This design comes from an exercise in tuning for small area on the open sky130 flow, not from production work. RTL that was checked went through simulation tests only; none was proved equivalent to the original. The series may have gaps, and a smaller design here may also do less where the tests do not look. No functional check of the RTL was part of runs 3 and 4. Power and IR drop assume default switching activity.

### design/flow/design.v
`timescale 1ns / 1ps
module CPU_Set(
    input CLK,
	 input reset,
	 input [15:0]camera,
	 input [15:0] move_command,
	 input [15:0] data_out,
	 output reg [23:0] memory_location,
	 output reg [15:0] memory_input,
	 output reg [127:0] display,
	 output reg write_memory
    );
    parameter [14:0] termination_line = 15'd22;
	 parameter [4:0] stall = 5'd0;
    parameter [4:0] store = 5'd1;
    parameter [4:0] add = 5'd2;
    parameter [4:0] sub = 5'd3;
    parameter [4:0] move = 5'd4;
    parameter [4:0] sll = 5'd5;
    parameter [4:0] srl = 5'd6;
    parameter [4:0] load_hi_reg = 5'd7;
    parameter [4:0] load_lo_reg = 5'd8;
    parameter [4:0] jump = 5'd9;
    parameter [4:0] set_servo = 5'd10;
    parameter [4:0] load_cam = 5'd11;
    parameter [4:0] move_buffer = 5'd12;
    parameter [4:0] bne = 5'd13;
    parameter [4:0] beq = 5'd14;
    parameter [4:0] slt = 5'd15;
    parameter [4:0] AND = 5'd16;
    parameter [4:0] OR = 5'd17;
    parameter [4:0] NOT = 5'd18;
    parameter [4:0] load = 5'd19;
    parameter [4:0] loadl = 5'd20;
    parameter [4:0] storel = 5'd21;
    parameter [1:0] phase0 = 2'b00;
    parameter [1:0] phase1 = 2'b01;
    parameter [1:0] phase2 = 2'b10;
    parameter [2:0] reg0 = 3'b000;
    parameter [2:0] reg1 = 3'b001;
    parameter [2:0] reg2 = 3'b010;
    parameter [2:0] reg3 = 3'b011;
    parameter [2:0] reg4 = 3'b100;
    parameter [2:0] reg5 = 3'b101;
    parameter [2:0] reg6 = 3'b110;    
	 reg [15:0] word;
	 reg [14:0] pc_counter;
	 reg [7:0] right_servo;  
	 reg [7:0] left_servo;
	 reg [7:0] hi_part;
	 reg [2:0] reg_to_store;
	 reg [1:0] phase;
	 reg memory_flag;
	 reg memory_ready;
	 reg load_store;  
	 reg [15:0] r0;
	 reg [15:0] r1;
	 reg [15:0] r2;
	 reg [15:0] r3;
	 reg [15:0] r4;
	 reg [15:0] r5;
	 reg [15:0] r6;
	 reg [15:0] r7;
	 reg [15:0] tempA;
	 reg [15:0] tempB;
	 reg [10:0] jump_amount;  
	 always@(posedge CLK)
	 begin 
		if(reset)
		begin
			word <= 16'b0;
			pc_counter <= 15'b0;
			right_servo <= 8'b0;
			left_servo <= 8'b0;
			hi_part <= 8'b0;
			reg_to_store <= 3'b0;
			phase <= 2'b11;
			memory_flag <= 1'b0;
			memory_ready <= 1'b0;
			write_memory <= 1'b0;
			load_store <= 1'b1;
			r0 <= 16'b0;
			r1 <= 16'b0;
			r2 <= 16'b0;
			r3 <= 16'b0;
			r4 <= 16'b0;
			r5 <= 16'b0;
			r6 <= 16'b0;
			r7 <= 16'b0;
			jump_amount <= 11'b0;
			memory_location <= 24'b0;
			memory_input <= 16'b0;
			display <= 128'b0;
		end
		else
		begin
		if(pc_counter > termination_line )
            phase <= phase0;
		else
			phase <= phase + 1'b1;	
        case(phase) 
            phase0:
            begin 
					word <= data_out;
					if(memory_flag)
					begin
					  case(reg_to_store)
							reg0: memory_input <= r0;
							reg1:	memory_input <= r1;
							reg2:	memory_input <= r2;
							reg3:	memory_input <= r3;
							reg4:	memory_input <= r4;
							reg5:	memory_input <= r5;
							reg6:	memory_input <= r6;
							default: memory_input <= r7;
					  endcase	
					  memory_ready <= 1'b1;
					end
					else if(data_out[15:11] == loadl)
					begin
						memory_location <= {16'b0, data_out[7:0]};
						memory_ready <= 1'b1;
						reg_to_store <= data_out[10:8];
						load_store <= 1'b1;
					end
					else if(data_out[15:11] == storel)
					begin
						memory_location <= {16'b0, data_out[7:0]};
						memory_ready <= 1'b1;
						load_store <= 1'b0;
						write_memory <= 1'b1;
						case(data_out[10:8])
							reg0: memory_input <= r0;
							reg1:	memory_input <= r1;
							reg2:	memory_input <= r2;
							reg3:	memory_input <= r3;
							reg4:	memory_input <= r4;
							reg5:	memory_input <= r5;
							reg6:	memory_input <= r6;
							default: memory_input <= r7;
					  endcase	
					end
            end
            phase1:
            begin
                if(memory_flag)
                begin
                  write_memory <= ~(load_store);
						memory_location <= {hi_part,word};
						hi_part <= 1'b0;
						memory_flag <= 1'b0;
                end
                else 
                begin
						case(word[15:11])  
							load:
							begin
								 memory_flag <= 1'b1;
								 load_store <= 1'b1;
								 reg_to_store <= word[10:8];
								 hi_part <= word[7:0];
							end
							store:
							begin
								 memory_flag <= 1'b1;
								 load_store <= 1'b0;
								 reg_to_store <= word[10:8];
								 hi_part <= word[7:0];
							end
							add:
							begin
								 case(word[7:5]) 
									  reg0: tempA = r0; 
									  reg1: tempA = r1; 
									  reg2: tempA = r2; 
									  reg3: tempA = r3; 
									  reg4: tempA = r4; 
									  reg5: tempA = r5; 
									  reg6: tempA = r6; 
									  default: tempA = r7;
								 endcase					
								 case(word[4:2]) 
									  reg0: tempB = r0; 
									  reg1: tempB = r1; 
									  reg2: tempB = r2; 
									  reg3: tempB = r3; 
									  reg4: tempB = r4; 
									  reg5: tempB = r5; 
									  reg6: tempB = r6; 
									  default: tempB = r7;
								 endcase					
								 case(word[10:8]) 
									  reg0: r0 <= tempA + tempB;  
									  reg1: r1 <= tempA + tempB;
									  reg2: r2 <= tempA + tempB;
									  reg3: r3 <= tempA + tempB;
									  reg4: r4 <= tempA + tempB;
									  reg5: r5 <= tempA + tempB;
									  reg6: r6 <= tempA + tempB;
									  default: r7 <= tempA + tempB;
								 endcase					
							end
							sub:
							begin
								 case(word[7:5]) 
									  reg0: tempA = r0; 
									  reg1: tempA = r1; 
									  reg2: tempA = r2; 
									  reg3: tempA = r3; 
									  reg4: tempA = r4; 
									  reg5: tempA = r5; 
									  reg6: tempA = r6; 
									  default: tempA = r7;
								 endcase					
								 case(word[4:2]) 
									  reg0: tempB= r0; 
									  reg1: tempB = r1; 
									  reg2: tempB = r2; 
									  reg3: tempB = r3; 
									  reg4: tempB = r4; 
									  reg5: tempB = r5; 
									  reg6: tempB = r6; 
									  default: tempB = r7;
								 endcase					
								 case(word[10:8]) 
									  reg0: r0 <= tempA - tempB;  
									  reg1: r1 <= tempA - tempB;
									  reg2: r2 <= tempA - tempB;
									  reg3: r3 <= tempA - tempB;
									  reg4: r4 <= tempA - tempB;
									  reg5: r5 <= tempA - tempB;
									  reg6: r6 <= tempA - tempB;
									  default: r7 <= tempA - tempB;
								 endcase
							end
							move:
							begin
								 case(word[7:5]) 
									  reg0: tempA = r0; 
									  reg1: tempA = r1; 
									  reg2: tempA = r2; 
									  reg3: tempA = r3; 
									  reg4: tempA = r4; 
									  reg5: tempA = r5; 
									  reg6: tempA = r6; 
									  default: tempA = r7;
								 endcase					
								 case(word[10:8]) 
									  reg0: r0 <= tempA;
									  reg1: r1 <= tempA;
									  reg2: r2 <= tempA;
									  reg3: r3 <= tempA;
									  reg4: r4 <= tempA;
									  reg5: r5 <= tempA;
									  reg6: r6 <= tempA;
									  default: r7 <= tempA;
								 endcase
							end
							sll:
							begin
								 case(word[7:5]) 
									  reg0: tempA = r0 << word[4:1]; 
									  reg1: tempA = r1 << word[4:1]; 
									  reg2: tempA = r2 << word[4:1]; 
									  reg3: tempA = r3 << word[4:1]; 
									  reg4: tempA = r4 << word[4:1]; 
									  reg5: tempA = r5 << word[4:1]; 
									  reg6: tempA = r6 << word[4:1]; 
									  default: tempA = r7 << word[4:1];
								 endcase					
								 case(word[10:8]) 
									  reg0: r0 <= tempA;
									  reg1: r1 <= tempA;
									  reg2: r2 <= tempA;
									  reg3: r3 <= tempA;
									  reg4: r4 <= tempA;
									  reg5: r5 <= tempA;
									  reg6: r6 <= tempA;
									  default: r7 <= tempA;
								 endcase
							end
							srl:
							begin
								 case(word[7:5]) 
									  reg0: tempA = r0 >> word[4:1]; 
									  reg1: tempA = r1 >> word[4:1]; 
									  reg2: tempA = r2 >> word[4:1]; 
									  reg3: tempA = r3 >> word[4:1]; 
									  reg4: tempA = r4 >> word[4:1]; 
									  reg5: tempA = r5 >> word[4:1]; 
									  reg6: tempA = r6 >> word[4:1]; 
									  default: tempA = r7 >> word[4:1];
								 endcase					
								 case(word[10:8]) 
									  reg0: r0 <= tempA;
									  reg1: r1 <= tempA;
									  reg2: r2 <= tempA;
									  reg3: r3 <= tempA;
									  reg4: r4 <= tempA;
									  reg5: r5 <= tempA;
									  reg6: r6 <= tempA;
									  default: r7 <= tempA;
								 endcase
							end
							load_hi_reg:
							begin
								 case(word[10:8]) 
									  reg0: r0[15:8] <= word[7:0];
									  reg1: r1[15:8] <= word[7:0];
									  reg2: r2[15:8] <= word[7:0];
									  reg3: r3[15:8] <= word[7:0];
									  reg4: r4[15:8] <= word[7:0];
									  reg5: r5[15:8] <= word[7:0];
									  reg6: r6[15:8] <= word[7:0];
									  default: r7[15:8] <= word[7:0];
								 endcase
							end
							load_lo_reg:
							begin
								 case(word[10:8]) 
									  reg0: r0[7:0] <= word[7:0];
									  reg1: r1[7:0] <= word[7:0];
									  reg2: r2[7:0] <= word[7:0];
									  reg3: r3[7:0] <= word[7:0];
									  reg4: r4[7:0] <= word[7:0];
									  reg5: r5[7:0] <= word[7:0];
									  reg6: r6[7:0] <= word[7:0];
									  default: r7[7:0] <= word[7:0];
								 endcase
							end
							jump:
							begin
								 jump_amount <= word[10:0];
							end
							set_servo:
							begin
								 case(word[10:8]) 
									  reg0:
									  begin
											right_servo <= r0[7:0];
											left_servo <= r0[15:8];
									  end
									  reg1:
									  begin
											right_servo <= r1[7:0];
											left_servo <= r1[15:8];
									  end
									  reg2:
									  begin
											right_servo <= r2[7:0];
											left_servo <= r2[15:8];
									  end
									  reg3:
									  begin
											right_servo <= r3[7:0];
											left_servo <= r3[15:8];
									  end
									  reg4:
									  begin
											right_servo <= r4[7:0];
											left_servo <= r4[15:8];
									  end
									  reg5:
									  begin
											right_servo <= r5[7:0];
											left_servo <= r5[15:8];
									  end
									  reg6:
									  begin
											right_servo <= r6[7:0];
											left_servo <= r6[15:8];
									  end
									  default:
									  begin
											right_servo <= r7[7:0];
											left_servo <= r7[15:8];
									  end
								 endcase
							end
							load_cam:
							begin
								 case(word[10:8]) 
									  reg0: r0 <= camera;
									  reg1: r1 <= camera;
									  reg2: r2 <= camera;
									  reg3: r3 <= camera;
									  reg4: r4 <= camera;
									  reg5: r5 <= camera;
									  reg6: r6 <= camera;
									  default: r7 <= camera;
								 endcase
							end
							move_buffer:
							begin
								 case(word[10:8]) 
									  reg0: r0 <= move_command;
									  reg1: r1 <= move_command;
									  reg2: r2 <= move_command;
									  reg3: r3 <= move_command;
									  reg4: r4 <= move_command;
									  reg5: r5 <= move_command;
									  reg6: r6 <= move_command;
									  default: r7 <= move_command;
								 endcase
							end
							bne:
							begin
								 case(word[10:8]) 
									  reg0: tempA = r0; 
									  reg1: tempA = r1; 
									  reg2: tempA = r2; 
									  reg3: tempA = r3; 
									  reg4: tempA = r4; 
									  reg5: tempA = r5; 
									  reg6: tempA = r6; 
									  default: tempA = r7;
								 endcase					
								 case(word[7:5]) 
									  reg0: tempB= r0; 
									  reg1: tempB = r1; 
									  reg2: tempB = r2; 
									  reg3: tempB = r3; 
									  reg4: tempB = r4; 
									  reg5: tempB = r5; 
									  reg6: tempB = r6; 
									  default: tempB = r7;
								 endcase		
								 if(tempA != tempB)
								 begin
									  jump_amount <= {6'b0, word[4:0]};
								 end
								 else
								 begin
									  jump_amount <= 11'b0;
								 end
							end
							beq:
							begin
								 case(word[10:8]) 
									  reg0: tempA = r0; 
									  reg1: tempA = r1; 
									  reg2: tempA = r2; 
									  reg3: tempA = r3; 
									  reg4: tempA = r4; 
									  reg5: tempA = r5; 
									  reg6: tempA = r6; 
									  default: tempA = r7;
								 endcase					
								 case(word[7:5]) 
									  reg0: tempB = r0; 
									  reg1: tempB = r1; 
									  reg2: tempB = r2; 
									  reg3: tempB = r3; 
									  reg4: tempB = r4; 
									  reg5: tempB = r5; 
									  reg6: tempB = r6; 
									  default: tempB = r7;
								 endcase		
								 if(tempA == tempB)
								 begin
									  jump_amount <= {6'b0 , word[4:0]};
								 end
								 else
								 begin
									  jump_amount <= 11'b0;
								 end
							end
							slt:
							begin
								 case(word[7:5]) 
									  reg0: tempA = r0; 
									  reg1: tempA = r1; 
									  reg2: tempA = r2; 
									  reg3: tempA = r3; 
									  reg4: tempA = r4; 
									  reg5: tempA = r5; 
									  reg6: tempA = r6; 
									  default: tempA = r7;
								 endcase					
								 case(word[4:2]) 
									  reg0: tempB = r0; 
									  reg1: tempB = r1; 
									  reg2: tempB = r2; 
									  reg3: tempB = r3; 
									  reg4: tempB = r4; 
									  reg5: tempB = r5; 
									  reg6: tempB = r6; 
									  default: tempB = r7;
								 endcase		
								 case(word[10:8]) 
									  reg0: r0 <= tempA < tempB;
									  reg1: r1 <= tempA < tempB;
									  reg2: r2 <= tempA < tempB;
									  reg3: r3 <= tempA < tempB;
									  reg4: r4 <= tempA < tempB;
									  reg5: r5 <= tempA < tempB;
									  reg6: r6 <= tempA < tempB;
									  default: r7 <= tempA < tempB;
								 endcase
							end
							AND:
							begin
								 case(word[7:5]) 
									  reg0: tempA = r0; 
									  reg1: tempA = r1; 
									  reg2: tempA = r2; 
									  reg3: tempA = r3; 
									  reg4: tempA = r4; 
									  reg5: tempA = r5; 
									  reg6: tempA = r6; 
									  default: tempA = r7;
								 endcase					
								 case(word[4:2]) 
									  reg0: tempB = r0; 
									  reg1: tempB = r1; 
									  reg2: tempB = r2; 
									  reg3: tempB = r3; 
									  reg4: tempB = r4; 
									  reg5: tempB = r5; 
									  reg6: tempB = r6; 
									  default: tempB = r7;
								 endcase		
								 case(word[10:8]) 
									  reg0: r0 <= tempA & tempB;
									  reg1: r1 <= tempA & tempB;
									  reg2: r2 <= tempA & tempB;
									  reg3: r3 <= tempA & tempB;
									  reg4: r4 <= tempA & tempB;
									  reg5: r5 <= tempA & tempB;
									  reg6: r6 <= tempA & tempB;
									  default: r7 <= tempA & tempB;
								 endcase
							end
							OR:
							begin
								 case(word[7:5]) 
									  reg0: tempA = r0; 
									  reg1: tempA = r1; 
									  reg2: tempA = r2; 
									  reg3: tempA = r3; 
									  reg4: tempA = r4; 
									  reg5: tempA = r5; 
									  reg6: tempA = r6; 
									  default: tempA = r7;
								 endcase					
								 case(word[4:2]) 
									  reg0: tempB = r0; 
									  reg1: tempB = r1; 
									  reg2: tempB = r2; 
									  reg3: tempB = r3; 
									  reg4: tempB = r4; 
									  reg5: tempB = r5; 
									  reg6: tempB = r6; 
									  default: tempB = r7;
								 endcase		
								 case(word[10:8]) 
									  reg0: r0 <= tempA | tempB;
									  reg1: r1 <= tempA | tempB;
									  reg2: r2 <= tempA | tempB;
									  reg3: r3 <= tempA | tempB;
									  reg4: r4 <= tempA | tempB;
									  reg5: r5 <= tempA | tempB;
									  reg6: r6 <= tempA | tempB;
									  default: r7 <= tempA | tempB;
								 endcase
							end
							NOT:
							begin
								 case(word[7:5]) 
									  reg0: tempA = r0; 
									  reg1: tempA = r1; 
									  reg2: tempA = r2; 
									  reg3: tempA = r3; 
									  reg4: tempA = r4; 
									  reg5: tempA = r5; 
									  reg6: tempA = r6; 
									  default: tempA = r7;
								 endcase
								 case(word[10:8]) 
									  reg0: r0 <= ~(tempA);
									  reg1: r1 <= ~(tempA);
									  reg2: r2 <= ~(tempA);
									  reg3: r3 <= ~(tempA);
									  reg4: r4 <= ~(tempA);
									  reg5: r5 <= ~(tempA);
									  reg6: r6 <= ~(tempA);
									  default: r7 <= ~(tempA);
								 endcase
							end
							storel:
							begin
								write_memory <= 1'b0;
							end
							default:
							begin
							end
						endcase
               end
            end
            phase2:
				begin
					write_memory <= 1'b0;
					if (memory_ready && load_store)
					begin
						memory_ready <= 1'b0;
						case(reg_to_store)
							reg0: r0 <= data_out;
							reg1:	r1 <= data_out;
							reg2:	r2 <= data_out;
							reg3:	r3 <= data_out;
							reg4:	r4 <= data_out;
							reg5:	r5 <= data_out;
							reg6:	r6 <= data_out;
							default: r7 <= data_out;
						endcase
					end
					if(jump_amount > 1'b0)
					begin
						if(jump_amount[0] == 1'b1)
						begin
							memory_location <= {9'b0,pc_counter - jump_amount[10:1]};
							pc_counter <= pc_counter - jump_amount[10:1];
						end
						else
						begin
							memory_location <= {9'b0,pc_counter + jump_amount[10:1]};
							pc_counter <= pc_counter + jump_amount[10:1];
						end
						jump_amount <= 11'b0;
					end
					else
					begin
						memory_location <= {9'b0,pc_counter + 1'b1};
						pc_counter <= pc_counter + 1'b1;
					end
				end
            default:  
            begin
					display <= {r7,r6,r5,r4,r3,r2,r1,r0};
            end				
        endcase
	 end
		end
endmodule
### design/flow/run.sh
#!/bin/bash
# synth_recipe.tcl (not shown) runs the flow's synth.tcl, then flattens the netlist and writes it again
# the make line also repeats each setting of config.mk as NAME=value (left out here)
make -C /OpenROAD-flow-scripts/flow DESIGN_CONFIG=/design/flow/config.mk WORK_HOME=/design/flow/orfs CLKGATE_MAP_FILE= SYNTH_SCRIPT=/design/flow/synth_recipe.tcl finish
### design/flow/config.mk
export PLATFORM = sky130hd
export DESIGN_NAME = CPU_Set
export DESIGN_NICKNAME = CPU_Set
export VERILOG_FILES = /design/flow/design.v
export SDC_FILE = /design/flow/constraint.sdc
export NUM_CORES = 4
export LEC_CHECK = 0
export CAP_MARGIN = 20
export CORE_MARGIN = 2
export CORE_UTILIZATION = 40
export SLEW_MARGIN = 20
### design/flow/constraint.sdc
create_clock -name core_clock -period 10.0 [get_ports {CLK}]
set_input_delay 2.0000 -clock core_clock [delete_from_list [all_inputs] [get_ports {CLK}]]
set_output_delay 2.0000 -clock core_clock [all_outputs]
set_load 0.01 [all_outputs]
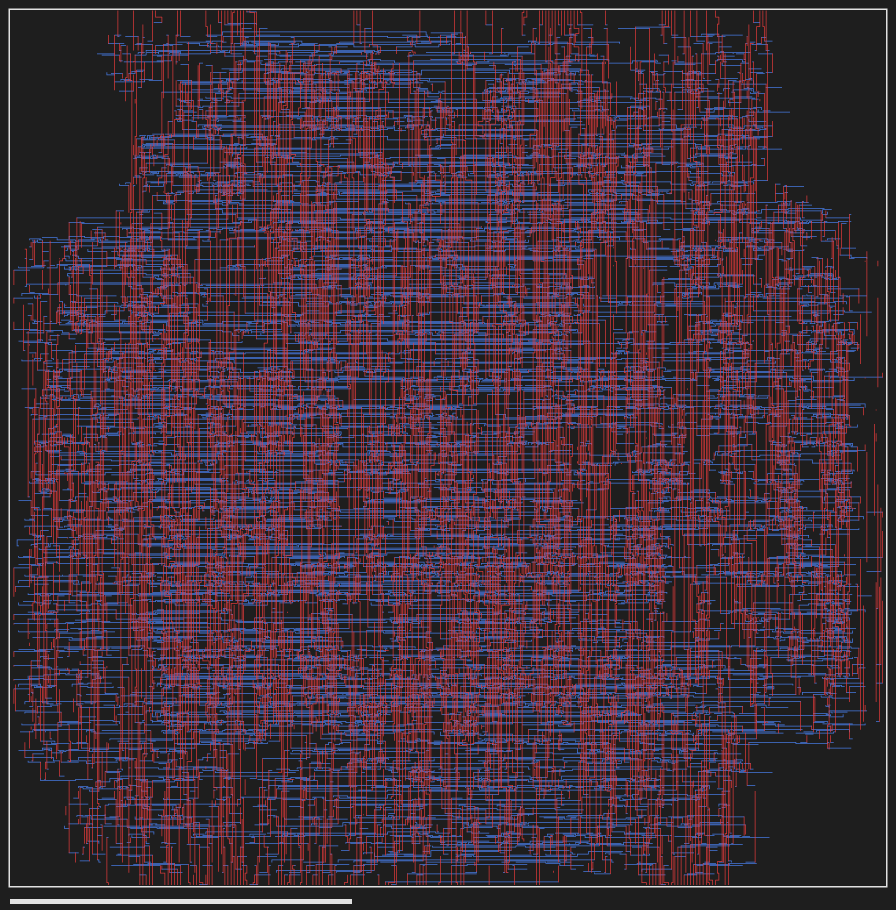
(run_1/metal_stack.png)
The bar under the picture is 100 um long. Two of the layers only.
[met2] red | wire length: 53.9 mm
[met1] blue | wire length: 48.4 mm
drt wl/cell: 29.7 um
DR vias: 26700

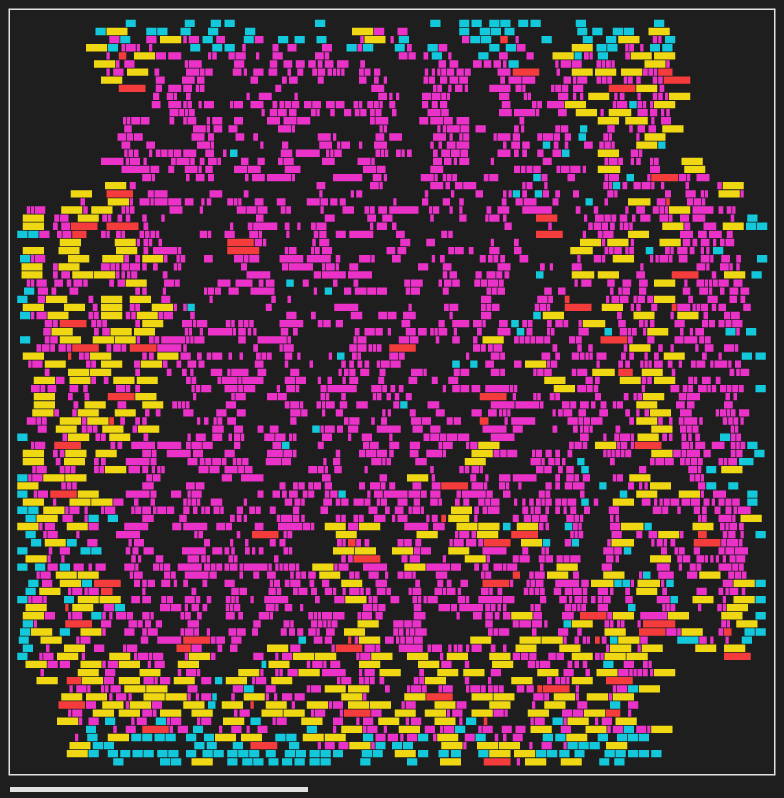
(run_1/cell_classes.png)
The bar under the picture is 100 um long.
[clock drivers and dummy loads] red | cells: 73 | share of their area: 4.9%
[flip-flops] yellow | cells: 355 | share of their area: 25%
[all other logic] magenta | cells: 2519 | share of their area: 61%
[other buffers and delay cells] cyan | cells: 271 | share of their area: 9.2%
std cell rows: 92
final core utilization: 0.466
Seq/total area: 0.243
Core Area: 63000 um2

==> flow_summary.json, run 1 <==
{
  "yosys_most_used_dff": "dfxtp_1",
  "fmax_ghz": 0.165,
  "postCtsResizedCells": 0,
  "cts_buffer_depth": 3,
  "drtIter0Drc": 3609,
  "ys_seq_area_frac": 0.280,
  "cts.clk_slew.worst_paths_ns": 0.06,
  "start_kind": "flip-flop",
  "hp-class": "reg2reg",
  "vias_per_cell": 6.56,
  "leakage_nw": 10.3,
  "synth_edf_count": 0,
  "place_ws_ns": 4.14,
  "die_x_um": 256,
  "async_flop_share": 0,
  "grt_pass1_wl_mm": 174,
  "crit_fanout": 35,
  "placed_area_um2": 27900,
  "min_period_over_period": 0.607,
  "rsz0062_at_grt": "no",
  "final_nets": 3310,
  "cts_setup_buffers": 0,
  "wl_met1_mm": 48.4,
  "hold_violations": 0,
  "die_height_um": 256,
  "p_per_area_nw_per_um2": 356,
  "dieArea_um2": 65600,
  "antenna_left": 0,
  "drc_errors": 0,
  "design_area_um2": 29300,
  "maxCapViolations": 0,
  "tns_ns": 0,
  "gp_congestion": 0.989,
  "path_class": "reg2reg",
  "clock-root-buffer": "clkbuf_16",
  "arrival_ns": 6.54,
  "finalWorstSetupSlack_ns": 3.93,
  "wl_met3_mm": 11.1,
  "drv_slew": 0,
  "syn_to_final_growth_pct": 15.4,
  "status": "complete, no violations"
}
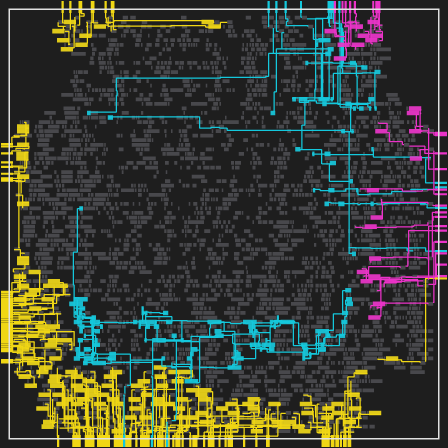
(run_1/port_nets.png)
[memory_location] magenta | direction: output | edge: 15 right, 9 top | end cells: 24 | buffers: 24 | wire: 990 um
[data_out] cyan | direction: input | edge: 9 top, 4 right, 3 bottom | end cells: 144 | buffers: 18 | wire: 3180 um
[display] yellow | direction: output | edge: 81 bottom, 37 left, 9 top, 1 right | end cells: 128 | buffers: 128 | wire: 4610 um
IO Count: 219
Buffers on Ports: 218

## run 1: placed cells by master (no fill, tap or decap), types with 51 or more instances in the layout
cell type        count
ha_1                66
nand2_1            223
nand3_1            152
o21ai_0            172
dfxtp_1            343
mux2i_1            267
nor2_1             393
a21oi_1            167
mux4_2              51
clkdlybuf4s50_1    215
nor3_1              57
buf_4               52
inv_1               88
## run 1: path summary, 6_finish.rpt
| path | startpoint | end | slack (ns) | depth (start not counted) |
|---|---|---|---|---|
| min reg2reg | memory_location[19]$_SDFFE_PP0P_ | memory_location[19]$_SDFFE_PP0P_ | 0.45 | 2 |
| max | word[6]$_SDFFE_PP0P_ | r4[14]$_SDFFE_PP0P_ | 3.93 | 15 |
| max reg2reg | word[6]$_SDFFE_PP0P_ | r4[14]$_SDFFE_PP0P_ | 3.93 | 15 |
| min | memory_location[19]$_SDFFE_PP0P_ | memory_location[19]$_SDFFE_PP0P_ | 0.45 | 2 |
## run 1: metrics by stage
step | power, mW | hold WS, ns | std cells
3_3_place_gp | 8.60 | 0.441 | 3991
6_report | 10.4 | 0.448 | 4065
4_1_cts | 10.2 | 0.450 | 4064
2_1_floorplan | 6.29 | 0.448 | 3148
3_5_place_dp | 8.65 | 0.444 | 3991
5_1_grt | 10.8 | 0.476 | 4064
## run 1: layer usage
layer,track usage,vias up
met3,0.0731,409
met4,0.181,4
met5,0,-
met1,0.452,13000
li1,-,11700
met2,0.558,1559
## run 1: synth_stat cells (53+ instances only)
library cell	n	share of area
nor2_1	393	0.058
dfxtp_1	355	0.28
mux2i_1	267	0.11
nand2_1	223	0.033
o21ai_0	172	0.034
clkbuf_1	169	0.025
a21oi_1	167	0.033
nand3_1	152	0.030
inv_1	90	0.013
ha_1	68	0.033
nor3_1	58	0.011
buf_1	53	0.0078
## run 1: sequential cells by signal, indices dropped and copies added (netlist names)
| name | count |
|---|---|
| r4 | 16 |
| pc_counter | 15 |
| r3 | 16 |
| r7 | 16 |
| r2 | 16 |
| r6 | 16 |
| r1 | 16 |
| r0 | 16 |
| reg_to_store | 3 |
| memory_flag | 1 |
| memory_input | 16 |
| write_memory | 1 |
| memory_ready | 1 |
| display | 128 |
| hi_part | 8 |
| jump_amount | 11 |
| phase | 2 |
| word | 16 |
| r5 | 16 |
| load_store | 1 |
| memory_location | 24 |
## run 1: power by group
part	leakage [nW]	switching, mW	total, mW	internal, mW
Combinational	6.80	3.77	5.98	2.21
Sequential	2.89	1.08	2.89	1.81
Clock	0.668	0.667	1.56	0.893
## run 1: logic make-up after synthesis
family,synth area share
adder cells (fa/ha/maj),0.0358
flip-flops,0.280
buffers and inverters,0.0606
AO/OA/AOI/OAI,0.247
AND/OR/NAND/NOR,0.194
multiplexers,0.165
XOR/XNOR,0.0183
## run 1: final cells by class
cell class	instances	area, um2
clock buffers	55	1180
flip-flops and latches	355	7120
well taps	846	1060
diodes	1	2.50
inverters	99	375
multi-input cells	2420	16800
clock inverters	18	206
fillers	6198	33600
repair buffers	271	2590
## run 1: worst max-delay path: stages (launching register included)
cell	delay [ns]
dfxtp_2	0.68
buf_4	0.48
nand3_2	0.59
or2_2	0.57
and2_0	0.32
ha_1	0.30
inv_1	0.09
fa_1	0.24
nor2b_1	0.08
o31ai_1	0.58
a211oi_1	0.28
or3_1	0.48
a41oi_1	0.27
mux2i_1	0.61
nor2_1	0.08
a211oi_1	0.25
## Run 2: files that changed since run 1, shown whole
==> design/flow/design.v <==
`timescale 1ns / 1ps
module CPU_Set(
    input CLK,
    input reset,
    input [15:0] camera,
    input [15:0] move_command,
    input [15:0] data_out,
    output [23:0] memory_location,
    output reg [15:0] memory_input,
    output reg [127:0] display,
    output reg write_memory
    );
    localparam [4:0] OP_STORE = 5'd1,  OP_ADD = 5'd2,  OP_SUB = 5'd3,  OP_MOVE = 5'd4,
                     OP_SLL = 5'd5,    OP_SRL = 5'd6,  OP_LHI = 5'd7,  OP_LLO = 5'd8,
                     OP_JUMP = 5'd9,   OP_CAM = 5'd11, OP_MVB = 5'd12, OP_BNE = 5'd13,
                     OP_BEQ = 5'd14,   OP_SLT = 5'd15, OP_AND = 5'd16, OP_OR = 5'd17,
                     OP_NOT = 5'd18,   OP_LOAD = 5'd19, OP_LOADL = 5'd20, OP_STOREL = 5'd21;
    reg [15:0] word;
    reg [14:0] pc;
    reg [7:0]  hi;           
    reg [2:0]  rts;          
    reg [1:0]  phase;
    reg        mflag;        
    reg        mready;       
    reg        lstore;       
    reg        addr_word;    
    reg        zero;         
    reg        pload;        
    reg [15:0] P;            
    reg [1:0]  lmode;        
    wire [4:0] op  = word[15:11];
    wire [4:0] dop = data_out[15:11];
    wire ph0 = phase == 2'd0;
    wire ph1 = phase == 2'd1;
    wire ph2 = phase == 2'd2;
    wire ph3 = phase == 2'd3;
    assign memory_location[23:16] = (lmode == 2'd1) ? hi : 8'd0;
    assign memory_location[15:8]  = (lmode == 2'd1) ? word[15:8] :
                                    (lmode == 2'd0) ? {1'b0, pc[14:8]} : 8'd0;
    assign memory_location[7:0]   = (lmode == 2'd1) ? word[7:0] :
                                    (lmode == 2'd0) ? pc[7:0] : hi;
    reg [2:0] ridx;
    always @(*) begin
        case (phase)
            2'd0: ridx = mflag ? rts : data_out[10:8];
            2'd1: ridx = word[7:5];
            default: ridx = word[4:2];
        endcase
    end
    wire [15:0] rdat = display[ridx*16 +: 16];
    wire        inv = op != OP_ADD;
    wire [16:0] sum = {1'b0, P} + {1'b0, rdat ^ {16{inv}}} + {16'd0, inv};
    wire        eq  = sum[15:0] == 16'd0;
    reg [15:0] res;
    always @(*) begin
        case (op)
            OP_ADD, OP_SUB: res = sum[15:0];
            OP_SLT: res = {15'd0, ~sum[16]};
            OP_AND: res = P & rdat;
            OP_OR:  res = P | rdat;
            OP_NOT: res = ~P;
            OP_SLL: res = P << word[4:1];
            OP_SRL: res = P >> word[4:1];
            OP_LHI, OP_LLO: res = {word[7:0], word[7:0]};
            default: res = P;
        endcase
    end
    wire alu_wr = ~addr_word & (op == OP_ADD || op == OP_SUB || op == OP_MOVE || op == OP_SLL ||
                                op == OP_SRL || op == OP_LHI || op == OP_LLO || op == OP_CAM ||
                                op == OP_MVB || op == OP_SLT || op == OP_AND || op == OP_OR ||
                                op == OP_NOT);
    wire [2:0]  wdst = pload ? rts : word[10:8];
    wire [15:0] wdat = pload ? P : res;
    wire wr_hi = ph3 & (pload | (alu_wr & op != OP_LLO));
    wire wr_lo = ph3 & (pload | (alu_wr & op != OP_LHI));
    wire taken_br = ~addr_word & ((op == OP_BNE & ~zero) | (op == OP_BEQ & zero));
    wire is_jump  = ~addr_word & (op == OP_JUMP);
    wire [10:0] ja = is_jump ? word[10:0] : taken_br ? {6'd0, word[4:0]} : 11'd0;
    wire ja_zero = ja == 11'd0;
    wire [9:0] mag = {ja[10:2], ja[1] | ja_zero};
    wire [14:0] pc_next = pc + ({{5{ja[0]}}, mag ^ {10{ja[0]}}}) + {14'd0, ja[0]};
    integer i;
    always @(posedge CLK) begin
        for (i = 0; i < 8; i = i + 1) begin
            if (reset) display[i*16 +: 16] <= 16'd0;
            else begin
                if (wr_hi && wdst == i) display[i*16+8 +: 8] <= wdat[15:8];
                if (wr_lo && wdst == i) display[i*16   +: 8] <= wdat[7:0];
            end
        end
        if (reset) begin
            pc <= 15'd0;
            phase <= 2'd3;
            mflag <= 1'b0;
            mready <= 1'b0;
            lstore <= 1'b1;
            write_memory <= 1'b0;
            memory_input <= 16'd0;
            addr_word <= 1'b1;
            pload <= 1'b0;
            lmode <= 2'd0;
        end else begin
            if (pc > 15'd22) phase <= 2'd0;
            else phase <= phase + 2'd1;
            case (phase)
            2'd0: begin
                word <= data_out;
                P <= rdat;
                if (mflag) begin
                    memory_input <= rdat;
                    mready <= 1'b1;
                end else if (dop == OP_LOADL) begin
                    lmode <= 2'd2;
                    hi <= data_out[7:0];
                    mready <= 1'b1;
                    rts <= data_out[10:8];
                    lstore <= 1'b1;
                end else if (dop == OP_STOREL) begin
                    lmode <= 2'd2;
                    hi <= data_out[7:0];
                    mready <= 1'b1;
                    lstore <= 1'b0;
                    write_memory <= 1'b1;
                    memory_input <= rdat;
                end
            end
            2'd1: begin
                addr_word <= mflag;
                zero <= eq;
                P <= (op == OP_CAM) ? camera : (op == OP_MVB) ? move_command : rdat;
                if (mflag) begin
                    write_memory <= ~lstore;
                    lmode <= 2'd1;
                    mflag <= 1'b0;
                end else begin
                    if (op == OP_LOAD || op == OP_STORE) begin
                        mflag <= 1'b1;
                        lstore <= op == OP_LOAD;
                        rts <= word[10:8];
                        hi <= word[7:0];
                    end
                    if (op == OP_STOREL) write_memory <= 1'b0;
                end
            end
            2'd2: begin
                write_memory <= 1'b0;
                lmode <= 2'd0;
                pc <= pc_next;
                pload <= mready & lstore;
                if (mready & lstore) begin
                    mready <= 1'b0;
                    P <= data_out;
                end
            end
            default: ;
            endcase
        end
    end
endmodule
==> design/flow/config.mk <==
export PLATFORM = sky130hd
export DESIGN_NAME = CPU_Set
export DESIGN_NICKNAME = CPU_Set
export VERILOG_FILES = /design/flow/design.v
export SDC_FILE = /design/flow/constraint.sdc
export NUM_CORES = 4
export LEC_CHECK = 0
export ABC_AREA = 1
export CAP_MARGIN = 20
export CORE_MARGIN = 2
export CORE_UTILIZATION = 55
export SLEW_MARGIN = 20
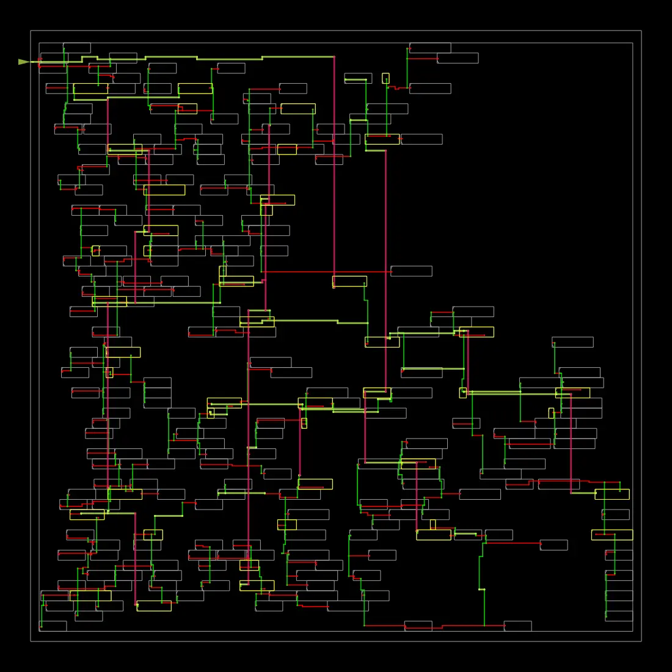
(run_2/final_clocks.png)
Clock net power: 0.961 mW
TritonCTS Buffers: 25
sequential cell count: 213
Sink Count: 213
clock skew: 0.0268 ns

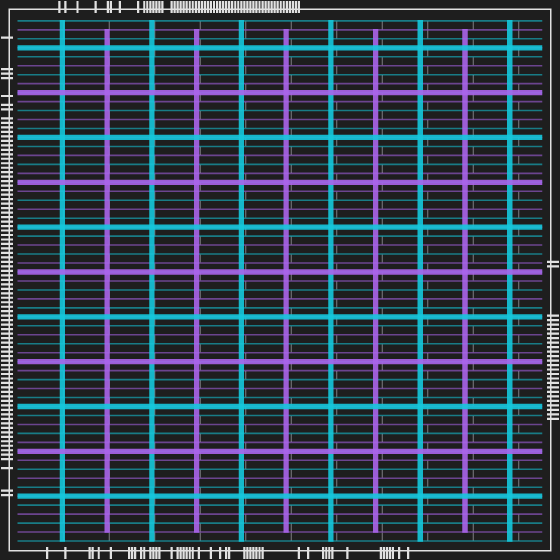
(run_2/pdn.png)
Pins as bars on the die edge. Tap cells in gray.
[VSS] cyan
[VDD] purple
tap cells: 330
met5 straps: 11
signal pins: 219
Die W: 164 um
Core Area: 25100 um2

==> flow_summary.json, run 2 <==
{
  "fmax_ghz": 0.154,
  "p_per_area_nw_per_um2": 198,
  "design_area_um2": 17000,
  "yosysMostFrequentCell": "o21ai_0",
  "min_period_over_period": 0.650,
  "path_class": "in2reg",
  "placed_area_um2": 16200,
  "maxCapViolations": 0,
  "gp_congestion": 0.965,
  "pin_count": 219,
  "largest-register": "display",
  "largest_reg_flops": 128,
  "rsz0062_at_grt": "no",
  "ys_seq_area_frac": 0.335,
  "grt_pass1_wl_mm": 80.7,
  "tns_ns": 0,
  "synth_common_cells": "299 x o21ai_0, 290 x nand2_1, 222 x nor2_1",
  "antenna_left": 0,
  "hold_violations": 0,
  "start_kind": "primary input",
  "netSwitchingFraction": 0.417,
  "rows": 58,
  "diodes": 0,
  "postCtsResizedCells": 0,
  "drtIter0Drc": 2280,
  "place.port_buffers": 218,
  "finalWorstSetupSlack_ns": 3.50,
  "wire_per_inst_um": 21.5,
  "status": "complete, no violations",
  "final_nets": 2208,
  "num_vias": 15400,
  "cts.clk_slew.worst_paths_ns": 0.06,
  "final_common_cell": "o21ai_0",
  "drc_errors": 0,
  "combPwrFrac": 0.413,
  "pwr-share-clk": 0.285
}
run 2: stage by stage:
step	utilization	instances	power, mW
after global routing	0.678	2468	3.53
after global placement	0.643	2423	2.37
final	0.678	2468	3.38
after CTS	0.678	2468	3.33
after detailed placement	0.643	2423	2.38
after floorplan	-	1971	1.97
run 2: area by class of cell:
| type | count | area, um2 | share of cell area |
|---|---|---|---|
| Clock buffer | 31 | 698 | 0.0410 |
| Clock inverter | 14 | 161 | 0.00948 |
| Inverter | 194 | 737 | 0.0433 |
| Multi-Input combinational cell | 1456 | 8040 | 0.472 |
| Sequential cell | 213 | 4700 | 0.276 |
| Tap cell | 330 | 413 | 0.0243 |
| Timing Repair Buffer | 230 | 2270 | 0.133 |
run 2: cells by family (layout without fill, tap and decap cells):
| group | after synthesis | after routing | synth area share |
|---|---|---|---|
| AOI/OAI and AO/OA | 719 | 719 | 0.307 |
| and+or+nand+nor | 664 | 664 | 0.207 |
| buffers and inverters | 302 | 469 | 0.0935 |
| DFF | 213 | 213 | 0.335 |
| adders and majority gates | 38 | 38 | 0.0349 |
| xor gates and xnor gates | 32 | 32 | 0.0205 |
| muxes | 3 | 3 | 0.00214 |
run 2: critical path, cell delays in order:
cell	delay, ns
clkdlybuf4s50_1	0.49
inv_1	0.07
nand2_1	0.06
nand3_1	0.10
nand2_4	0.12
nand2_4	0.39
inv_6	0.49
nor2_1	0.08
nor2_1	0.09
o21ai_1	0.07
nand3_1	0.12
nand2_2	0.11
xor2_1	0.19
fa_1	0.47
nand3_1	0.11
nand3_1	0.12
nand2_1	0.10
o211ai_1	0.13
a21oi_1	0.22
o21ai_0	0.16
a21boi_0	0.31
o211ai_1	0.15
a41oi_2	0.55
nor2_1	0.13
nor2_1	0.12
run 2: path summary, 6_finish.rpt:
| check | cells after the start | slack, ns | to | from |
|---|---|---|---|---|
| setup / recovery | 25 | 3.50 | display[96]$_SDFFE_PP0P_ | data_out[8] |
| hold / removal | 2 | 0.50 | write_memory$_SDFFE_PP0P_ | write_memory$_SDFFE_PP0P_ |
| setup reg to reg | 23 | 4.34 | display[96]$_SDFFE_PP0P_ | word[2]$_DFFE_PP_ |
| hold reg to reg | 2 | 0.50 | write_memory$_SDFFE_PP0P_ | write_memory$_SDFFE_PP0P_ |
run 2: power groups by stage:
stage / clock, mW / sequential, mW / combinational [mW]
3_5_place_dp: 0 / 1.04 / 1.35
4_1_cts: 0.958 / 1.02 / 1.36
6_report: 0.961 / 1.02 / 1.39
3_3_place_gp: 0 / 1.04 / 1.33
5_1_grt: 0.990 / 1.03 / 1.51
2_1_floorplan: 0 / 1.01 / 0.967
run 2: per-layer routing:
layer  up-vias  GRT usage
li1       7057          -
met1      7156      0.529
met2      1020      0.617
met3       138     0.0497
met4         0      0.159
met5         -          0
## Run 3: files that changed since run 2, shown whole
removed: design/flow/run.sh
==> design/flow/design.v <==
`timescale 1ns / 1ps
module CPU_Set(
    input CLK,
    input reset,
    input [15:0] camera,
    input [15:0] move_command,
    input [15:0] data_out,
    output [23:0] memory_location,
    output reg [15:0] memory_input,
    output reg [127:0] display,
    output reg write_memory
    );
    localparam [4:0] OP_STORE = 5'd1,  OP_ADD = 5'd2,  OP_SUB = 5'd3,  OP_MOVE = 5'd4,
                     OP_SLL = 5'd5,    OP_SRL = 5'd6,  OP_LHI = 5'd7,  OP_LLO = 5'd8,
                     OP_JUMP = 5'd9,   OP_CAM = 5'd11, OP_MVB = 5'd12, OP_BNE = 5'd13,
                     OP_BEQ = 5'd14,   OP_SLT = 5'd15, OP_AND = 5'd16, OP_OR = 5'd17,
                     OP_NOT = 5'd18,   OP_LOAD = 5'd19, OP_LOADL = 5'd20, OP_STOREL = 5'd21;
    reg [15:0] word;
    reg [14:0] pc;
    reg [7:0]  hi;           
    reg [2:0]  rts;          
    reg [1:0]  phase;
    reg        mflag;        
    reg        mready;       
    reg        lstore;       
    reg        addr_word;    
    reg        zero;         
    reg        pload;        
    reg [15:0] P;            
    reg        loc_pc;       
    reg        loc_hw;       
    wire [4:0] op  = word[15:11];
    wire [4:0] dop = data_out[15:11];
    wire ph0 = phase == 2'd0;
    wire ph1 = phase == 2'd1;
    wire ph2 = phase == 2'd2;
    wire ph3 = phase == 2'd3;
    wire halted = pc > 15'd22;
    assign memory_location[23:16] = loc_hw ? hi : 8'd0;
    assign memory_location[15:8]  = loc_hw ? word[15:8] : loc_pc ? {1'b0, pc[14:8]} : 8'd0;
    assign memory_location[7:0]   = loc_pc ? pc[7:0] : word[7:0];
    reg [2:0] ridx;
    always @(*) begin
        case (phase)
            2'd0: ridx = mflag ? rts : data_out[10:8];
            2'd1: ridx = word[7:5];
            default: ridx = word[4:2];
        endcase
    end
    wire [15:0] rdat = display[ridx*16 +: 16];
    function [15:0] rev(input [15:0] x);
        integer k;
        for (k = 0; k < 16; k = k + 1) rev[k] = x[15-k];
    endfunction
    wire        inv = op != OP_ADD;
    wire [16:0] sum = {1'b0, P} + {1'b0, rdat ^ {16{inv}}} + {16'd0, inv};
    wire        eq  = sum[15:0] == 16'd0;
    wire [15:0] shl = P << word[4:1];
    reg [15:0] res;
    always @(*) begin
        case (op)
            OP_ADD, OP_SUB: res = sum[15:0];
            OP_SLT: res = {15'd0, ~sum[16]};
            OP_AND: res = P & rdat;
            OP_OR:  res = P | rdat;
            OP_NOT: res = ~P;
            OP_SLL: res = shl;
            OP_SRL: res = rev(shl);
            OP_LHI, OP_LLO: res = {word[7:0], word[7:0]};
            default: res = P;
        endcase
    end
    wire alu_wr = ~addr_word & (op == OP_ADD || op == OP_SUB || op == OP_MOVE || op == OP_SLL ||
                                op == OP_SRL || op == OP_LHI || op == OP_LLO || op == OP_CAM ||
                                op == OP_MVB || op == OP_SLT || op == OP_AND || op == OP_OR ||
                                op == OP_NOT);
    wire [2:0]  wdst = pload ? rts : word[10:8];
    wire [15:0] wdat = (pload ? P : res) & {16{~reset}};
    wire wr_hi = ph3 & (pload | (alu_wr & op != OP_LLO));
    wire wr_lo = ph3 & (pload | (alu_wr & op != OP_LHI));
    wire taken_br = ~addr_word & ((op == OP_BNE & ~zero) | (op == OP_BEQ & zero));
    wire is_jump  = ~addr_word & (op == OP_JUMP);
    wire [10:0] ja = is_jump ? word[10:0] : taken_br ? {6'd0, word[4:0]} : 11'd0;
    wire ja_zero = ja == 11'd0;
    wire [9:0] mag = {ja[10:2], ja[1] | ja_zero};
    wire [14:0] pc_next = pc + ({{5{ja[0]}}, mag ^ {10{ja[0]}}}) + {14'd0, ja[0]};
    wire ls0    = ph0 & ~mflag & (dop == OP_LOADL || dop == OP_STOREL);
    wire st0    = ph0 & ~mflag & (dop == OP_STOREL);
    wire ldst1  = ph1 & ~mflag & (op == OP_LOAD || op == OP_STORE);
    wire do_ld  = ph2 & mready & lstore;
    integer i;
    always @(posedge CLK) begin
        for (i = 0; i < 8; i = i + 1) begin
            if (reset | (wr_hi && wdst == i)) display[i*16+8 +: 8] <= wdat[15:8];
            if (reset | (wr_lo && wdst == i)) display[i*16   +: 8] <= wdat[7:0];
        end
        if (reset | ph2) pc <= pc_next & {15{~reset}};
        if (reset | (ph0 & mflag) | st0) memory_input <= rdat & {16{~reset}};
        if (ph0 & (~halted | ls0)) word <= data_out;
        if (ph0 | ph1 | do_ld)
            P <= ph2 ? data_out : (ph1 & op == OP_CAM) ? camera : (ph1 & op == OP_MVB) ? move_command :
                 (ph1 & op == OP_SRL) ? rev(rdat) : rdat;
        if (ldst1) hi <= word[7:0];
        if (ldst1) rts <= word[10:8];
        else if (ls0 & dop == OP_LOADL) rts <= data_out[10:8];
        if (ph1) zero <= eq;
        if (reset) begin
            phase <= 2'd3;
            mflag <= 1'b0;
            mready <= 1'b0;
            lstore <= 1'b1;
            write_memory <= 1'b0;
            addr_word <= 1'b1;
            pload <= 1'b0;
            loc_pc <= 1'b1;
            loc_hw <= 1'b0;
        end else begin
            phase <= halted ? 2'd0 : phase + 2'd1;
            case (phase)
            2'd0: begin
                if (mflag) mready <= 1'b1;
                else if (ls0) begin
                    loc_pc <= 1'b0;
                    loc_hw <= 1'b0;
                    mready <= 1'b1;
                    lstore <= dop == OP_LOADL;
                    if (st0) write_memory <= 1'b1;
                end
            end
            2'd1: begin
                addr_word <= mflag;
                if (mflag) begin
                    write_memory <= ~lstore;
                    loc_pc <= 1'b0;
                    loc_hw <= 1'b1;
                    mflag <= 1'b0;
                end else begin
                    if (ldst1) begin
                        mflag <= 1'b1;
                        lstore <= op == OP_LOAD;
                    end
                    if (op == OP_STOREL) write_memory <= 1'b0;
                end
            end
            2'd2: begin
                write_memory <= 1'b0;
                loc_pc <= 1'b1;
                loc_hw <= 1'b0;
                pload <= mready & lstore;
                if (mready & lstore) mready <= 1'b0;
            end
            default: ;
            endcase
        end
    end
endmodule
==> design/flow/flow/run.sh <==
#!/bin/bash
# Standard ORFS layout, with two changes to what the layout inserts:
#  - ports are buffered with the smallest buffer (buf_1) instead of the
#    resizer's default pick;
#  - clock tree built from small clock buffers, without dummy loads.
set -euo pipefail
export BUFFER_PORTS_ARGS="-buffer_cell sky130_fd_sc_hd__buf_1"
export CTS_ARGS="-sink_clustering_enable -repair_clock_nets -dont_use_dummy_load -buf_list {sky130_fd_sc_hd__clkbuf_2 sky130_fd_sc_hd__clkbuf_4 sky130_fd_sc_hd__clkbuf_8}"
bash standard.sh > standard.log 2>&1
==> design/flow/standard.sh <==
#!/bin/bash
# synth_recipe.tcl (not shown) runs the flow's synth.tcl, then flattens the netlist and writes it again
# the make line also repeats each setting of config.mk as NAME=value (left out here)
make -C /OpenROAD-flow-scripts/flow DESIGN_CONFIG=/design/flow/config.mk WORK_HOME=/design/flow/orfs CLKGATE_MAP_FILE= SYNTH_SCRIPT=/design/flow/synth_recipe.tcl "${@:-finish}"
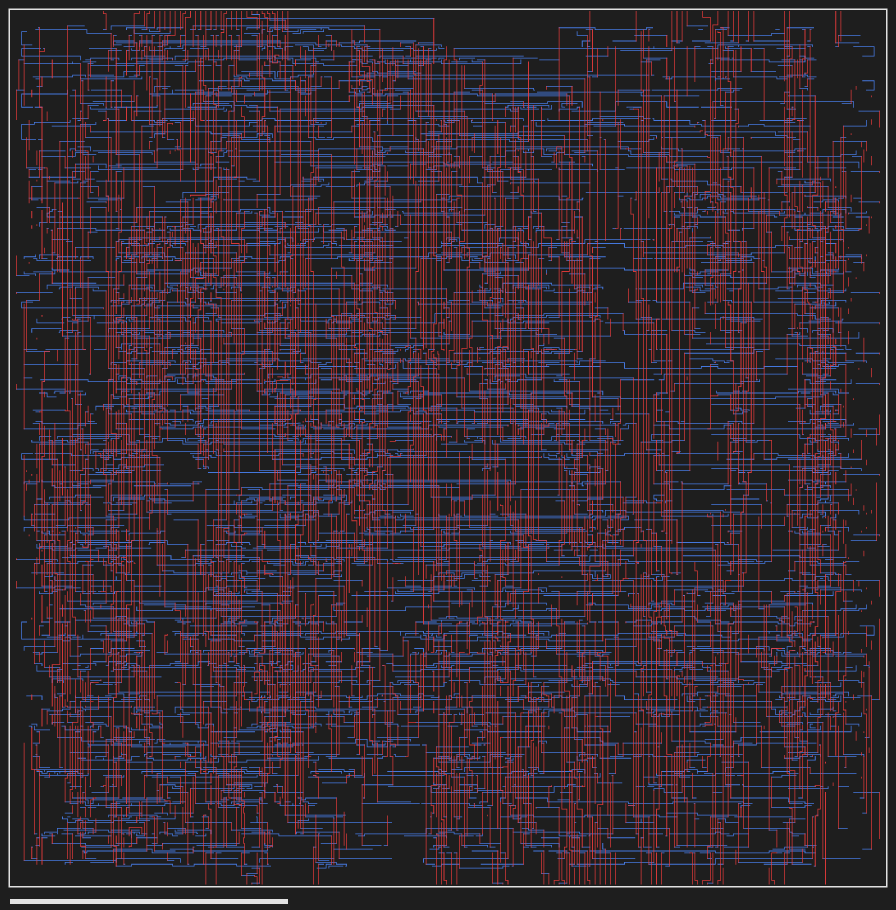
(run_3/metal_stack.png)
The bar under the picture is 50 um long. Two of the layers only.
[met1] blue | wire length: 18000 um
[met2] red | wire length: 20.7 mm
DR vias: 12200
final wirelength: 45.0 mm

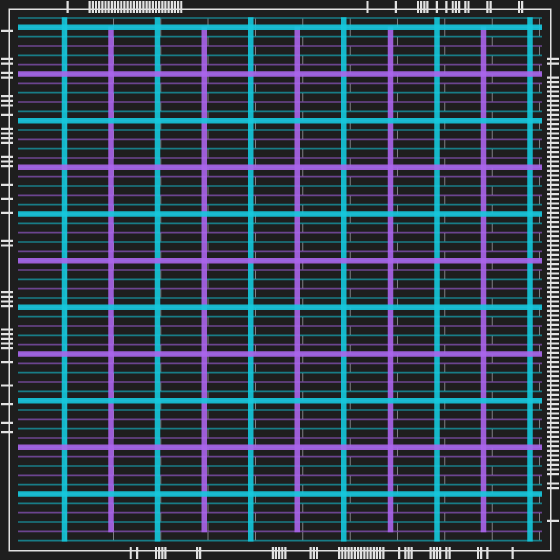
(run_3/pdn.png)
Pins as bars on the die edge. Tap cells in gray.
[VDD] purple
[VSS] cyan
tap cells: 319
rows: 56
met5 straps: 11
signal pins: 219
Core Area: 23300 um2
Peak VDD IR: 0.127 mV
Die Ht: 157 um
Die W: 157 um

==> flow_summary.json, run 3 <==
{
  "postCtsResizedCells": 0,
  "final_nets": 1778,
  "pin_count": 219,
  "rows": 56,
  "rsz0062_at_grt": "no",
  "grt-busiest-layer": "met2",
  "min_period_over_period": 0.593,
  "gp_congestion": 1.01,
  "r2r-end": "display[16]$_DFFE_PP_",
  "fin_skew_ns": 0.0615,
  "ff2ff_path_depth": 25,
  "netSwitchingFraction": 0.336,
  "diodes": 0,
  "ys_seq_area_frac": 0.487,
  "combPwrFrac": 0.252,
  "final_common_cell": "nand2_1",
  "hold_violations": 0,
  "drc_errors": 0,
  "synth_common_cells": "291 x nand2_1, 203 x edfxtp_1, 144 x nor2_1",
  "cts_buffers": 37,
  "fmax_ghz": 0.169,
  "grt_pass1_wl_mm": 65.0,
  "rrSetupSlack_ns": 4.48,
  "start_kind": "primary input",
  "largest_reg_flops": 128,
  "status": "complete, no violations"
}
run 3: cell types whose count changed after synthesis, sizes merged, moves of 17 or more:
cell    before  now
nor3        11   28
o21ai      350  182
inv        193  149
dfxtp      169   10
buf         47   27
o211ai      25   54
edfxtp      44  203
nor2       245  151
clkbuf      60   33
a21oi      253   91
nand3       59   87
run 3: final cells by class:
type                       instances  area, um2  share of cell area
timing repair buffer             225        871              0.0604
clock buffer                      37        509              0.0353
multi-input combinational       1062       5750               0.399
inverter                         151        584              0.0406
tap                              319        399              0.0277
sequential                       213       6300               0.437
run 3: how the worst min path moves through the flow:
stage               cells after the start                  end           startpoint  slack [ns]
CTS                                     2  mready$_SDFFE_PP0P_  mready$_SDFFE_PP0P_        0.51
detailed placement                      2  lstore$_SDFFE_PP1P_  lstore$_SDFFE_PP1P_        0.51
global placement                        2  lstore$_SDFFE_PP1P_  lstore$_SDFFE_PP1P_        0.49
finish                                  2  mready$_SDFFE_PP0P_  mready$_SDFFE_PP0P_        0.52
floorplan                               0      hi[0]$_DFFE_PP_    word[0]$_DFFE_PP_        0.42
global route                            1  phase[0]$_SDFF_PP1_  phase[0]$_SDFF_PP1_        0.54
run 3: kinds of logic after synthesis:
| group | synth area share |
|---|---|
| AOI/OAI and AO/OA | 0.179 |
| xor gates and xnor gates | 0.0196 |
| adders and majority gates | 0.0379 |
| buffers and inverters | 0.0707 |
| muxes | 0.00164 |
| and+or+nand+nor | 0.204 |
| DFF | 0.487 |
run 3: critical path: stages:
cell       delay [ns]
buf_1            0.10
nand3_1          0.14
nand3_4          0.12
nand2_4          0.55
inv_8            0.22
nor2_1           0.17
o22ai_1          0.11
o21ai_2          0.36
xor2_1           0.12
ha_1             0.36
inv_1            0.07
nor3_1           0.17
nand2_1          0.07
nand2_1          0.13
a21boi_0         0.16
o21ai_0          0.30
nand2_1          0.09
nand2_1          0.12
nand3_1          0.09
nand3_1          0.11
o2111ai_1        0.11
o211ai_1         0.21
inv_1            0.20
run 3: metrics by stage:
stage	cells	power, mW	cell area (um2)	hold WS (ns)	util
after floorplan	1486	1.51	12900	0.424	-
after global placement	1970	1.71	13900	0.489	0.597
after detailed placement	1970	1.72	13900	0.511	0.597
after CTS	2007	2.35	14400	0.514	0.619
after global routing	2007	2.45	14400	0.543	0.619
final	2007	2.36	14400	0.517	0.619
run 3: power groups by stage:
stage	registers, mW	logic [mW]	clock network [mW]
5_1_grt	1.13	0.646	0.676
2_1_floorplan	1.13	0.375	0
3_5_place_dp	1.14	0.580	0
4_1_cts	1.12	0.582	0.646
3_3_place_gp	1.14	0.577	0
6_report	1.12	0.594	0.640
run 3: metal layers:
metal  part of all wire  vias up  wire length [um]
li1                   -     5595                 -
met1               0.40     5707             18000
met2               0.46      724             20700
met3              0.083      140              3730
met4              0.059        0              2640
met5                  0        -                 0
==> run 3 -> run 4 <==
--- a/design/flow/design.v
+++ b/design/flow/design.v
@@ -76,5 +76,5 @@
                                 op == OP_NOT);
     wire [2:0]  wdst = pload ? rts : word[10:8];
-    wire [15:0] wdat = (pload ? P : res) & {16{~reset}};
+    wire [15:0] wdat = P & {16{~reset}};
     wire wr_hi = ph3 & (pload | (alu_wr & op != OP_LLO));
     wire wr_lo = ph3 & (pload | (alu_wr & op != OP_LHI));
@@ -98,6 +98,6 @@
         if (reset | (ph0 & mflag) | st0) memory_input <= rdat & {16{~reset}};
         if (ph0 & (~halted | ls0)) word <= data_out;
-        if (ph0 | ph1 | do_ld)
-            P <= ph2 ? data_out : (ph1 & op == OP_CAM) ? camera : (ph1 & op == OP_MVB) ? move_command :
+        if (ph0 | ph1 | ph2)
+            P <= do_ld ? data_out : ph2 ? res : (ph1 & op == OP_CAM) ? camera : (ph1 & op == OP_MVB) ? move_command :
                  (ph1 & op == OP_SRL) ? rev(rdat) : rdat;
         if (ldst1) hi <= word[7:0];
==> design/flow/flow/run.sh (replaced) <==
#!/bin/bash
set -euo pipefail
here=$(pwd)

# synthesis script: synth_recipe.tcl, sourcing a copy of ORFS synth.tcl whose final abc
# call uses our ABC script
sed "s#^  log_cmd abc {\*}\$abc_args#  lset abc_args 1 $here/flow/abc.script\n  log_cmd abc {*}\$abc_args#" \
    "$FLOW_HOME/scripts/synth.tcl" > "$here/synth_own.tcl"
grep -q "flow/abc.script" "$here/synth_own.tcl"
sed "s#\$::env(SCRIPTS_DIR)/synth.tcl#$here/synth_own.tcl#" synth_recipe.tcl > "$here/own_synth.tcl"
grep -q "synth_own.tcl" "$here/own_synth.tcl"
sed "s#SYNTH_SCRIPT=[^ ]*#SYNTH_SCRIPT=$here/own_synth.tcl#" standard.sh > "$here/own_standard.sh"
grep -q "own_synth.tcl" "$here/own_standard.sh"

export BUFFER_PORTS_ARGS="-buffer_cell sky130_fd_sc_hd__buf_1"
export CTS_ARGS="-sink_clustering_enable -repair_clock_nets -dont_use_dummy_load -buf_list {sky130_fd_sc_hd__clkbuf_4} -sink_clustering_size 8 -sink_clustering_max_diameter 50"

bash "$here/own_standard.sh" synth > "$here/synth.log" 2>&1
bash "$here/own_standard.sh" > "$here/layout.log" 2>&1
==> design/flow/flow/abc.script (new file) <==
strash
&get -n
&deepsyn -T 60
&put
dch
amap
strash
dch
amap
topo
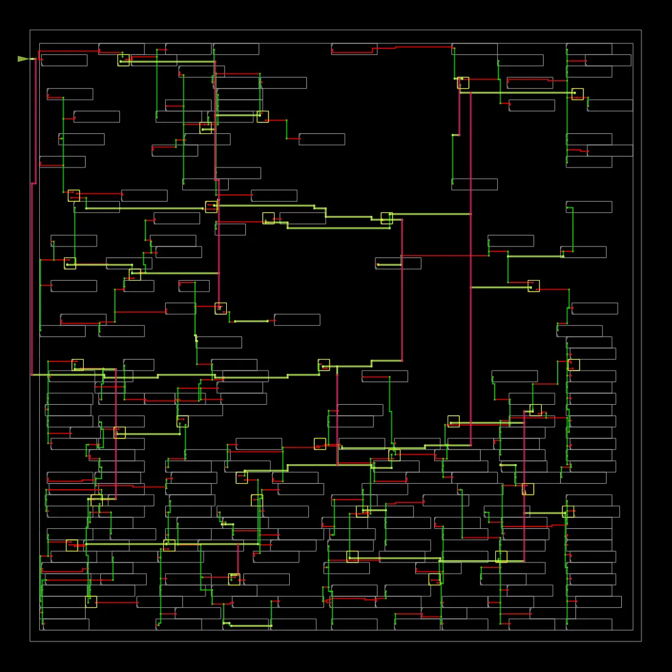
(run_4/final_clocks.png)
Clock net power: 0.462 mW
Clock buffer cells: 35
Worst-Skew Late Latency: 0.67 ns
TritonCTS Buffers: 35

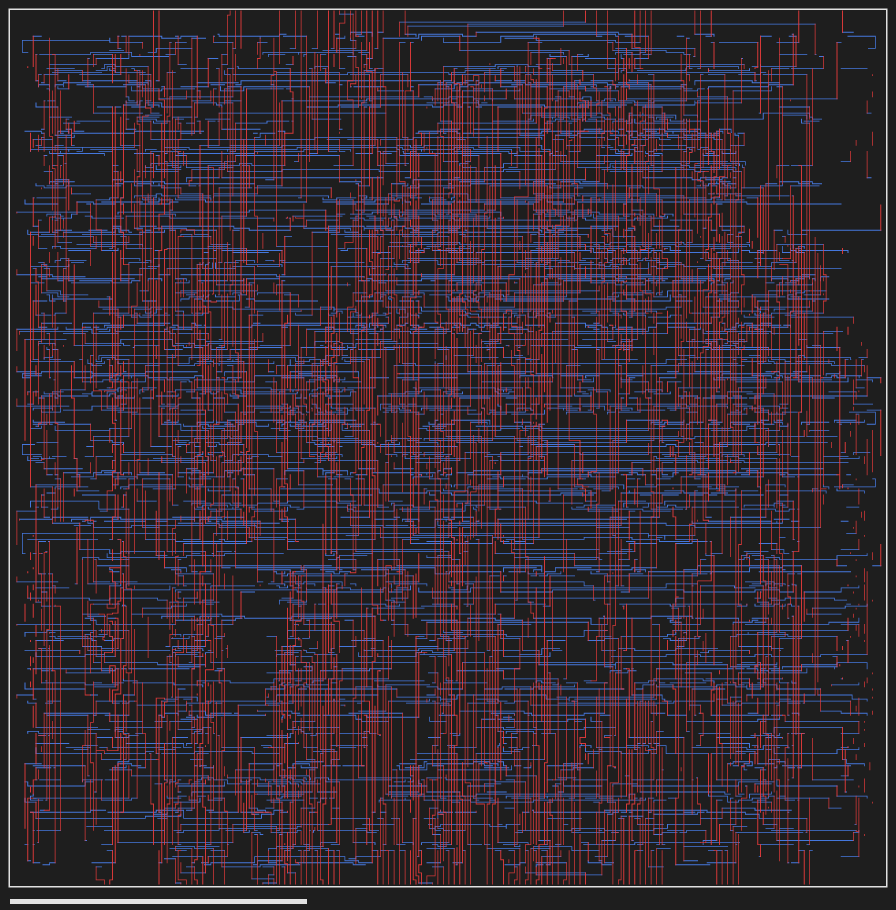
(run_4/metal_stack.png)
The bar under the picture is 50 um long. Two of the layers only.
drt wl/cell: 24.7 um
DR vias: 10800
Global Route Usage Sum: 0.370
final wirelength: 41.1 mm

==> flow_summary.json, run 4 <==
{
  "status": "complete, no violations",
  "fmax_ghz": 0.130,
  "synth_compound_area_frac": 0.206,
  "pin_count": 219,
  "drc_errors": 0,
  "postCtsResizedCells": 0,
  "min_period_over_period": 0.770,
  "htreeDepth": 2,
  "grt_pass1_wl_mm": 60.2,
  "core_area_um2": 20200,
  "postLayoutCoreUtil": 0.641,
  "synth_fa_ha_area_frac": 0.0401,
  "dieArea_um2": 21700,
  "final_common_cell": "nor2_1",
  "crit_buf_inv": 5,
  "synth_top_family_by_area": "compound AO/OA/AOI/OAI gates",
  "rows": 52,
  "cts_tree": "done",
  "min-delay-start": "mready$_SDFFE_PP0P_",
  "final_nets": 1481,
  "crit_family": "compound AO/OA/AOI/OAI gates",
  "rsz0062_at_grt": "no",
  "path_class": "in2reg",
  "cp-end-kind": "flip-flop",
  "slowest_stage": "a31oi_1",
  "start_kind": "primary input",
  "placed_area_um2": 12700,
  "cts.clk_slew.worst_paths_ns": 0.10,
  "synth.avg_cell_area_um2": 10.2,
  "design_area_um2": 13000,
  "cpMostUsedCell": "nor2_1",
  "ys_seq_area_frac": 0.557,
  "synth_common_cells": "233 x nor2_1, 203 x edfxtp_1, 106 x clkinv_1",
  "rrSetupSlack_ns": 2.44,
  "vdd.ir_drop.worst_mv": 0.129,
  "hold_violations": 0,
  "synth_xor_area_frac": 0,
  "largest_reg_flops": 128,
  "grt-busiest-layer": "met2",
  "place.port_buffers": 218,
  "synthCells": 1113,
  "gp_congestion": 1.05,
  "antenna_found_initial": 1,
  "ys_types": 46,
  "fin_skew_ns": 0.0604
}
-- run 4: cell types whose count changed in the layout (fill, tap and decap cells not counted), moves of 61 or more --
cell      change
nand2_1     -234
o22ai_1      +70
clkinv_1    +104
inv_1       -133
a21oi_1      -61
nand3_1      -67
nor2_1       +89
-- run 4: worst register-to-register path: cells and delay by family, from the launching register on --
family          cells  cell delay, ns
simple gates       20            2.33
buf+inv             4            0.77
flops               1            0.38
fa+ha+maj           2            0.72
compound gates     13            3.14
-- run 4: logic make-up after synthesis --
group,after synthesis
AOI/OAI and AO/OA,339
adders and majority gates,35
buffers and inverters,106
DFF,213
and+or+nand+nor,420
-- run 4: area by class of cell --
| type | instances | area (um2) |
|---|---|---|
| flip-flops and latches | 213 | 6300 |
| inverters | 106 | 398 |
| repair buffers | 246 | 1030 |
| well taps | 270 | 338 |
| multi-input cells | 794 | 4650 |
| clock buffers | 35 | 263 |
| fillers | 1728 | 7250 |
| diodes | 1 | 2.50 |
-- run 4: layer usage --
layer  share of wire  wire length, um
met1            0.39            15800
met5               0                0
met2            0.43            17700
met4           0.051             2090
met3            0.13             5410
-- run 4: path summary, 6_finish.rpt --
| kind | endpoint | cells after the start |
|---|---|---|
| max | P[15]$_DFFE_PP_ | 38 |
| min | mready$_SDFFE_PP0P_ | 2 |
| max reg2reg | P[15]$_DFFE_PP_ | 39 |
| min reg2reg | mready$_SDFFE_PP0P_ | 2 |
-- run 4: power by group --
group,switching [mW],internal [mW],total [mW]
clock,0.301,0.161,0.462
combinational,0.362,0.174,0.536
sequential,0.0730,1.08,1.16
-- run 4: per-stage QoR --
step                      cells  power (mW)  hold slack, ns
after floorplan            1113        1.47           0.436
after global placement     1629        1.69           0.452
after detailed placement   1629        1.69           0.462
after CTS                  1664        2.14           0.477
after global routing       1665        2.23           0.511
final                      1665        2.15           0.476
==> run 4 -> run 5 <==
--- a/design/flow/design.v
+++ b/design/flow/design.v
@@ -16,7 +16,6 @@
                      OP_BEQ = 5'd14,   OP_SLT = 5'd15, OP_AND = 5'd16, OP_OR = 5'd17,
                      OP_NOT = 5'd18,   OP_LOAD = 5'd19, OP_LOADL = 5'd20, OP_STOREL = 5'd21;
-    reg [15:0] word;
+    reg [15:0] word;         
     reg [14:0] pc;
-    reg [7:0]  hi;           
     reg [2:0]  rts;          
     reg [1:0]  phase;
@@ -26,5 +25,6 @@
     reg        addr_word;    
     reg        zero;         
-    reg        pload;        
+    reg        wr_hi;        
+    reg        wr_lo;        
     reg [15:0] P;            
     reg        loc_pc;       
@@ -37,5 +37,5 @@
     wire ph3 = phase == 2'd3;
     wire halted = pc > 15'd22;
-    assign memory_location[23:16] = loc_hw ? hi : 8'd0;
+    assign memory_location[23:16] = loc_hw ? P[7:0] : 8'd0;
     assign memory_location[15:8]  = loc_hw ? word[15:8] : loc_pc ? {1'b0, pc[14:8]} : 8'd0;
     assign memory_location[7:0]   = loc_pc ? pc[7:0] : word[7:0];
@@ -67,6 +67,5 @@
             OP_SLL: res = shl;
             OP_SRL: res = rev(shl);
-            OP_LHI, OP_LLO: res = {word[7:0], word[7:0]};
-            default: res = P;
+            default: res = P;    
         endcase
     end
@@ -75,8 +74,4 @@
                                 op == OP_MVB || op == OP_SLT || op == OP_AND || op == OP_OR ||
                                 op == OP_NOT);
-    wire [2:0]  wdst = pload ? rts : word[10:8];
-    wire [15:0] wdat = P & {16{~reset}};
-    wire wr_hi = ph3 & (pload | (alu_wr & op != OP_LLO));
-    wire wr_lo = ph3 & (pload | (alu_wr & op != OP_LHI));
     wire taken_br = ~addr_word & ((op == OP_BNE & ~zero) | (op == OP_BEQ & zero));
     wire is_jump  = ~addr_word & (op == OP_JUMP);
@@ -87,20 +82,23 @@
     wire ls0    = ph0 & ~mflag & (dop == OP_LOADL || dop == OP_STOREL);
     wire st0    = ph0 & ~mflag & (dop == OP_STOREL);
-    wire ldst1  = ph1 & ~mflag & (op == OP_LOAD || op == OP_STORE);
-    wire do_ld  = ph2 & mready & lstore;
+    wire ldst   = op == OP_LOAD || op == OP_STORE;
+    wire ldst1  = ph1 & ~mflag & ldst;
+    wire do_ld  = mready & lstore;
+    wire [15:0] wdat = word & {16{~reset}};
     integer i;
     always @(posedge CLK) begin
         for (i = 0; i < 8; i = i + 1) begin
-            if (reset | (wr_hi && wdst == i)) display[i*16+8 +: 8] <= wdat[15:8];
-            if (reset | (wr_lo && wdst == i)) display[i*16   +: 8] <= wdat[7:0];
+            if (reset | (ph3 & wr_hi & rts == i)) display[i*16+8 +: 8] <= wdat[15:8];
+            if (reset | (ph3 & wr_lo & rts == i)) display[i*16   +: 8] <= wdat[7:0];
         end
         if (reset | ph2) pc <= pc_next & {15{~reset}};
         if (reset | (ph0 & mflag) | st0) memory_input <= rdat & {16{~reset}};
-        if (ph0 & (~halted | ls0)) word <= data_out;
-        if (ph0 | ph1 | ph2)
-            P <= do_ld ? data_out : ph2 ? res : (ph1 & op == OP_CAM) ? camera : (ph1 & op == OP_MVB) ? move_command :
-                 (ph1 & op == OP_SRL) ? rev(rdat) : rdat;
-        if (ldst1) hi <= word[7:0];
-        if (ldst1) rts <= word[10:8];
+        if ((ph0 & (~halted | ls0)) | ph2) word <= (ph2 & ~do_ld) ? res : data_out;
+        if ((ph0 | ph1) & ~mflag)
+            P <= ph0 ? rdat :
+                 (op == OP_CAM) ? camera : (op == OP_MVB) ? move_command :
+                 (op == OP_SRL) ? rev(rdat) :
+                 (ldst | op == OP_LHI | op == OP_LLO) ? {word[7:0], word[7:0]} : rdat;
+        if (ldst1 | (ph2 & ~do_ld)) rts <= word[10:8];
         else if (ls0 & dop == OP_LOADL) rts <= data_out[10:8];
         if (ph1) zero <= eq;
@@ -111,6 +109,6 @@
             lstore <= 1'b1;
             write_memory <= 1'b0;
-            addr_word <= 1'b1;
-            pload <= 1'b0;
+            wr_hi <= 1'b0;
+            wr_lo <= 1'b0;
             loc_pc <= 1'b1;
             loc_hw <= 1'b0;
@@ -136,5 +134,5 @@
                     mflag <= 1'b0;
                 end else begin
-                    if (ldst1) begin
+                    if (ldst) begin
                         mflag <= 1'b1;
                         lstore <= op == OP_LOAD;
@@ -147,6 +145,7 @@
                 loc_pc <= 1'b1;
                 loc_hw <= 1'b0;
-                pload <= mready & lstore;
-                if (mready & lstore) mready <= 1'b0;
+                wr_hi <= do_ld | (alu_wr & op != OP_LLO);
+                wr_lo <= do_ld | (alu_wr & op != OP_LHI);
+                if (do_ld) mready <= 1'b0;
             end
             default: ;
--- a/design/flow/flow/run.sh
+++ b/design/flow/flow/run.sh
@@ -14,5 +14,5 @@
 
 export BUFFER_PORTS_ARGS="-buffer_cell sky130_fd_sc_hd__buf_1"
-export CTS_ARGS="-sink_clustering_enable -repair_clock_nets -dont_use_dummy_load -buf_list {sky130_fd_sc_hd__clkbuf_4} -sink_clustering_size 8 -sink_clustering_max_diameter 50"
+export CTS_ARGS="-sink_clustering_enable -repair_clock_nets -dont_use_dummy_load -buf_list {sky130_fd_sc_hd__clkbuf_4} -sink_clustering_size 6 -sink_clustering_max_diameter 40"
 
 bash "$here/own_standard.sh" synth > "$here/synth.log" 2>&1
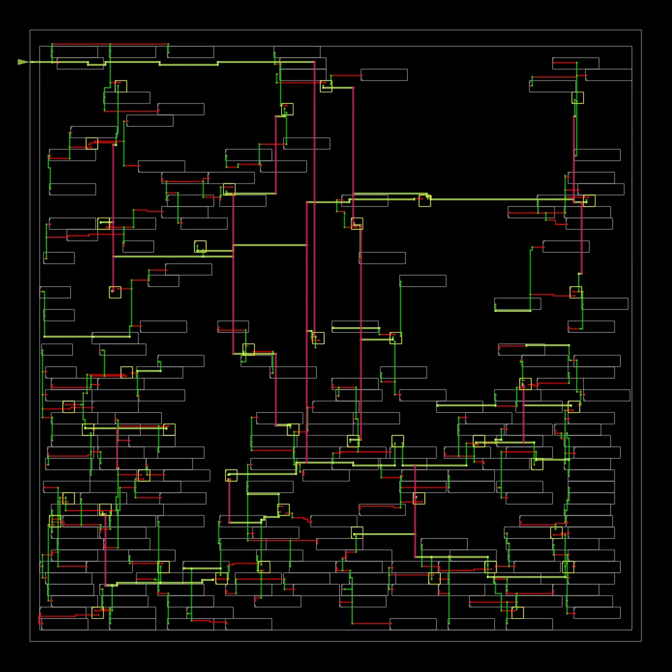
(run_5/final_clocks.png)
clock skew: 0.0740 ns
Worst-Skew Late Latency: 0.68 ns
sequential cell count: 206

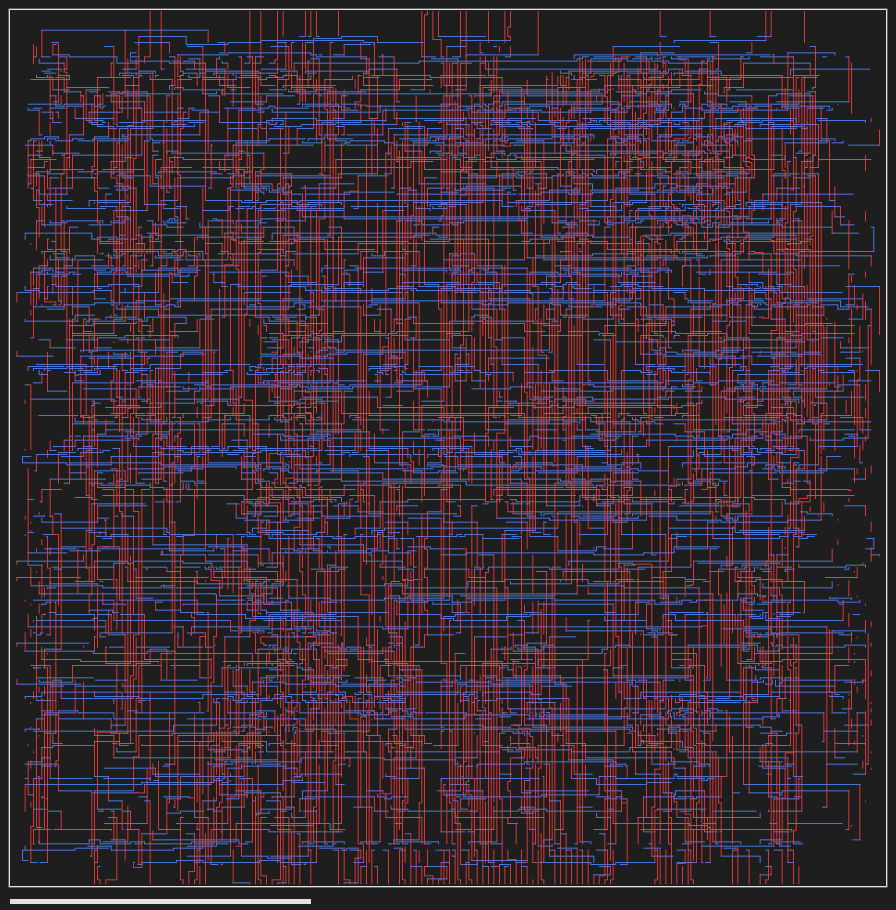
(run_5/metal_stack.png)
The bar under the picture is 50 um long. Two of the layers only.
[met1] blue | wire length: 15500 um
[met2] red | wire length: 17200 um
Global Route Usage Sum: 0.372
final wirelength: 40.3 mm
drt wl/cell: 24.7 um
DR vias: 10900

==> flow_summary.json, run 5 <==
{
  "min_period_over_period": 0.824,
  "ff2ff_path_depth": 33,
  "hold_depth": 1,
  "pwr-share-clk": 0.217,
  "synth.avg_cell_area_um2": 10.3,
  "cts_buffers": 44,
  "ys_seq_area_frac": 0.554,
  "crit_family": "compound AO/OA/AOI/OAI gates",
  "status": "complete, no violations",
  "final_nets": 1454,
  "ys_types": 43,
  "hold_end": "wr_lo$_SDFFE_PP0P_",
  "start_kind": "primary input",
  "synth_common_cells": "206 x nor2_1, 196 x edfxtp_1, 117 x clkinv_1",
  "cts.clk_slew.worst_paths_ns": 0.06,
  "cpMostUsedCell": "nor2_1",
  "rsz0062_at_grt": "no",
  "combPwrFrac": 0.299,
  "htreeDepth": 2,
  "vdd.ir_drop.worst_mv": 0.131,
  "fmax_ghz": 0.121,
  "cts_tree": "done",
  "n_fill_cell": 1677,
  "drc_errors": 0,
  "stdcell_count": 1629,
  "rows": 51,
  "netSwitchingFraction": 0.360,
  "core_area_um2": 19500,
  "gp_congestion": 1.02,
  "crit_buf_inv": 6,
  "synthCells": 1068,
  "min-delay-start": "wr_lo$_SDFFE_PP0P_",
  "seqPwrFrac": 0.484,
  "place.port_buffers": 218,
  "path_class": "in2reg",
  "postLayoutCoreUtil": 0.651,
  "cp-end-kind": "flip-flop"
}
## run 5: per-stage QoR
| step | hold slack, ns | power (mW) | instance area [um2] | setup WS, ns |
|---|---|---|---|---|
| after floorplan | 0.449 | 1.53 | 11000 | 1.46 |
| after global placement | 0.470 | 1.79 | 12400 | 1.50 |
| after CTS | 0.485 | 2.28 | 12700 | 1.98 |
| final | 0.489 | 2.30 | 12700 | 1.76 |
| after global routing | 0.507 | 2.39 | 12700 | 1.30 |
| after detailed placement | 0.472 | 1.79 | 12400 | 1.33 |
## run 5: layout make-up
| cell class | count | area [um2] | share of cell area |
|---|---|---|---|
| timing repair buffer | 251 | 1060 | 0.0838 |
| tap | 265 | 332 | 0.0261 |
| multi-input combinational | 745 | 4460 | 0.351 |
| sequential | 206 | 6090 | 0.479 |
| clock buffer | 44 | 330 | 0.0260 |
| inverter | 117 | 439 | 0.0345 |
| antenna | 1 | 2.50 | 0.000197 |
## run 5: how the worst max path moves through the flow
stage	slack [ns]	to	cells past startpoint
detailed placement	1.33	word[15]$_DFFE_PP_	37
global route	1.30	word[15]$_DFFE_PP_	38
global placement	1.50	word[15]$_DFFE_PP_	37
floorplan	1.46	word[15]$_DFFE_PP_	35
finish	1.76	word[15]$_DFFE_PP_	37
CTS	1.98	word[15]$_DFFE_PP_	37
## run 5: power by group through the flow
stage / Clock [mW] / Sequential, mW / Combinational [mW]
after floorplan: 0 / 1.12 / 0.407
after global placement: 0 / 1.13 / 0.660
after detailed placement: 0 / 1.13 / 0.662
after CTS: 0.503 / 1.11 / 0.665
after global routing: 0.533 / 1.12 / 0.743
final: 0.500 / 1.11 / 0.687
## run 5: cell families after synthesis
| kind of cell | after synthesis | share of synthesized area |
|---|---|---|
| buffers and inverters | 117 | 0.0400 |
| AO/OA/AOI/OAI | 348 | 0.220 |
| AND/OR/NAND/NOR | 358 | 0.140 |
| adder cells (fa/ha/maj) | 39 | 0.0458 |
| flip-flops | 206 | 0.554 |
## run 5: per-layer routing
layer  global-route usage  part of all wire
met1                0.542              0.38
met2                0.533              0.43
met3               0.0984              0.15
met4                0.150             0.043
met5                    0                 0
==> run 5 -> run 6 <==
--- a/design/flow/design.v
+++ b/design/flow/design.v
@@ -28,6 +28,5 @@
     reg        wr_lo;        
     reg [15:0] P;            
-    reg        loc_pc;       
-    reg        loc_hw;       
+    reg        loc_ls;       
     wire [4:0] op  = word[15:11];
     wire [4:0] dop = data_out[15:11];
@@ -37,7 +36,8 @@
     wire ph3 = phase == 2'd3;
     wire halted = pc > 15'd22;
+    wire loc_hw = ph2 & addr_word;
     assign memory_location[23:16] = loc_hw ? P[7:0] : 8'd0;
-    assign memory_location[15:8]  = loc_hw ? word[15:8] : loc_pc ? {1'b0, pc[14:8]} : 8'd0;
-    assign memory_location[7:0]   = loc_pc ? pc[7:0] : word[7:0];
+    assign memory_location[15:8]  = loc_hw ? word[15:8] : loc_ls ? 8'd0 : {1'b0, pc[14:8]};
+    assign memory_location[7:0]   = (loc_hw | loc_ls) ? word[7:0] : pc[7:0];
     reg [2:0] ridx;
     always @(*) begin
@@ -111,6 +111,5 @@
             wr_hi <= 1'b0;
             wr_lo <= 1'b0;
-            loc_pc <= 1'b1;
-            loc_hw <= 1'b0;
+            loc_ls <= 1'b0;
         end else begin
             phase <= halted ? 2'd0 : phase + 2'd1;
@@ -119,6 +118,5 @@
                 if (mflag) mready <= 1'b1;
                 else if (ls0) begin
-                    loc_pc <= 1'b0;
-                    loc_hw <= 1'b0;
+                    loc_ls <= 1'b1;
                     mready <= 1'b1;
                     lstore <= dop == OP_LOADL;
@@ -130,6 +128,4 @@
                 if (mflag) begin
                     write_memory <= ~lstore;
-                    loc_pc <= 1'b0;
-                    loc_hw <= 1'b1;
                     mflag <= 1'b0;
                 end else begin
@@ -143,6 +139,5 @@
             2'd2: begin
                 write_memory <= 1'b0;
-                loc_pc <= 1'b1;
-                loc_hw <= 1'b0;
+                loc_ls <= 1'b0;
                 wr_hi <= do_ld | (alu_wr & op != OP_LLO);
                 wr_lo <= do_ld | (alu_wr & op != OP_LHI);
--- a/design/flow/flow/run.sh
+++ b/design/flow/flow/run.sh
@@ -1,11 +1,17 @@
 #!/bin/bash
+# Own layout flow: the standard ORFS flow with these changes.
+#  2. Ports are buffered with the smallest buffer (buf_1).
+#  3. The clock tree uses clkbuf_4 with small sink clusters and no dummy loads.
+# Each tool's output goes to its own log in this folder (ORFS also keeps its
+# per-step logs in orfs/logs).
 set -euo pipefail
 here=$(pwd)
+export OWN_FLOW_DIR="$here/flow"
 
-# synthesis script: synth_recipe.tcl, sourcing a copy of ORFS synth.tcl whose final abc
-# call uses our ABC script
-sed "s#^  log_cmd abc {\*}\$abc_args#  lset abc_args 1 $here/flow/abc.script\n  log_cmd abc {*}\$abc_args#" \
+# synthesis script: synth_recipe.tcl, sourcing a copy of ORFS synth.tcl whose final
+# abc call is replaced by flow/abc_multi.tcl
+sed "s#^  log_cmd abc {\*}\$abc_args#  source $here/flow/abc_multi.tcl#" \
     "$FLOW_HOME/scripts/synth.tcl" > "$here/synth_own.tcl"
-grep -q "flow/abc.script" "$here/synth_own.tcl"
+grep -q "abc_multi.tcl" "$here/synth_own.tcl"
 sed "s#\$::env(SCRIPTS_DIR)/synth.tcl#$here/synth_own.tcl#" synth_recipe.tcl > "$here/own_synth.tcl"
 grep -q "synth_own.tcl" "$here/own_synth.tcl"
==> design/flow/flow/abc.script (replaced) <==
strash
&get -n
&deepsyn -T 60 -S @SEED@
&put
dch -f
amap -F 4 -A 4
strash
dch -f
amap -F 4 -A 4
topo
==> design/flow/flow/abc_multi.tcl (new file) <==
# Sourced by synth_own.tcl in place of ORFS's final "abc" call.
# Runs the final ABC technology mapping with flow/abc.script once per seed
# and keeps the smallest mapped netlist (by liberty cell area).  Flip-flops are
# mapped before this point and are not touched by ABC.
set own_flow_dir $::env(OWN_FLOW_DIR)
set own_seeds {0 1 2 3}
if { [info exists ::env(OWN_ABC_SEEDS)] } { set own_seeds $::env(OWN_ABC_SEEDS) }
set fh [open $own_flow_dir/abc.script r]
set own_script_text [read $fh]
close $fh
design -save own_pre_abc
set own_best_area -1
foreach own_seed $own_seeds {
  design -load own_pre_abc
  set own_sc $::env(RESULTS_DIR)/abc_seed$own_seed.script
  set fh [open $own_sc w]
  puts -nonewline $fh [string map [list @SEED@ $own_seed] $own_script_text]
  close $fh
  set own_args $abc_args
  lset own_args 1 $own_sc
  log_cmd abc {*}$own_args
  tee -q -o $::env(RESULTS_DIR)/abc_seed$own_seed.stat stat {*}$lib_args
  set fh [open $::env(RESULTS_DIR)/abc_seed$own_seed.stat r]
  set own_stat [read $fh]
  close $fh
  regexp {Chip area for module[^:]*:\s*([0-9.]+)} $own_stat -> own_area
  puts "ABC seed $own_seed: area $own_area"
  if { $own_best_area < 0 || $own_area < $own_best_area } {
    set own_best_area $own_area
    design -save own_best
  }
}
design -load own_best
puts "ABC best area $own_best_area"
--- a/design/flow/config.mk
+++ b/design/flow/config.mk
@@ -7,6 +7,7 @@
 export LEC_CHECK = 0
 export ABC_AREA = 1
-export CAP_MARGIN = 20
+export CAP_MARGIN = 5
 export CORE_MARGIN = 2
 export CORE_UTILIZATION = 55
-export SLEW_MARGIN = 20
+export GPL_TIMING_DRIVEN = 0
+export SLEW_MARGIN = 5
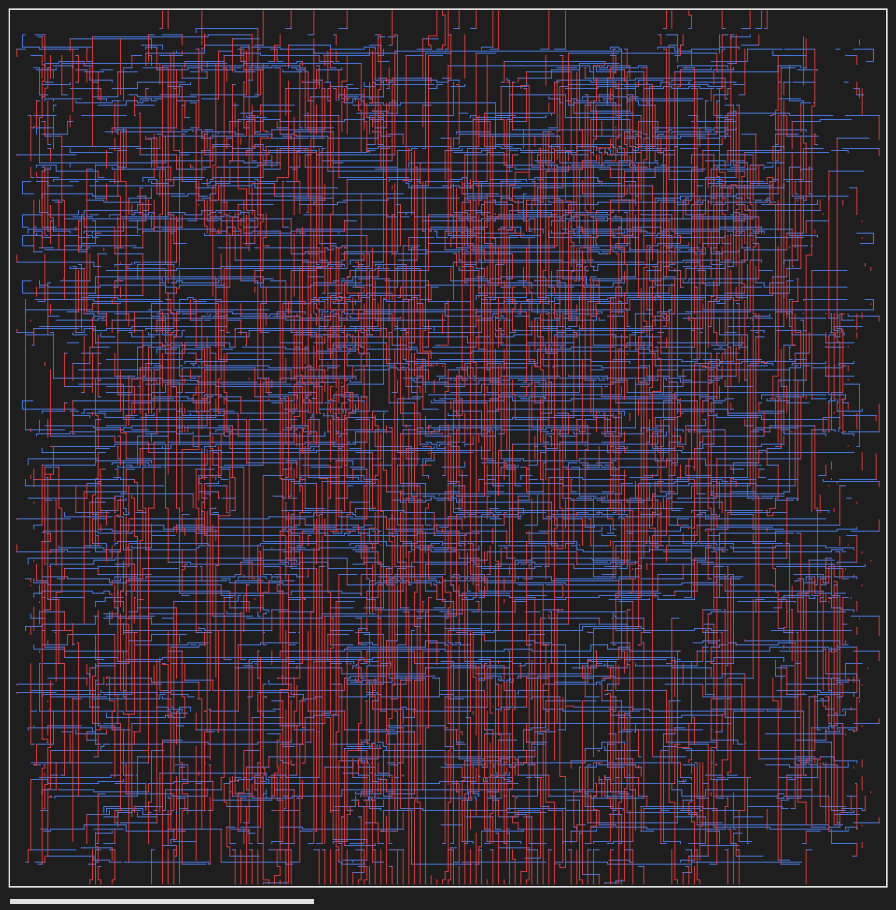
(run_6/metal_stack.png)
The bar under the picture is 50 um long. Two of the layers only.
[met1] blue | wire length: 15100 um
[met2] red | wire length: 17100 um
DR vias: 10400
drt wl/cell: 23.8 um
final wirelength: 37.8 mm
Global Route Usage Sum: 0.358

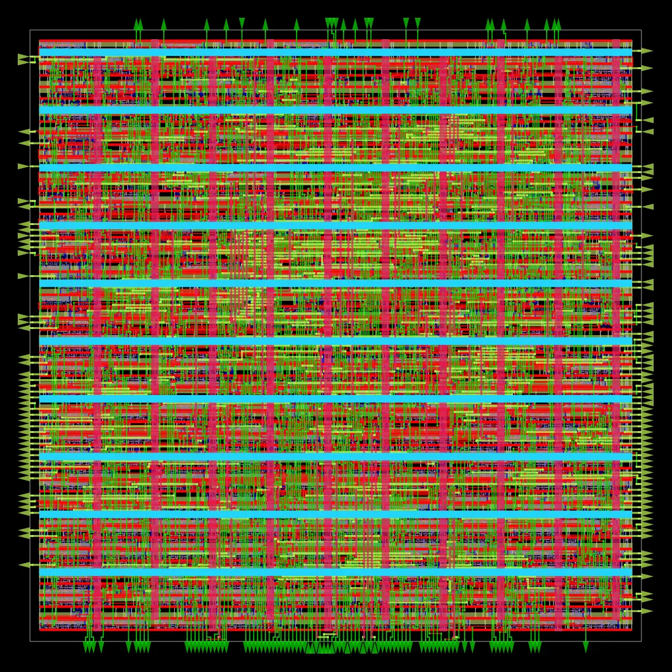
(run_6/final_all.png)
final core utilization: 0.644
post-route design area: 12500 um2
Die Ht: 144 um
std cell rows: 51
final std cells w/o fill: 1590

==> flow_summary.json, run 6 <==
{
  "status": "complete, no violations",
  "crit_family": "compound AO/OA/AOI/OAI gates",
  "cpMostUsedCell": "nor2_1",
  "gp_congestion": 1.03,
  "synth_fa_ha_area_frac": 0.0467,
  "cts_buffers": 43,
  "finalWorstSetupSlack_ns": 1.24,
  "ys_types": 39,
  "vdd.ir_drop.worst_mv": 0.105,
  "placed_area_um2": 12100,
  "final_nets": 1414,
  "ys_seq_area_frac": 0.563,
  "crit_buf_inv": 4,
  "fin_skew_ns": 0.0534,
  "core_area_um2": 19300,
  "cts_tree": "done",
  "fmax_ghz": 0.114,
  "rsz0062_at_grt": "no",
  "crit_end": "word[15]$_DFFE_PP_",
  "cts.clk_slew.worst_paths_ns": 0.08,
  "ff2ff_path_depth": 36,
  "htreeDepth": 2,
  "insertion_delay_ns": 0.65,
  "path_class": "in2reg",
  "place.port_buffers": 218,
  "synth.top_cell.area_share": 0.546,
  "muxShareOfSynthArea": 0,
  "min_period_over_period": 0.876,
  "place_ws_ns": 0.794,
  "synthCells": 1039,
  "synth_top_family_by_area": "compound AO/OA/AOI/OAI gates",
  "synth_xor_area_frac": 0,
  "worst-path-stages": 39,
  "synthSimpleGateAreaFrac": 0.102,
  "drc_errors": 0,
  "synth_common_cells": "196 x edfxtp_1, 189 x nor2_1, 125 x clkinv_1",
  "start_kind": "primary input"
}
run 6: changes by cell type after synthesis, moves of 10 or more:
cell,delta
a222oi_1,+11
nand3_1,-10
nor2_1,-17
nor3_1,-25
o21a_1,-22
o21ai_0,+36
o22ai_1,+29
o32ai_1,+13
run 6: cell families (layout without fill, tap and decap cells):
logic type               after synthesis  after routing
AO/OA/AOI/OAI                        397            397
adder cells (fa/ha/maj)               39             39
buffers and inverters                125            409
flip-flops                           205            205
other                                  0              2
AND/OR/NAND/NOR                      273            273
run 6: final cells by class:
cell class / count / area, um2
tap: 265 / 332
sequential: 205 / 6070
timing repair buffer: 241 / 1010
inverter: 125 / 469
fill: 1701 / 6880
clock buffer: 43 / 323
multi-input combinational: 709 / 4250
antenna: 2 / 5.00
run 6: metal layers:
layer	GRT usage	vias to the layer above	routed length [um]
li1	-	4649	-
met1	0.509	4900	15100
met2	0.554	751	17100
met3	0.0666	110	4330
met4	0.127	0	1340
met5	0	-	0
run 6: worst min path at each step:
stage / startpoint / to / slack [ns] / cells after the start
CTS: write_memory$_SDFFE_PP0P_ / write_memory$_SDFFE_PP0P_ / 0.45 / 2
global placement: write_memory$_SDFFE_PP0P_ / write_memory$_SDFFE_PP0P_ / 0.43 / 2
detailed placement: write_memory$_SDFFE_PP0P_ / write_memory$_SDFFE_PP0P_ / 0.44 / 2
finish: write_memory$_SDFFE_PP0P_ / write_memory$_SDFFE_PP0P_ / 0.45 / 2
global route: write_memory$_SDFFE_PP0P_ / write_memory$_SDFFE_PP0P_ / 0.46 / 2
floorplan: write_memory$_SDFFE_PP0P_ / write_memory$_SDFFE_PP0P_ / 0.46 / 2
run 6: stage by stage:
step | hold WS [ns] | util | total power [mW]
2_1_floorplan | 0.463 | - | 1.68
3_3_place_gp | 0.432 | 0.617 | 1.96
3_5_place_dp | 0.436 | 0.627 | 1.98
4_1_cts | 0.450 | 0.644 | 2.46
5_1_grt | 0.464 | 0.644 | 2.59
6_report | 0.453 | 0.644 | 2.48
run 6: worst reg2reg max path: cells and delay by family (launching register included):
family          cells  cell delay, ns
fa+ha+maj           1            0.29
flops               1            0.62
simple gates       22            3.90
compound gates      9            1.89
buf+inv             4            1.78
run 6: power by group:
group	internal, mW	switching [mW]	total (mW)
clock	0.197	0.297	0.493
combinational	0.265	0.578	0.843
sequential	1.06	0.0852	1.15
==> run 6 -> run 7 <==
--- a/design/flow/design.v
+++ b/design/flow/design.v
@@ -89,6 +89,6 @@
     always @(posedge CLK) begin
         for (i = 0; i < 8; i = i + 1) begin
-            if (reset | (ph3 & wr_hi & rts == i)) display[i*16+8 +: 8] <= wdat[15:8];
-            if (reset | (ph3 & wr_lo & rts == i)) display[i*16   +: 8] <= wdat[7:0];
+            if (reset | (wr_hi & rts == i)) display[i*16+8 +: 8] <= wdat[15:8];
+            if (reset | (wr_lo & rts == i)) display[i*16   +: 8] <= wdat[7:0];
         end
         if (reset | ph2) pc <= pc_next & {15{~reset}};
@@ -103,4 +103,6 @@
         else if (ls0 & dop == OP_LOADL) rts <= data_out[10:8];
         if (ph1) zero <= eq;
+        wr_hi <= ~reset & ph2 & (do_ld | (alu_wr & op != OP_LLO));
+        wr_lo <= ~reset & ph2 & (do_ld | (alu_wr & op != OP_LHI));
         if (reset) begin
             phase <= 2'd3;
@@ -109,6 +111,4 @@
             lstore <= 1'b1;
             write_memory <= 1'b0;
-            wr_hi <= 1'b0;
-            wr_lo <= 1'b0;
             loc_ls <= 1'b0;
         end else begin
@@ -140,6 +140,4 @@
                 write_memory <= 1'b0;
                 loc_ls <= 1'b0;
-                wr_hi <= do_ld | (alu_wr & op != OP_LLO);
-                wr_lo <= do_ld | (alu_wr & op != OP_LHI);
                 if (do_ld) mready <= 1'b0;
             end
--- a/design/flow/config.mk
+++ b/design/flow/config.mk
@@ -7,7 +7,7 @@
 export LEC_CHECK = 0
 export ABC_AREA = 1
-export CAP_MARGIN = 5
+export CAP_MARGIN = 20
 export CORE_MARGIN = 2
-export CORE_UTILIZATION = 55
+export CORE_UTILIZATION = 70
 export GPL_TIMING_DRIVEN = 0
-export SLEW_MARGIN = 5
+export SLEW_MARGIN = 20
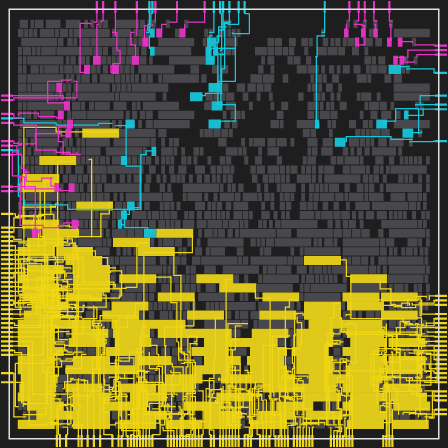
(run_7/port_nets.png)

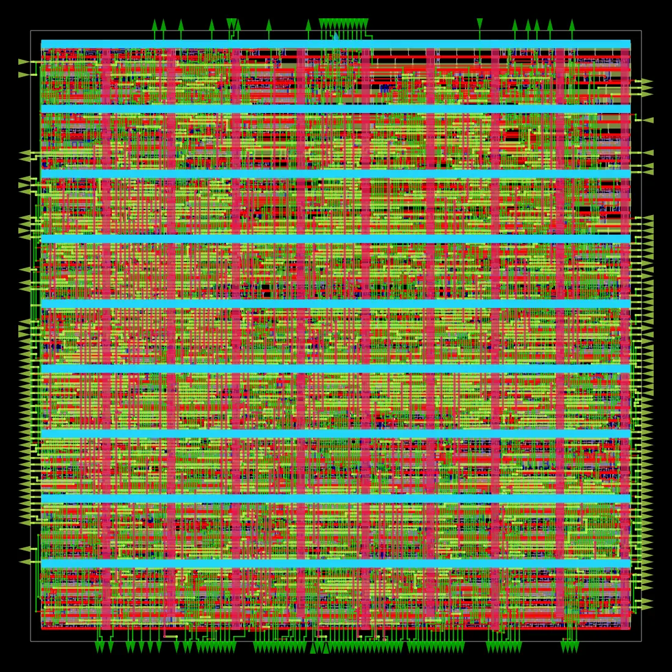
(run_7/final_all.png)
final std cells w/o fill: 1514
final wirelength: 42.0 mm
std cell rows: 45
Die W: 128 um
final core utilization: 0.813

==> flow_summary.json, run 7 <==
{
  "hp-class": "reg2reg",
  "place_ws_ns": 1.54,
  "synth_seq_cells": 205,
  "p_per_area_nw_per_um2": 195,
  "synth_edf_count": 196,
  "synthCells": 1058,
  "min-delay-start": "write_memory$_SDFFE_PP0P_",
  "final_nets": 1415,
  "pin_count": 219,
  "crit_family": "simple AND/OR/NAND/NOR gates",
  "cts.clk_slew.worst_paths_ns": 0.08,
  "p_sw_mw": 0.930,
  "leakage_nw": 4.18,
  "seqPwrFrac": 0.467,
  "pwr-share-clk": 0.204,
  "vdd.ir_drop.worst_mv": 0.203,
  "fmax_ghz": 0.122,
  "grt_pass1_vias": 10700,
  "vias_per_cell": 7.61,
  "cts_tree": "done",
  "synth.avg_cell_area_um2": 10.2,
  "dieArea_um2": 16400,
  "gp_congestion": 1.05,
  "total_power_mw": 2.40,
  "slowest_stage": "nand3_1",
  "start_kind": "primary input",
  "tns_ns": 0,
  "place.port_buffers": 218,
  "crit_buf_inv": 3,
  "synthTopCellsByArea": "edfxtp_1 55%, nor2_1 7.0%, o22ai_1 5.9%",
  "path_class": "in2reg",
  "drc_errors": 0,
  "gr-total-overflow": 0,
  "finalWorstSetupSlack_ns": 1.83,
  "cts_setup_buffers": 0,
  "ys_seq_area_frac": 0.564,
  "synth.top_cell.area_share": 0.548,
  "status": "complete, no violations",
  "combPwrFrac": 0.329,
  "postCtsResizedCells": 0,
  "syn_to_final_growth_pct": 14.1,
  "clock-root-buffer": "clkbuf_4",
  "cpMostUsedCell": "nor2_1",
  "p_int_mw": 1.47,
  "rsz0062_at_grt": "no",
  "synth_common_cells": "200 x nor2_1, 196 x edfxtp_1, 123 x clkinv_1",
  "num_vias": 11500,
  "wire_per_inst_um": 27.7,
  "hpwl_mm": 29.0,
  "finalSetupViolCount": 0,
  "ys_types": 43,
  "fin_skew_ns": 0.0745,
  "track_usage": 0.505,
  "core_area_um2": 15100,
  "netSwitchingFraction": 0.388,
  "min_period_over_period": 0.817,
  "cts_buffers": 40,
  "n_fill_cell": 883,
  "htreeDepth": 2,
  "insertion_delay_ns": 0.67
}
## run 7: cell types whose count changed in the layout (fill, tap and decap cells not counted), sizes merged, moves of 6 or more
cell	delta
nor4	+20
a21oi	+14
buf	-13
o32ai	-13
nor2	+11
a222oi	-8
nand2	+8
o221ai	-7
nand3	+6
## run 7: cell families after synthesis
family,count (synthesis),share of synthesized area
compound gates,372,0.223
buf+inv,123,0.0430
fa+ha+maj,38,0.0456
flops,205,0.564
simple gates,320,0.124
## run 7: through the flow
stage,utilization,instance area [um2],hold slack (ns)
CTS,0.810,12200,0.514
global route,0.813,12300,0.563
floorplan,-,10700,0.462
detailed placement,0.790,11900,0.502
finish,0.813,12300,0.513
global placement,0.782,11800,0.488
## run 7: layout make-up
type | instances | area (um2) | share of cell area
antenna | 1 | 2.50 | 0.000204
tap | 188 | 235 | 0.0192
multi-input combinational | 730 | 4290 | 0.350
inverter | 123 | 462 | 0.0376
clock buffer | 40 | 300 | 0.0245
timing repair buffer | 227 | 908 | 0.0741
sequential | 205 | 6070 | 0.495
## run 7: path summary, 6_finish.rpt
| path | end | slack [ns] | depth (start not counted) |
|---|---|---|---|
| setup reg to reg | zero$_DFFE_PN_ | 1.95 | 36 |
| hold reg to reg | write_memory$_SDFFE_PP0P_ | 0.51 | 2 |
| hold / removal | write_memory$_SDFFE_PP0P_ | 0.51 | 2 |
| setup / recovery | zero$_DFFE_PN_ | 1.83 | 35 |
## run 7: power groups by stage
| stage | registers, mW | clock network [mW] | logic (mW) |
|---|---|---|---|
| after floorplan | 1.13 | 0 | 0.455 |
| after global placement | 1.13 | 0 | 0.688 |
| after detailed placement | 1.13 | 0 | 0.721 |
| after CTS | 1.11 | 0.466 | 0.737 |
| after global routing | 1.12 | 0.502 | 0.825 |
| final | 1.12 | 0.489 | 0.788 |
## run 7: routing by layer
layer | vias up | wire [um] | GRT usage
met5 | - | 0 | 0
met4 | 0 | 3420 | 0.303
met3 | 356 | 7580 | 0.188
met2 | 1450 | 18100 | 0.762
met1 | 5104 | 12900 | 0.626
li1 | 4614 | - | -
## run 7: worst register-to-register path, delay by kind of cell (launching register included)
kind            cells  cell delay [ns]
simple gates       19             3.61
buf+inv             3             0.68
flops               1             0.42
fa+ha+maj           2             0.64
compound gates     12             2.45
==> run 7 -> run 8 <==
--- a/design/flow/flow/run.sh
+++ b/design/flow/flow/run.sh
@@ -1,4 +1,10 @@
 #!/bin/bash
 # Own layout flow: the standard ORFS flow with these changes.
+#     - no extract_fa: adders are left as plain gates for ABC instead of being
+#       hard-mapped to half/full adder cells;
+#     - the final ABC technology mapping: flow/abc_multi.tcl runs flow/abc.script
+#       (area-oriented: deepsyn + amap) with a few seeds and keeps the smallest netlist.
+#     Both only touch combinational logic; the flip-flop mapping and register names
+#     are unchanged.
 #  2. Ports are buffered with the smallest buffer (buf_1).
 #  3. The clock tree uses clkbuf_4 with small sink clusters and no dummy loads.
@@ -11,7 +17,9 @@
 # synthesis script: synth_recipe.tcl, sourcing a copy of ORFS synth.tcl whose final
 # abc call is replaced by flow/abc_multi.tcl
-sed "s#^  log_cmd abc {\*}\$abc_args#  source $here/flow/abc_multi.tcl#" \
+sed -e "s#^  log_cmd abc {\*}\$abc_args#  source $here/flow/abc_multi.tcl#" \
+    -e "s#^  extract_fa {\*}\[dont_use_extract_fa_args\]#  puts {extract_fa skipped by own flow}#" \
     "$FLOW_HOME/scripts/synth.tcl" > "$here/synth_own.tcl"
 grep -q "abc_multi.tcl" "$here/synth_own.tcl"
+grep -q "extract_fa skipped" "$here/synth_own.tcl"
 sed "s#\$::env(SCRIPTS_DIR)/synth.tcl#$here/synth_own.tcl#" synth_recipe.tcl > "$here/own_synth.tcl"
 grep -q "synth_own.tcl" "$here/own_synth.tcl"
--- a/design/flow/flow/abc_multi.tcl
+++ b/design/flow/flow/abc_multi.tcl
@@ -4,5 +4,5 @@
 # mapped before this point and are not touched by ABC.
 set own_flow_dir $::env(OWN_FLOW_DIR)
-set own_seeds {0 1 2 3}
+set own_seeds {0}
 if { [info exists ::env(OWN_ABC_SEEDS)] } { set own_seeds $::env(OWN_ABC_SEEDS) }
 set fh [open $own_flow_dir/abc.script r]
--- a/design/flow/config.mk
+++ b/design/flow/config.mk
@@ -9,5 +9,5 @@
 export CAP_MARGIN = 20
 export CORE_MARGIN = 2
-export CORE_UTILIZATION = 70
-export GPL_TIMING_DRIVEN = 0
+export CORE_UTILIZATION = 60
+export SETUP_SLACK_MARGIN = 0.4
 export SLEW_MARGIN = 20
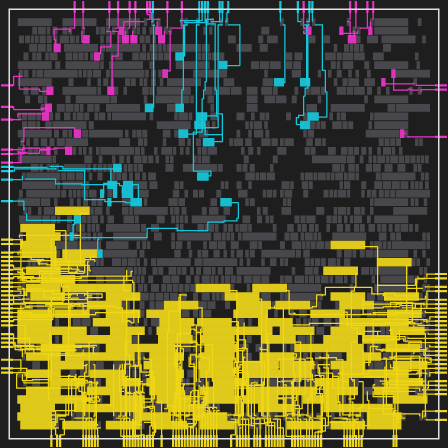
(run_8/port_nets.png)
[data_out] cyan | direction: input | edge: 12 top, 4 left | end cells: 26 | buffers: 16 | wire: 717 um
[display] yellow | direction: output | edge: 73 bottom, 28 right, 27 left | end cells: 128 | buffers: 128 | wire: 4510 um
[memory_location] magenta | direction: output | edge: 15 top, 6 left, 3 right | end cells: 24 | buffers: 24 | wire: 357 um

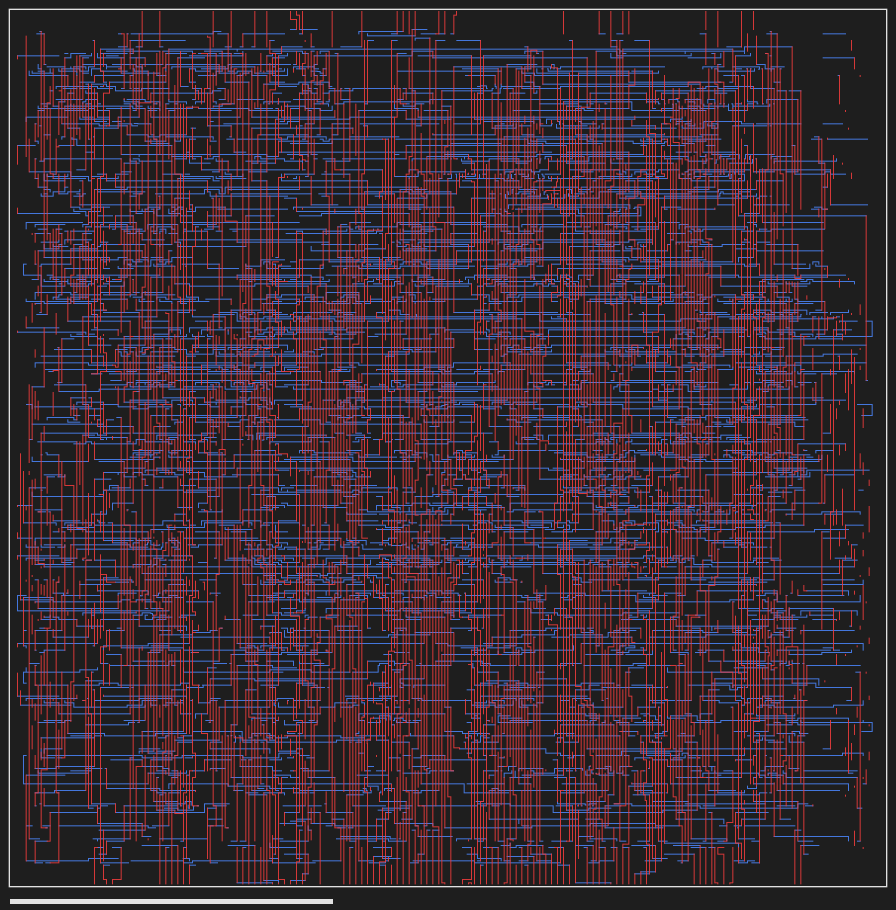
(run_8/metal_stack.png)
The bar under the picture is 50 um long. Two of the layers only.
[met1] blue | wire length: 13900 um
[met2] red | wire length: 17500 um
drt wl/cell: 25.5 um
final wirelength: 39.1 mm
DR vias: 10700
Global Route Usage Sum: 0.415

==> flow_summary.json, run 8 <==
{
  "status": "complete, no violations",
  "rows": 48,
  "synth_edf_count": 196,
  "tns_ns": 0,
  "p_int_mw": 1.44,
  "multiInputGateArea_um2": 3980,
  "cpMostUsedCell": "nor2_1",
  "synth_seq_cells": 205,
  "ys_types": 37,
  "synthCells": 1016,
  "path_class": "reg2reg",
  "fin_skew_ns": 0.134,
  "synth.avg_cell_area_um2": 10.3,
  "vias_per_cell": 7.00,
  "p_sw_mw": 0.826,
  "hp-class": "reg2reg",
  "seqCellArea_um2": 6070,
  "netSwitchingFraction": 0.365,
  "clock-root-buffer": "clkbuf_4",
  "p_per_area_nw_per_um2": 187,
  "min_period_over_period": 0.883,
  "die_x_um": 136,
  "gp_congestion": 1.05,
  "cts_tree": "done",
  "htreeDepth": 2,
  "cts_buffers": 42,
  "synthTopCellsByArea": "edfxtp_1 56%, nor2_1 6.6%, o21ai_0 6.1%"
}
-- run 8: layout make-up --
class | count | area share
timing repair buffer | 248 | 0.0864
multi-input combinational | 705 | 0.329
inverter | 106 | 0.0329
antenna | 1 | 0.000207
sequential | 205 | 0.502
clock buffer | 42 | 0.0261
tap | 225 | 0.0233
-- run 8: worst paths after layout --
check,slack [ns],to,cells after the start
setup / recovery,1.17,word[14]$_DFFE_PP_,44
hold / removal,0.46,mready$_SDFFE_PP0P_,2
setup reg to reg,1.17,word[14]$_DFFE_PP_,44
hold reg to reg,0.46,mready$_SDFFE_PP0P_,2
-- run 8: cells by family after synthesis --
family | share of synthesized area
flip-flops | 0.582
AO/OA/AOI/OAI | 0.275
AND/OR/NAND/NOR | 0.104
buffers and inverters | 0.0382
-- run 8: per-stage QoR --
stage | area, um2 | setup WS (ns)
2_1_floorplan | 10400 | 2.03
3_3_place_gp | 11800 | 1.20
3_5_place_dp | 11800 | 0.753
4_1_cts | 12100 | 1.32
5_1_grt | 12100 | 0.419
6_report | 12100 | 1.17
-- run 8: metal layers --
metal | vias to the layer above | wire length, um | global-route usage
li1 | 4596 | - | -
met1 | 4897 | 13900 | 0.571
met2 | 1059 | 17500 | 0.631
met3 | 165 | 6020 | 0.110
met4 | 0 | 1760 | 0.173
met5 | - | 0 | 0
-- run 8: worst max-delay path, delay by kind of cell, from the launching register on --
family                 cells  cell delay, ns
and+or+nand+nor           28            4.38
DFF                        1            0.45
buffers and inverters      4            0.71
AOI/OAI and AO/OA         12            2.97
-- run 8: what timing repair did --
action / in CTS / in global routing
setup endpoints to repair: 0 / 1
hold endpoints to repair: 0 / 0
resized for setup: 0 / 1
-- run 8: power groups by stage --
stage | Combinational (mW) | Clock (mW) | Sequential (mW)
3_3_place_gp | 0.622 | 0 | 1.12
4_1_cts | 0.636 | 0.481 | 1.10
2_1_floorplan | 0.386 | 0 | 1.12
3_5_place_dp | 0.631 | 0 | 1.12
5_1_grt | 0.708 | 0.513 | 1.11
6_report | 0.667 | 0.485 | 1.11

==> screenshots <==
The whole layout, all layers.
(a)
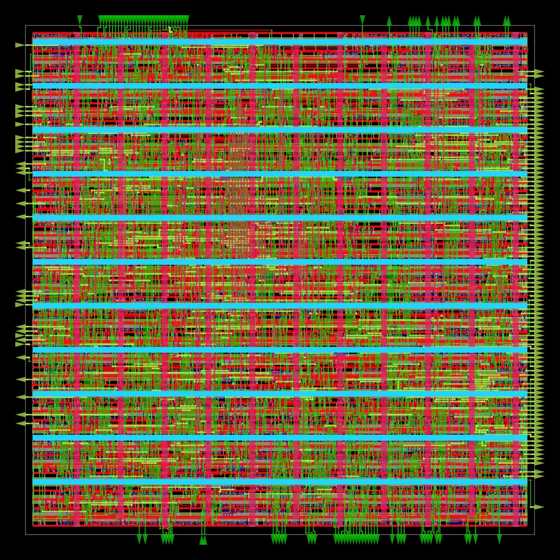
(b)
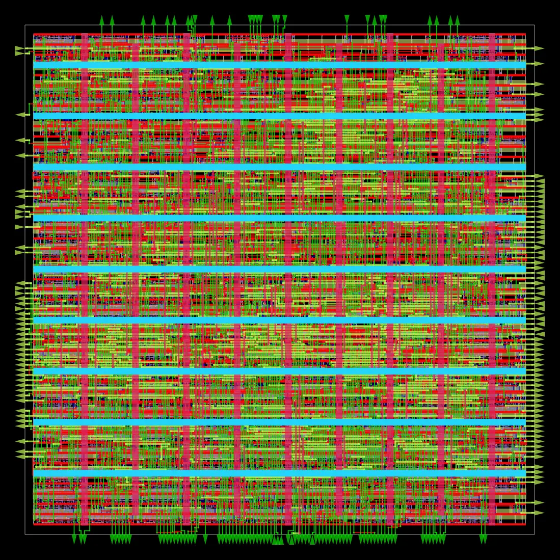
(c)
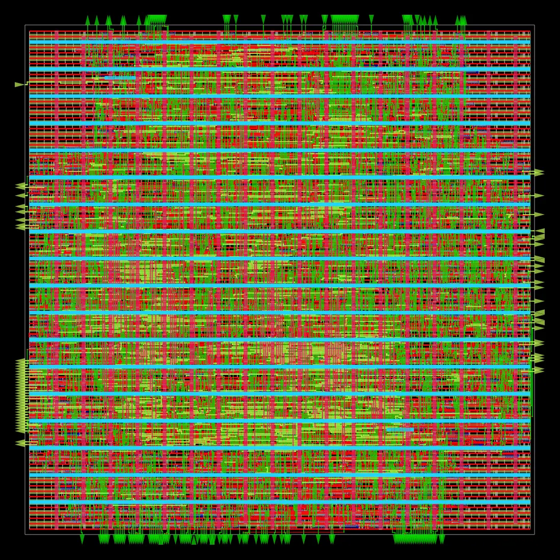
(d)
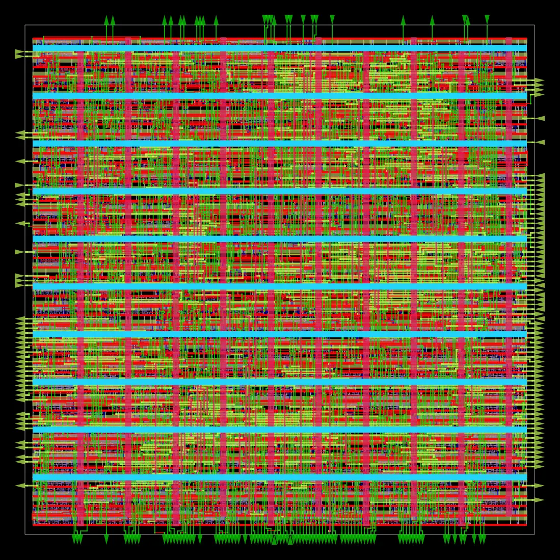
(e)
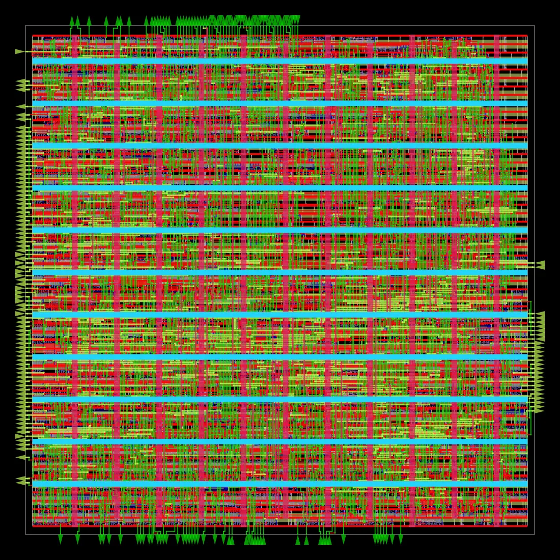
(e): run 2
(d): run 5
(c): run 1
(b): run 8
(a): run 3


==> notes/layouts.md <==
Pictures saved along the way, in no particular order.

Clock routing.
image #1
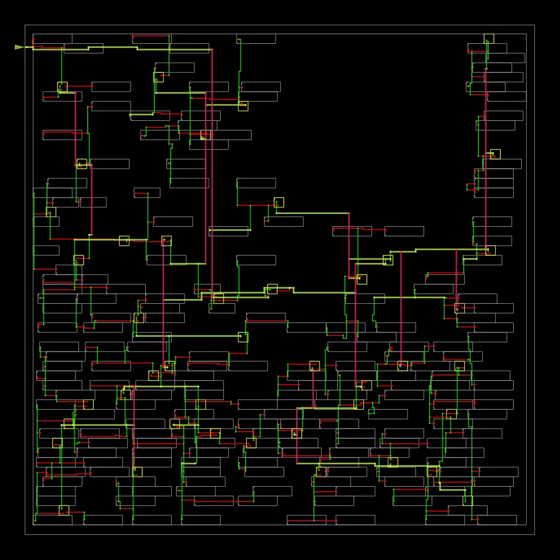
image #2
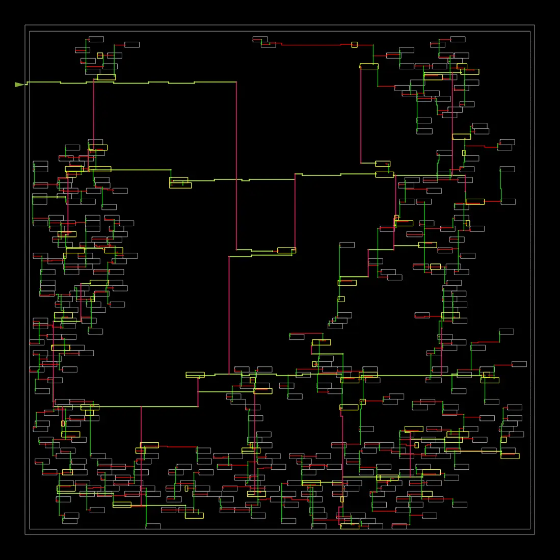
image #3
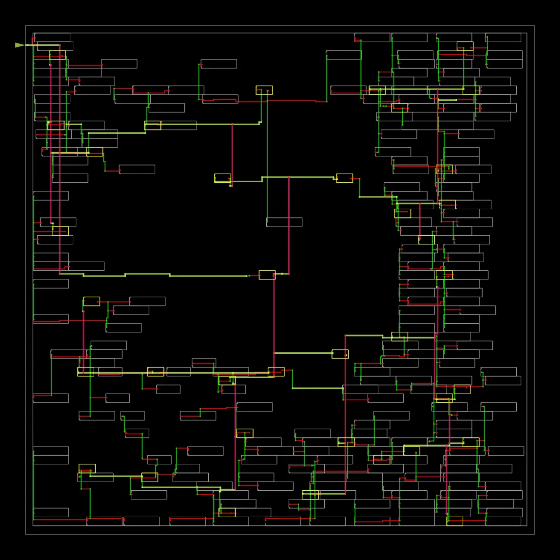
image #4
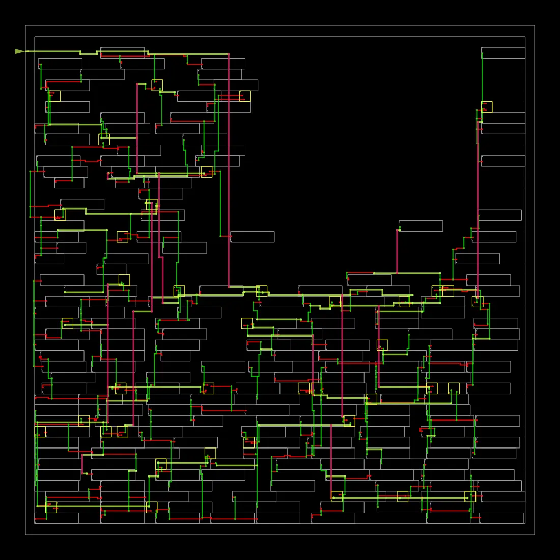
- image #4 = run 7
- image #3 = run 3
- image #1 = run 6
- image #2 = run 1

[separate check: timing with driven ports]
Ports are ideal in the flow. The routed layouts listed here were re-timed in OpenROAD.
Step 1 (the two cells are an assumption about what drives the block):
set clk [get_ports {CLK}]
set_driving_cell -lib_cell sky130_fd_sc_hd__clkbuf_16 $clk
set_driving_cell -lib_cell sky130_fd_sc_hd__buf_2 [delete_from_list [all_inputs] $clk]
Step 2 adds t to the input delays and takes it off the output delays; t is the mean of the earliest and latest rising clock arrival at the registers after step 1. Input paths then give back, and output paths get back, about the clock's delay inside the block.
a / b / c = ideal ports / drivers / drivers and shift; a / b = the first two.
run | t (ns) | setup slack, ns | cell pins on the clock port's net
run 1 | 0.646 | 3.932 / 3.932 / 3.932 | 1
run 2 | 0.590 | 3.495 / 3.521 / 2.931 | 1
run 3 | 0.557 | 4.067 / 4.092 / 3.535 | 1
run 4 | 0.677 | 2.300 / 2.309 / 1.632 | 1
run 5 | 0.686 | 1.762 / 1.785 / 1.099 | 1
run 6 | 0.665 | 1.239 / 1.256 / 0.591 | 1
run 7 | 0.675 | 1.828 / 1.847 / 1.171 | 1
run 8 | 0.666 | 1.167 / 1.167 / 0.529 | 1
After both steps every run listed still meets setup and hold. The setup slack of run 4, which loses most, moves by +0.009 ns with the drivers and by -0.668 ns with both steps.
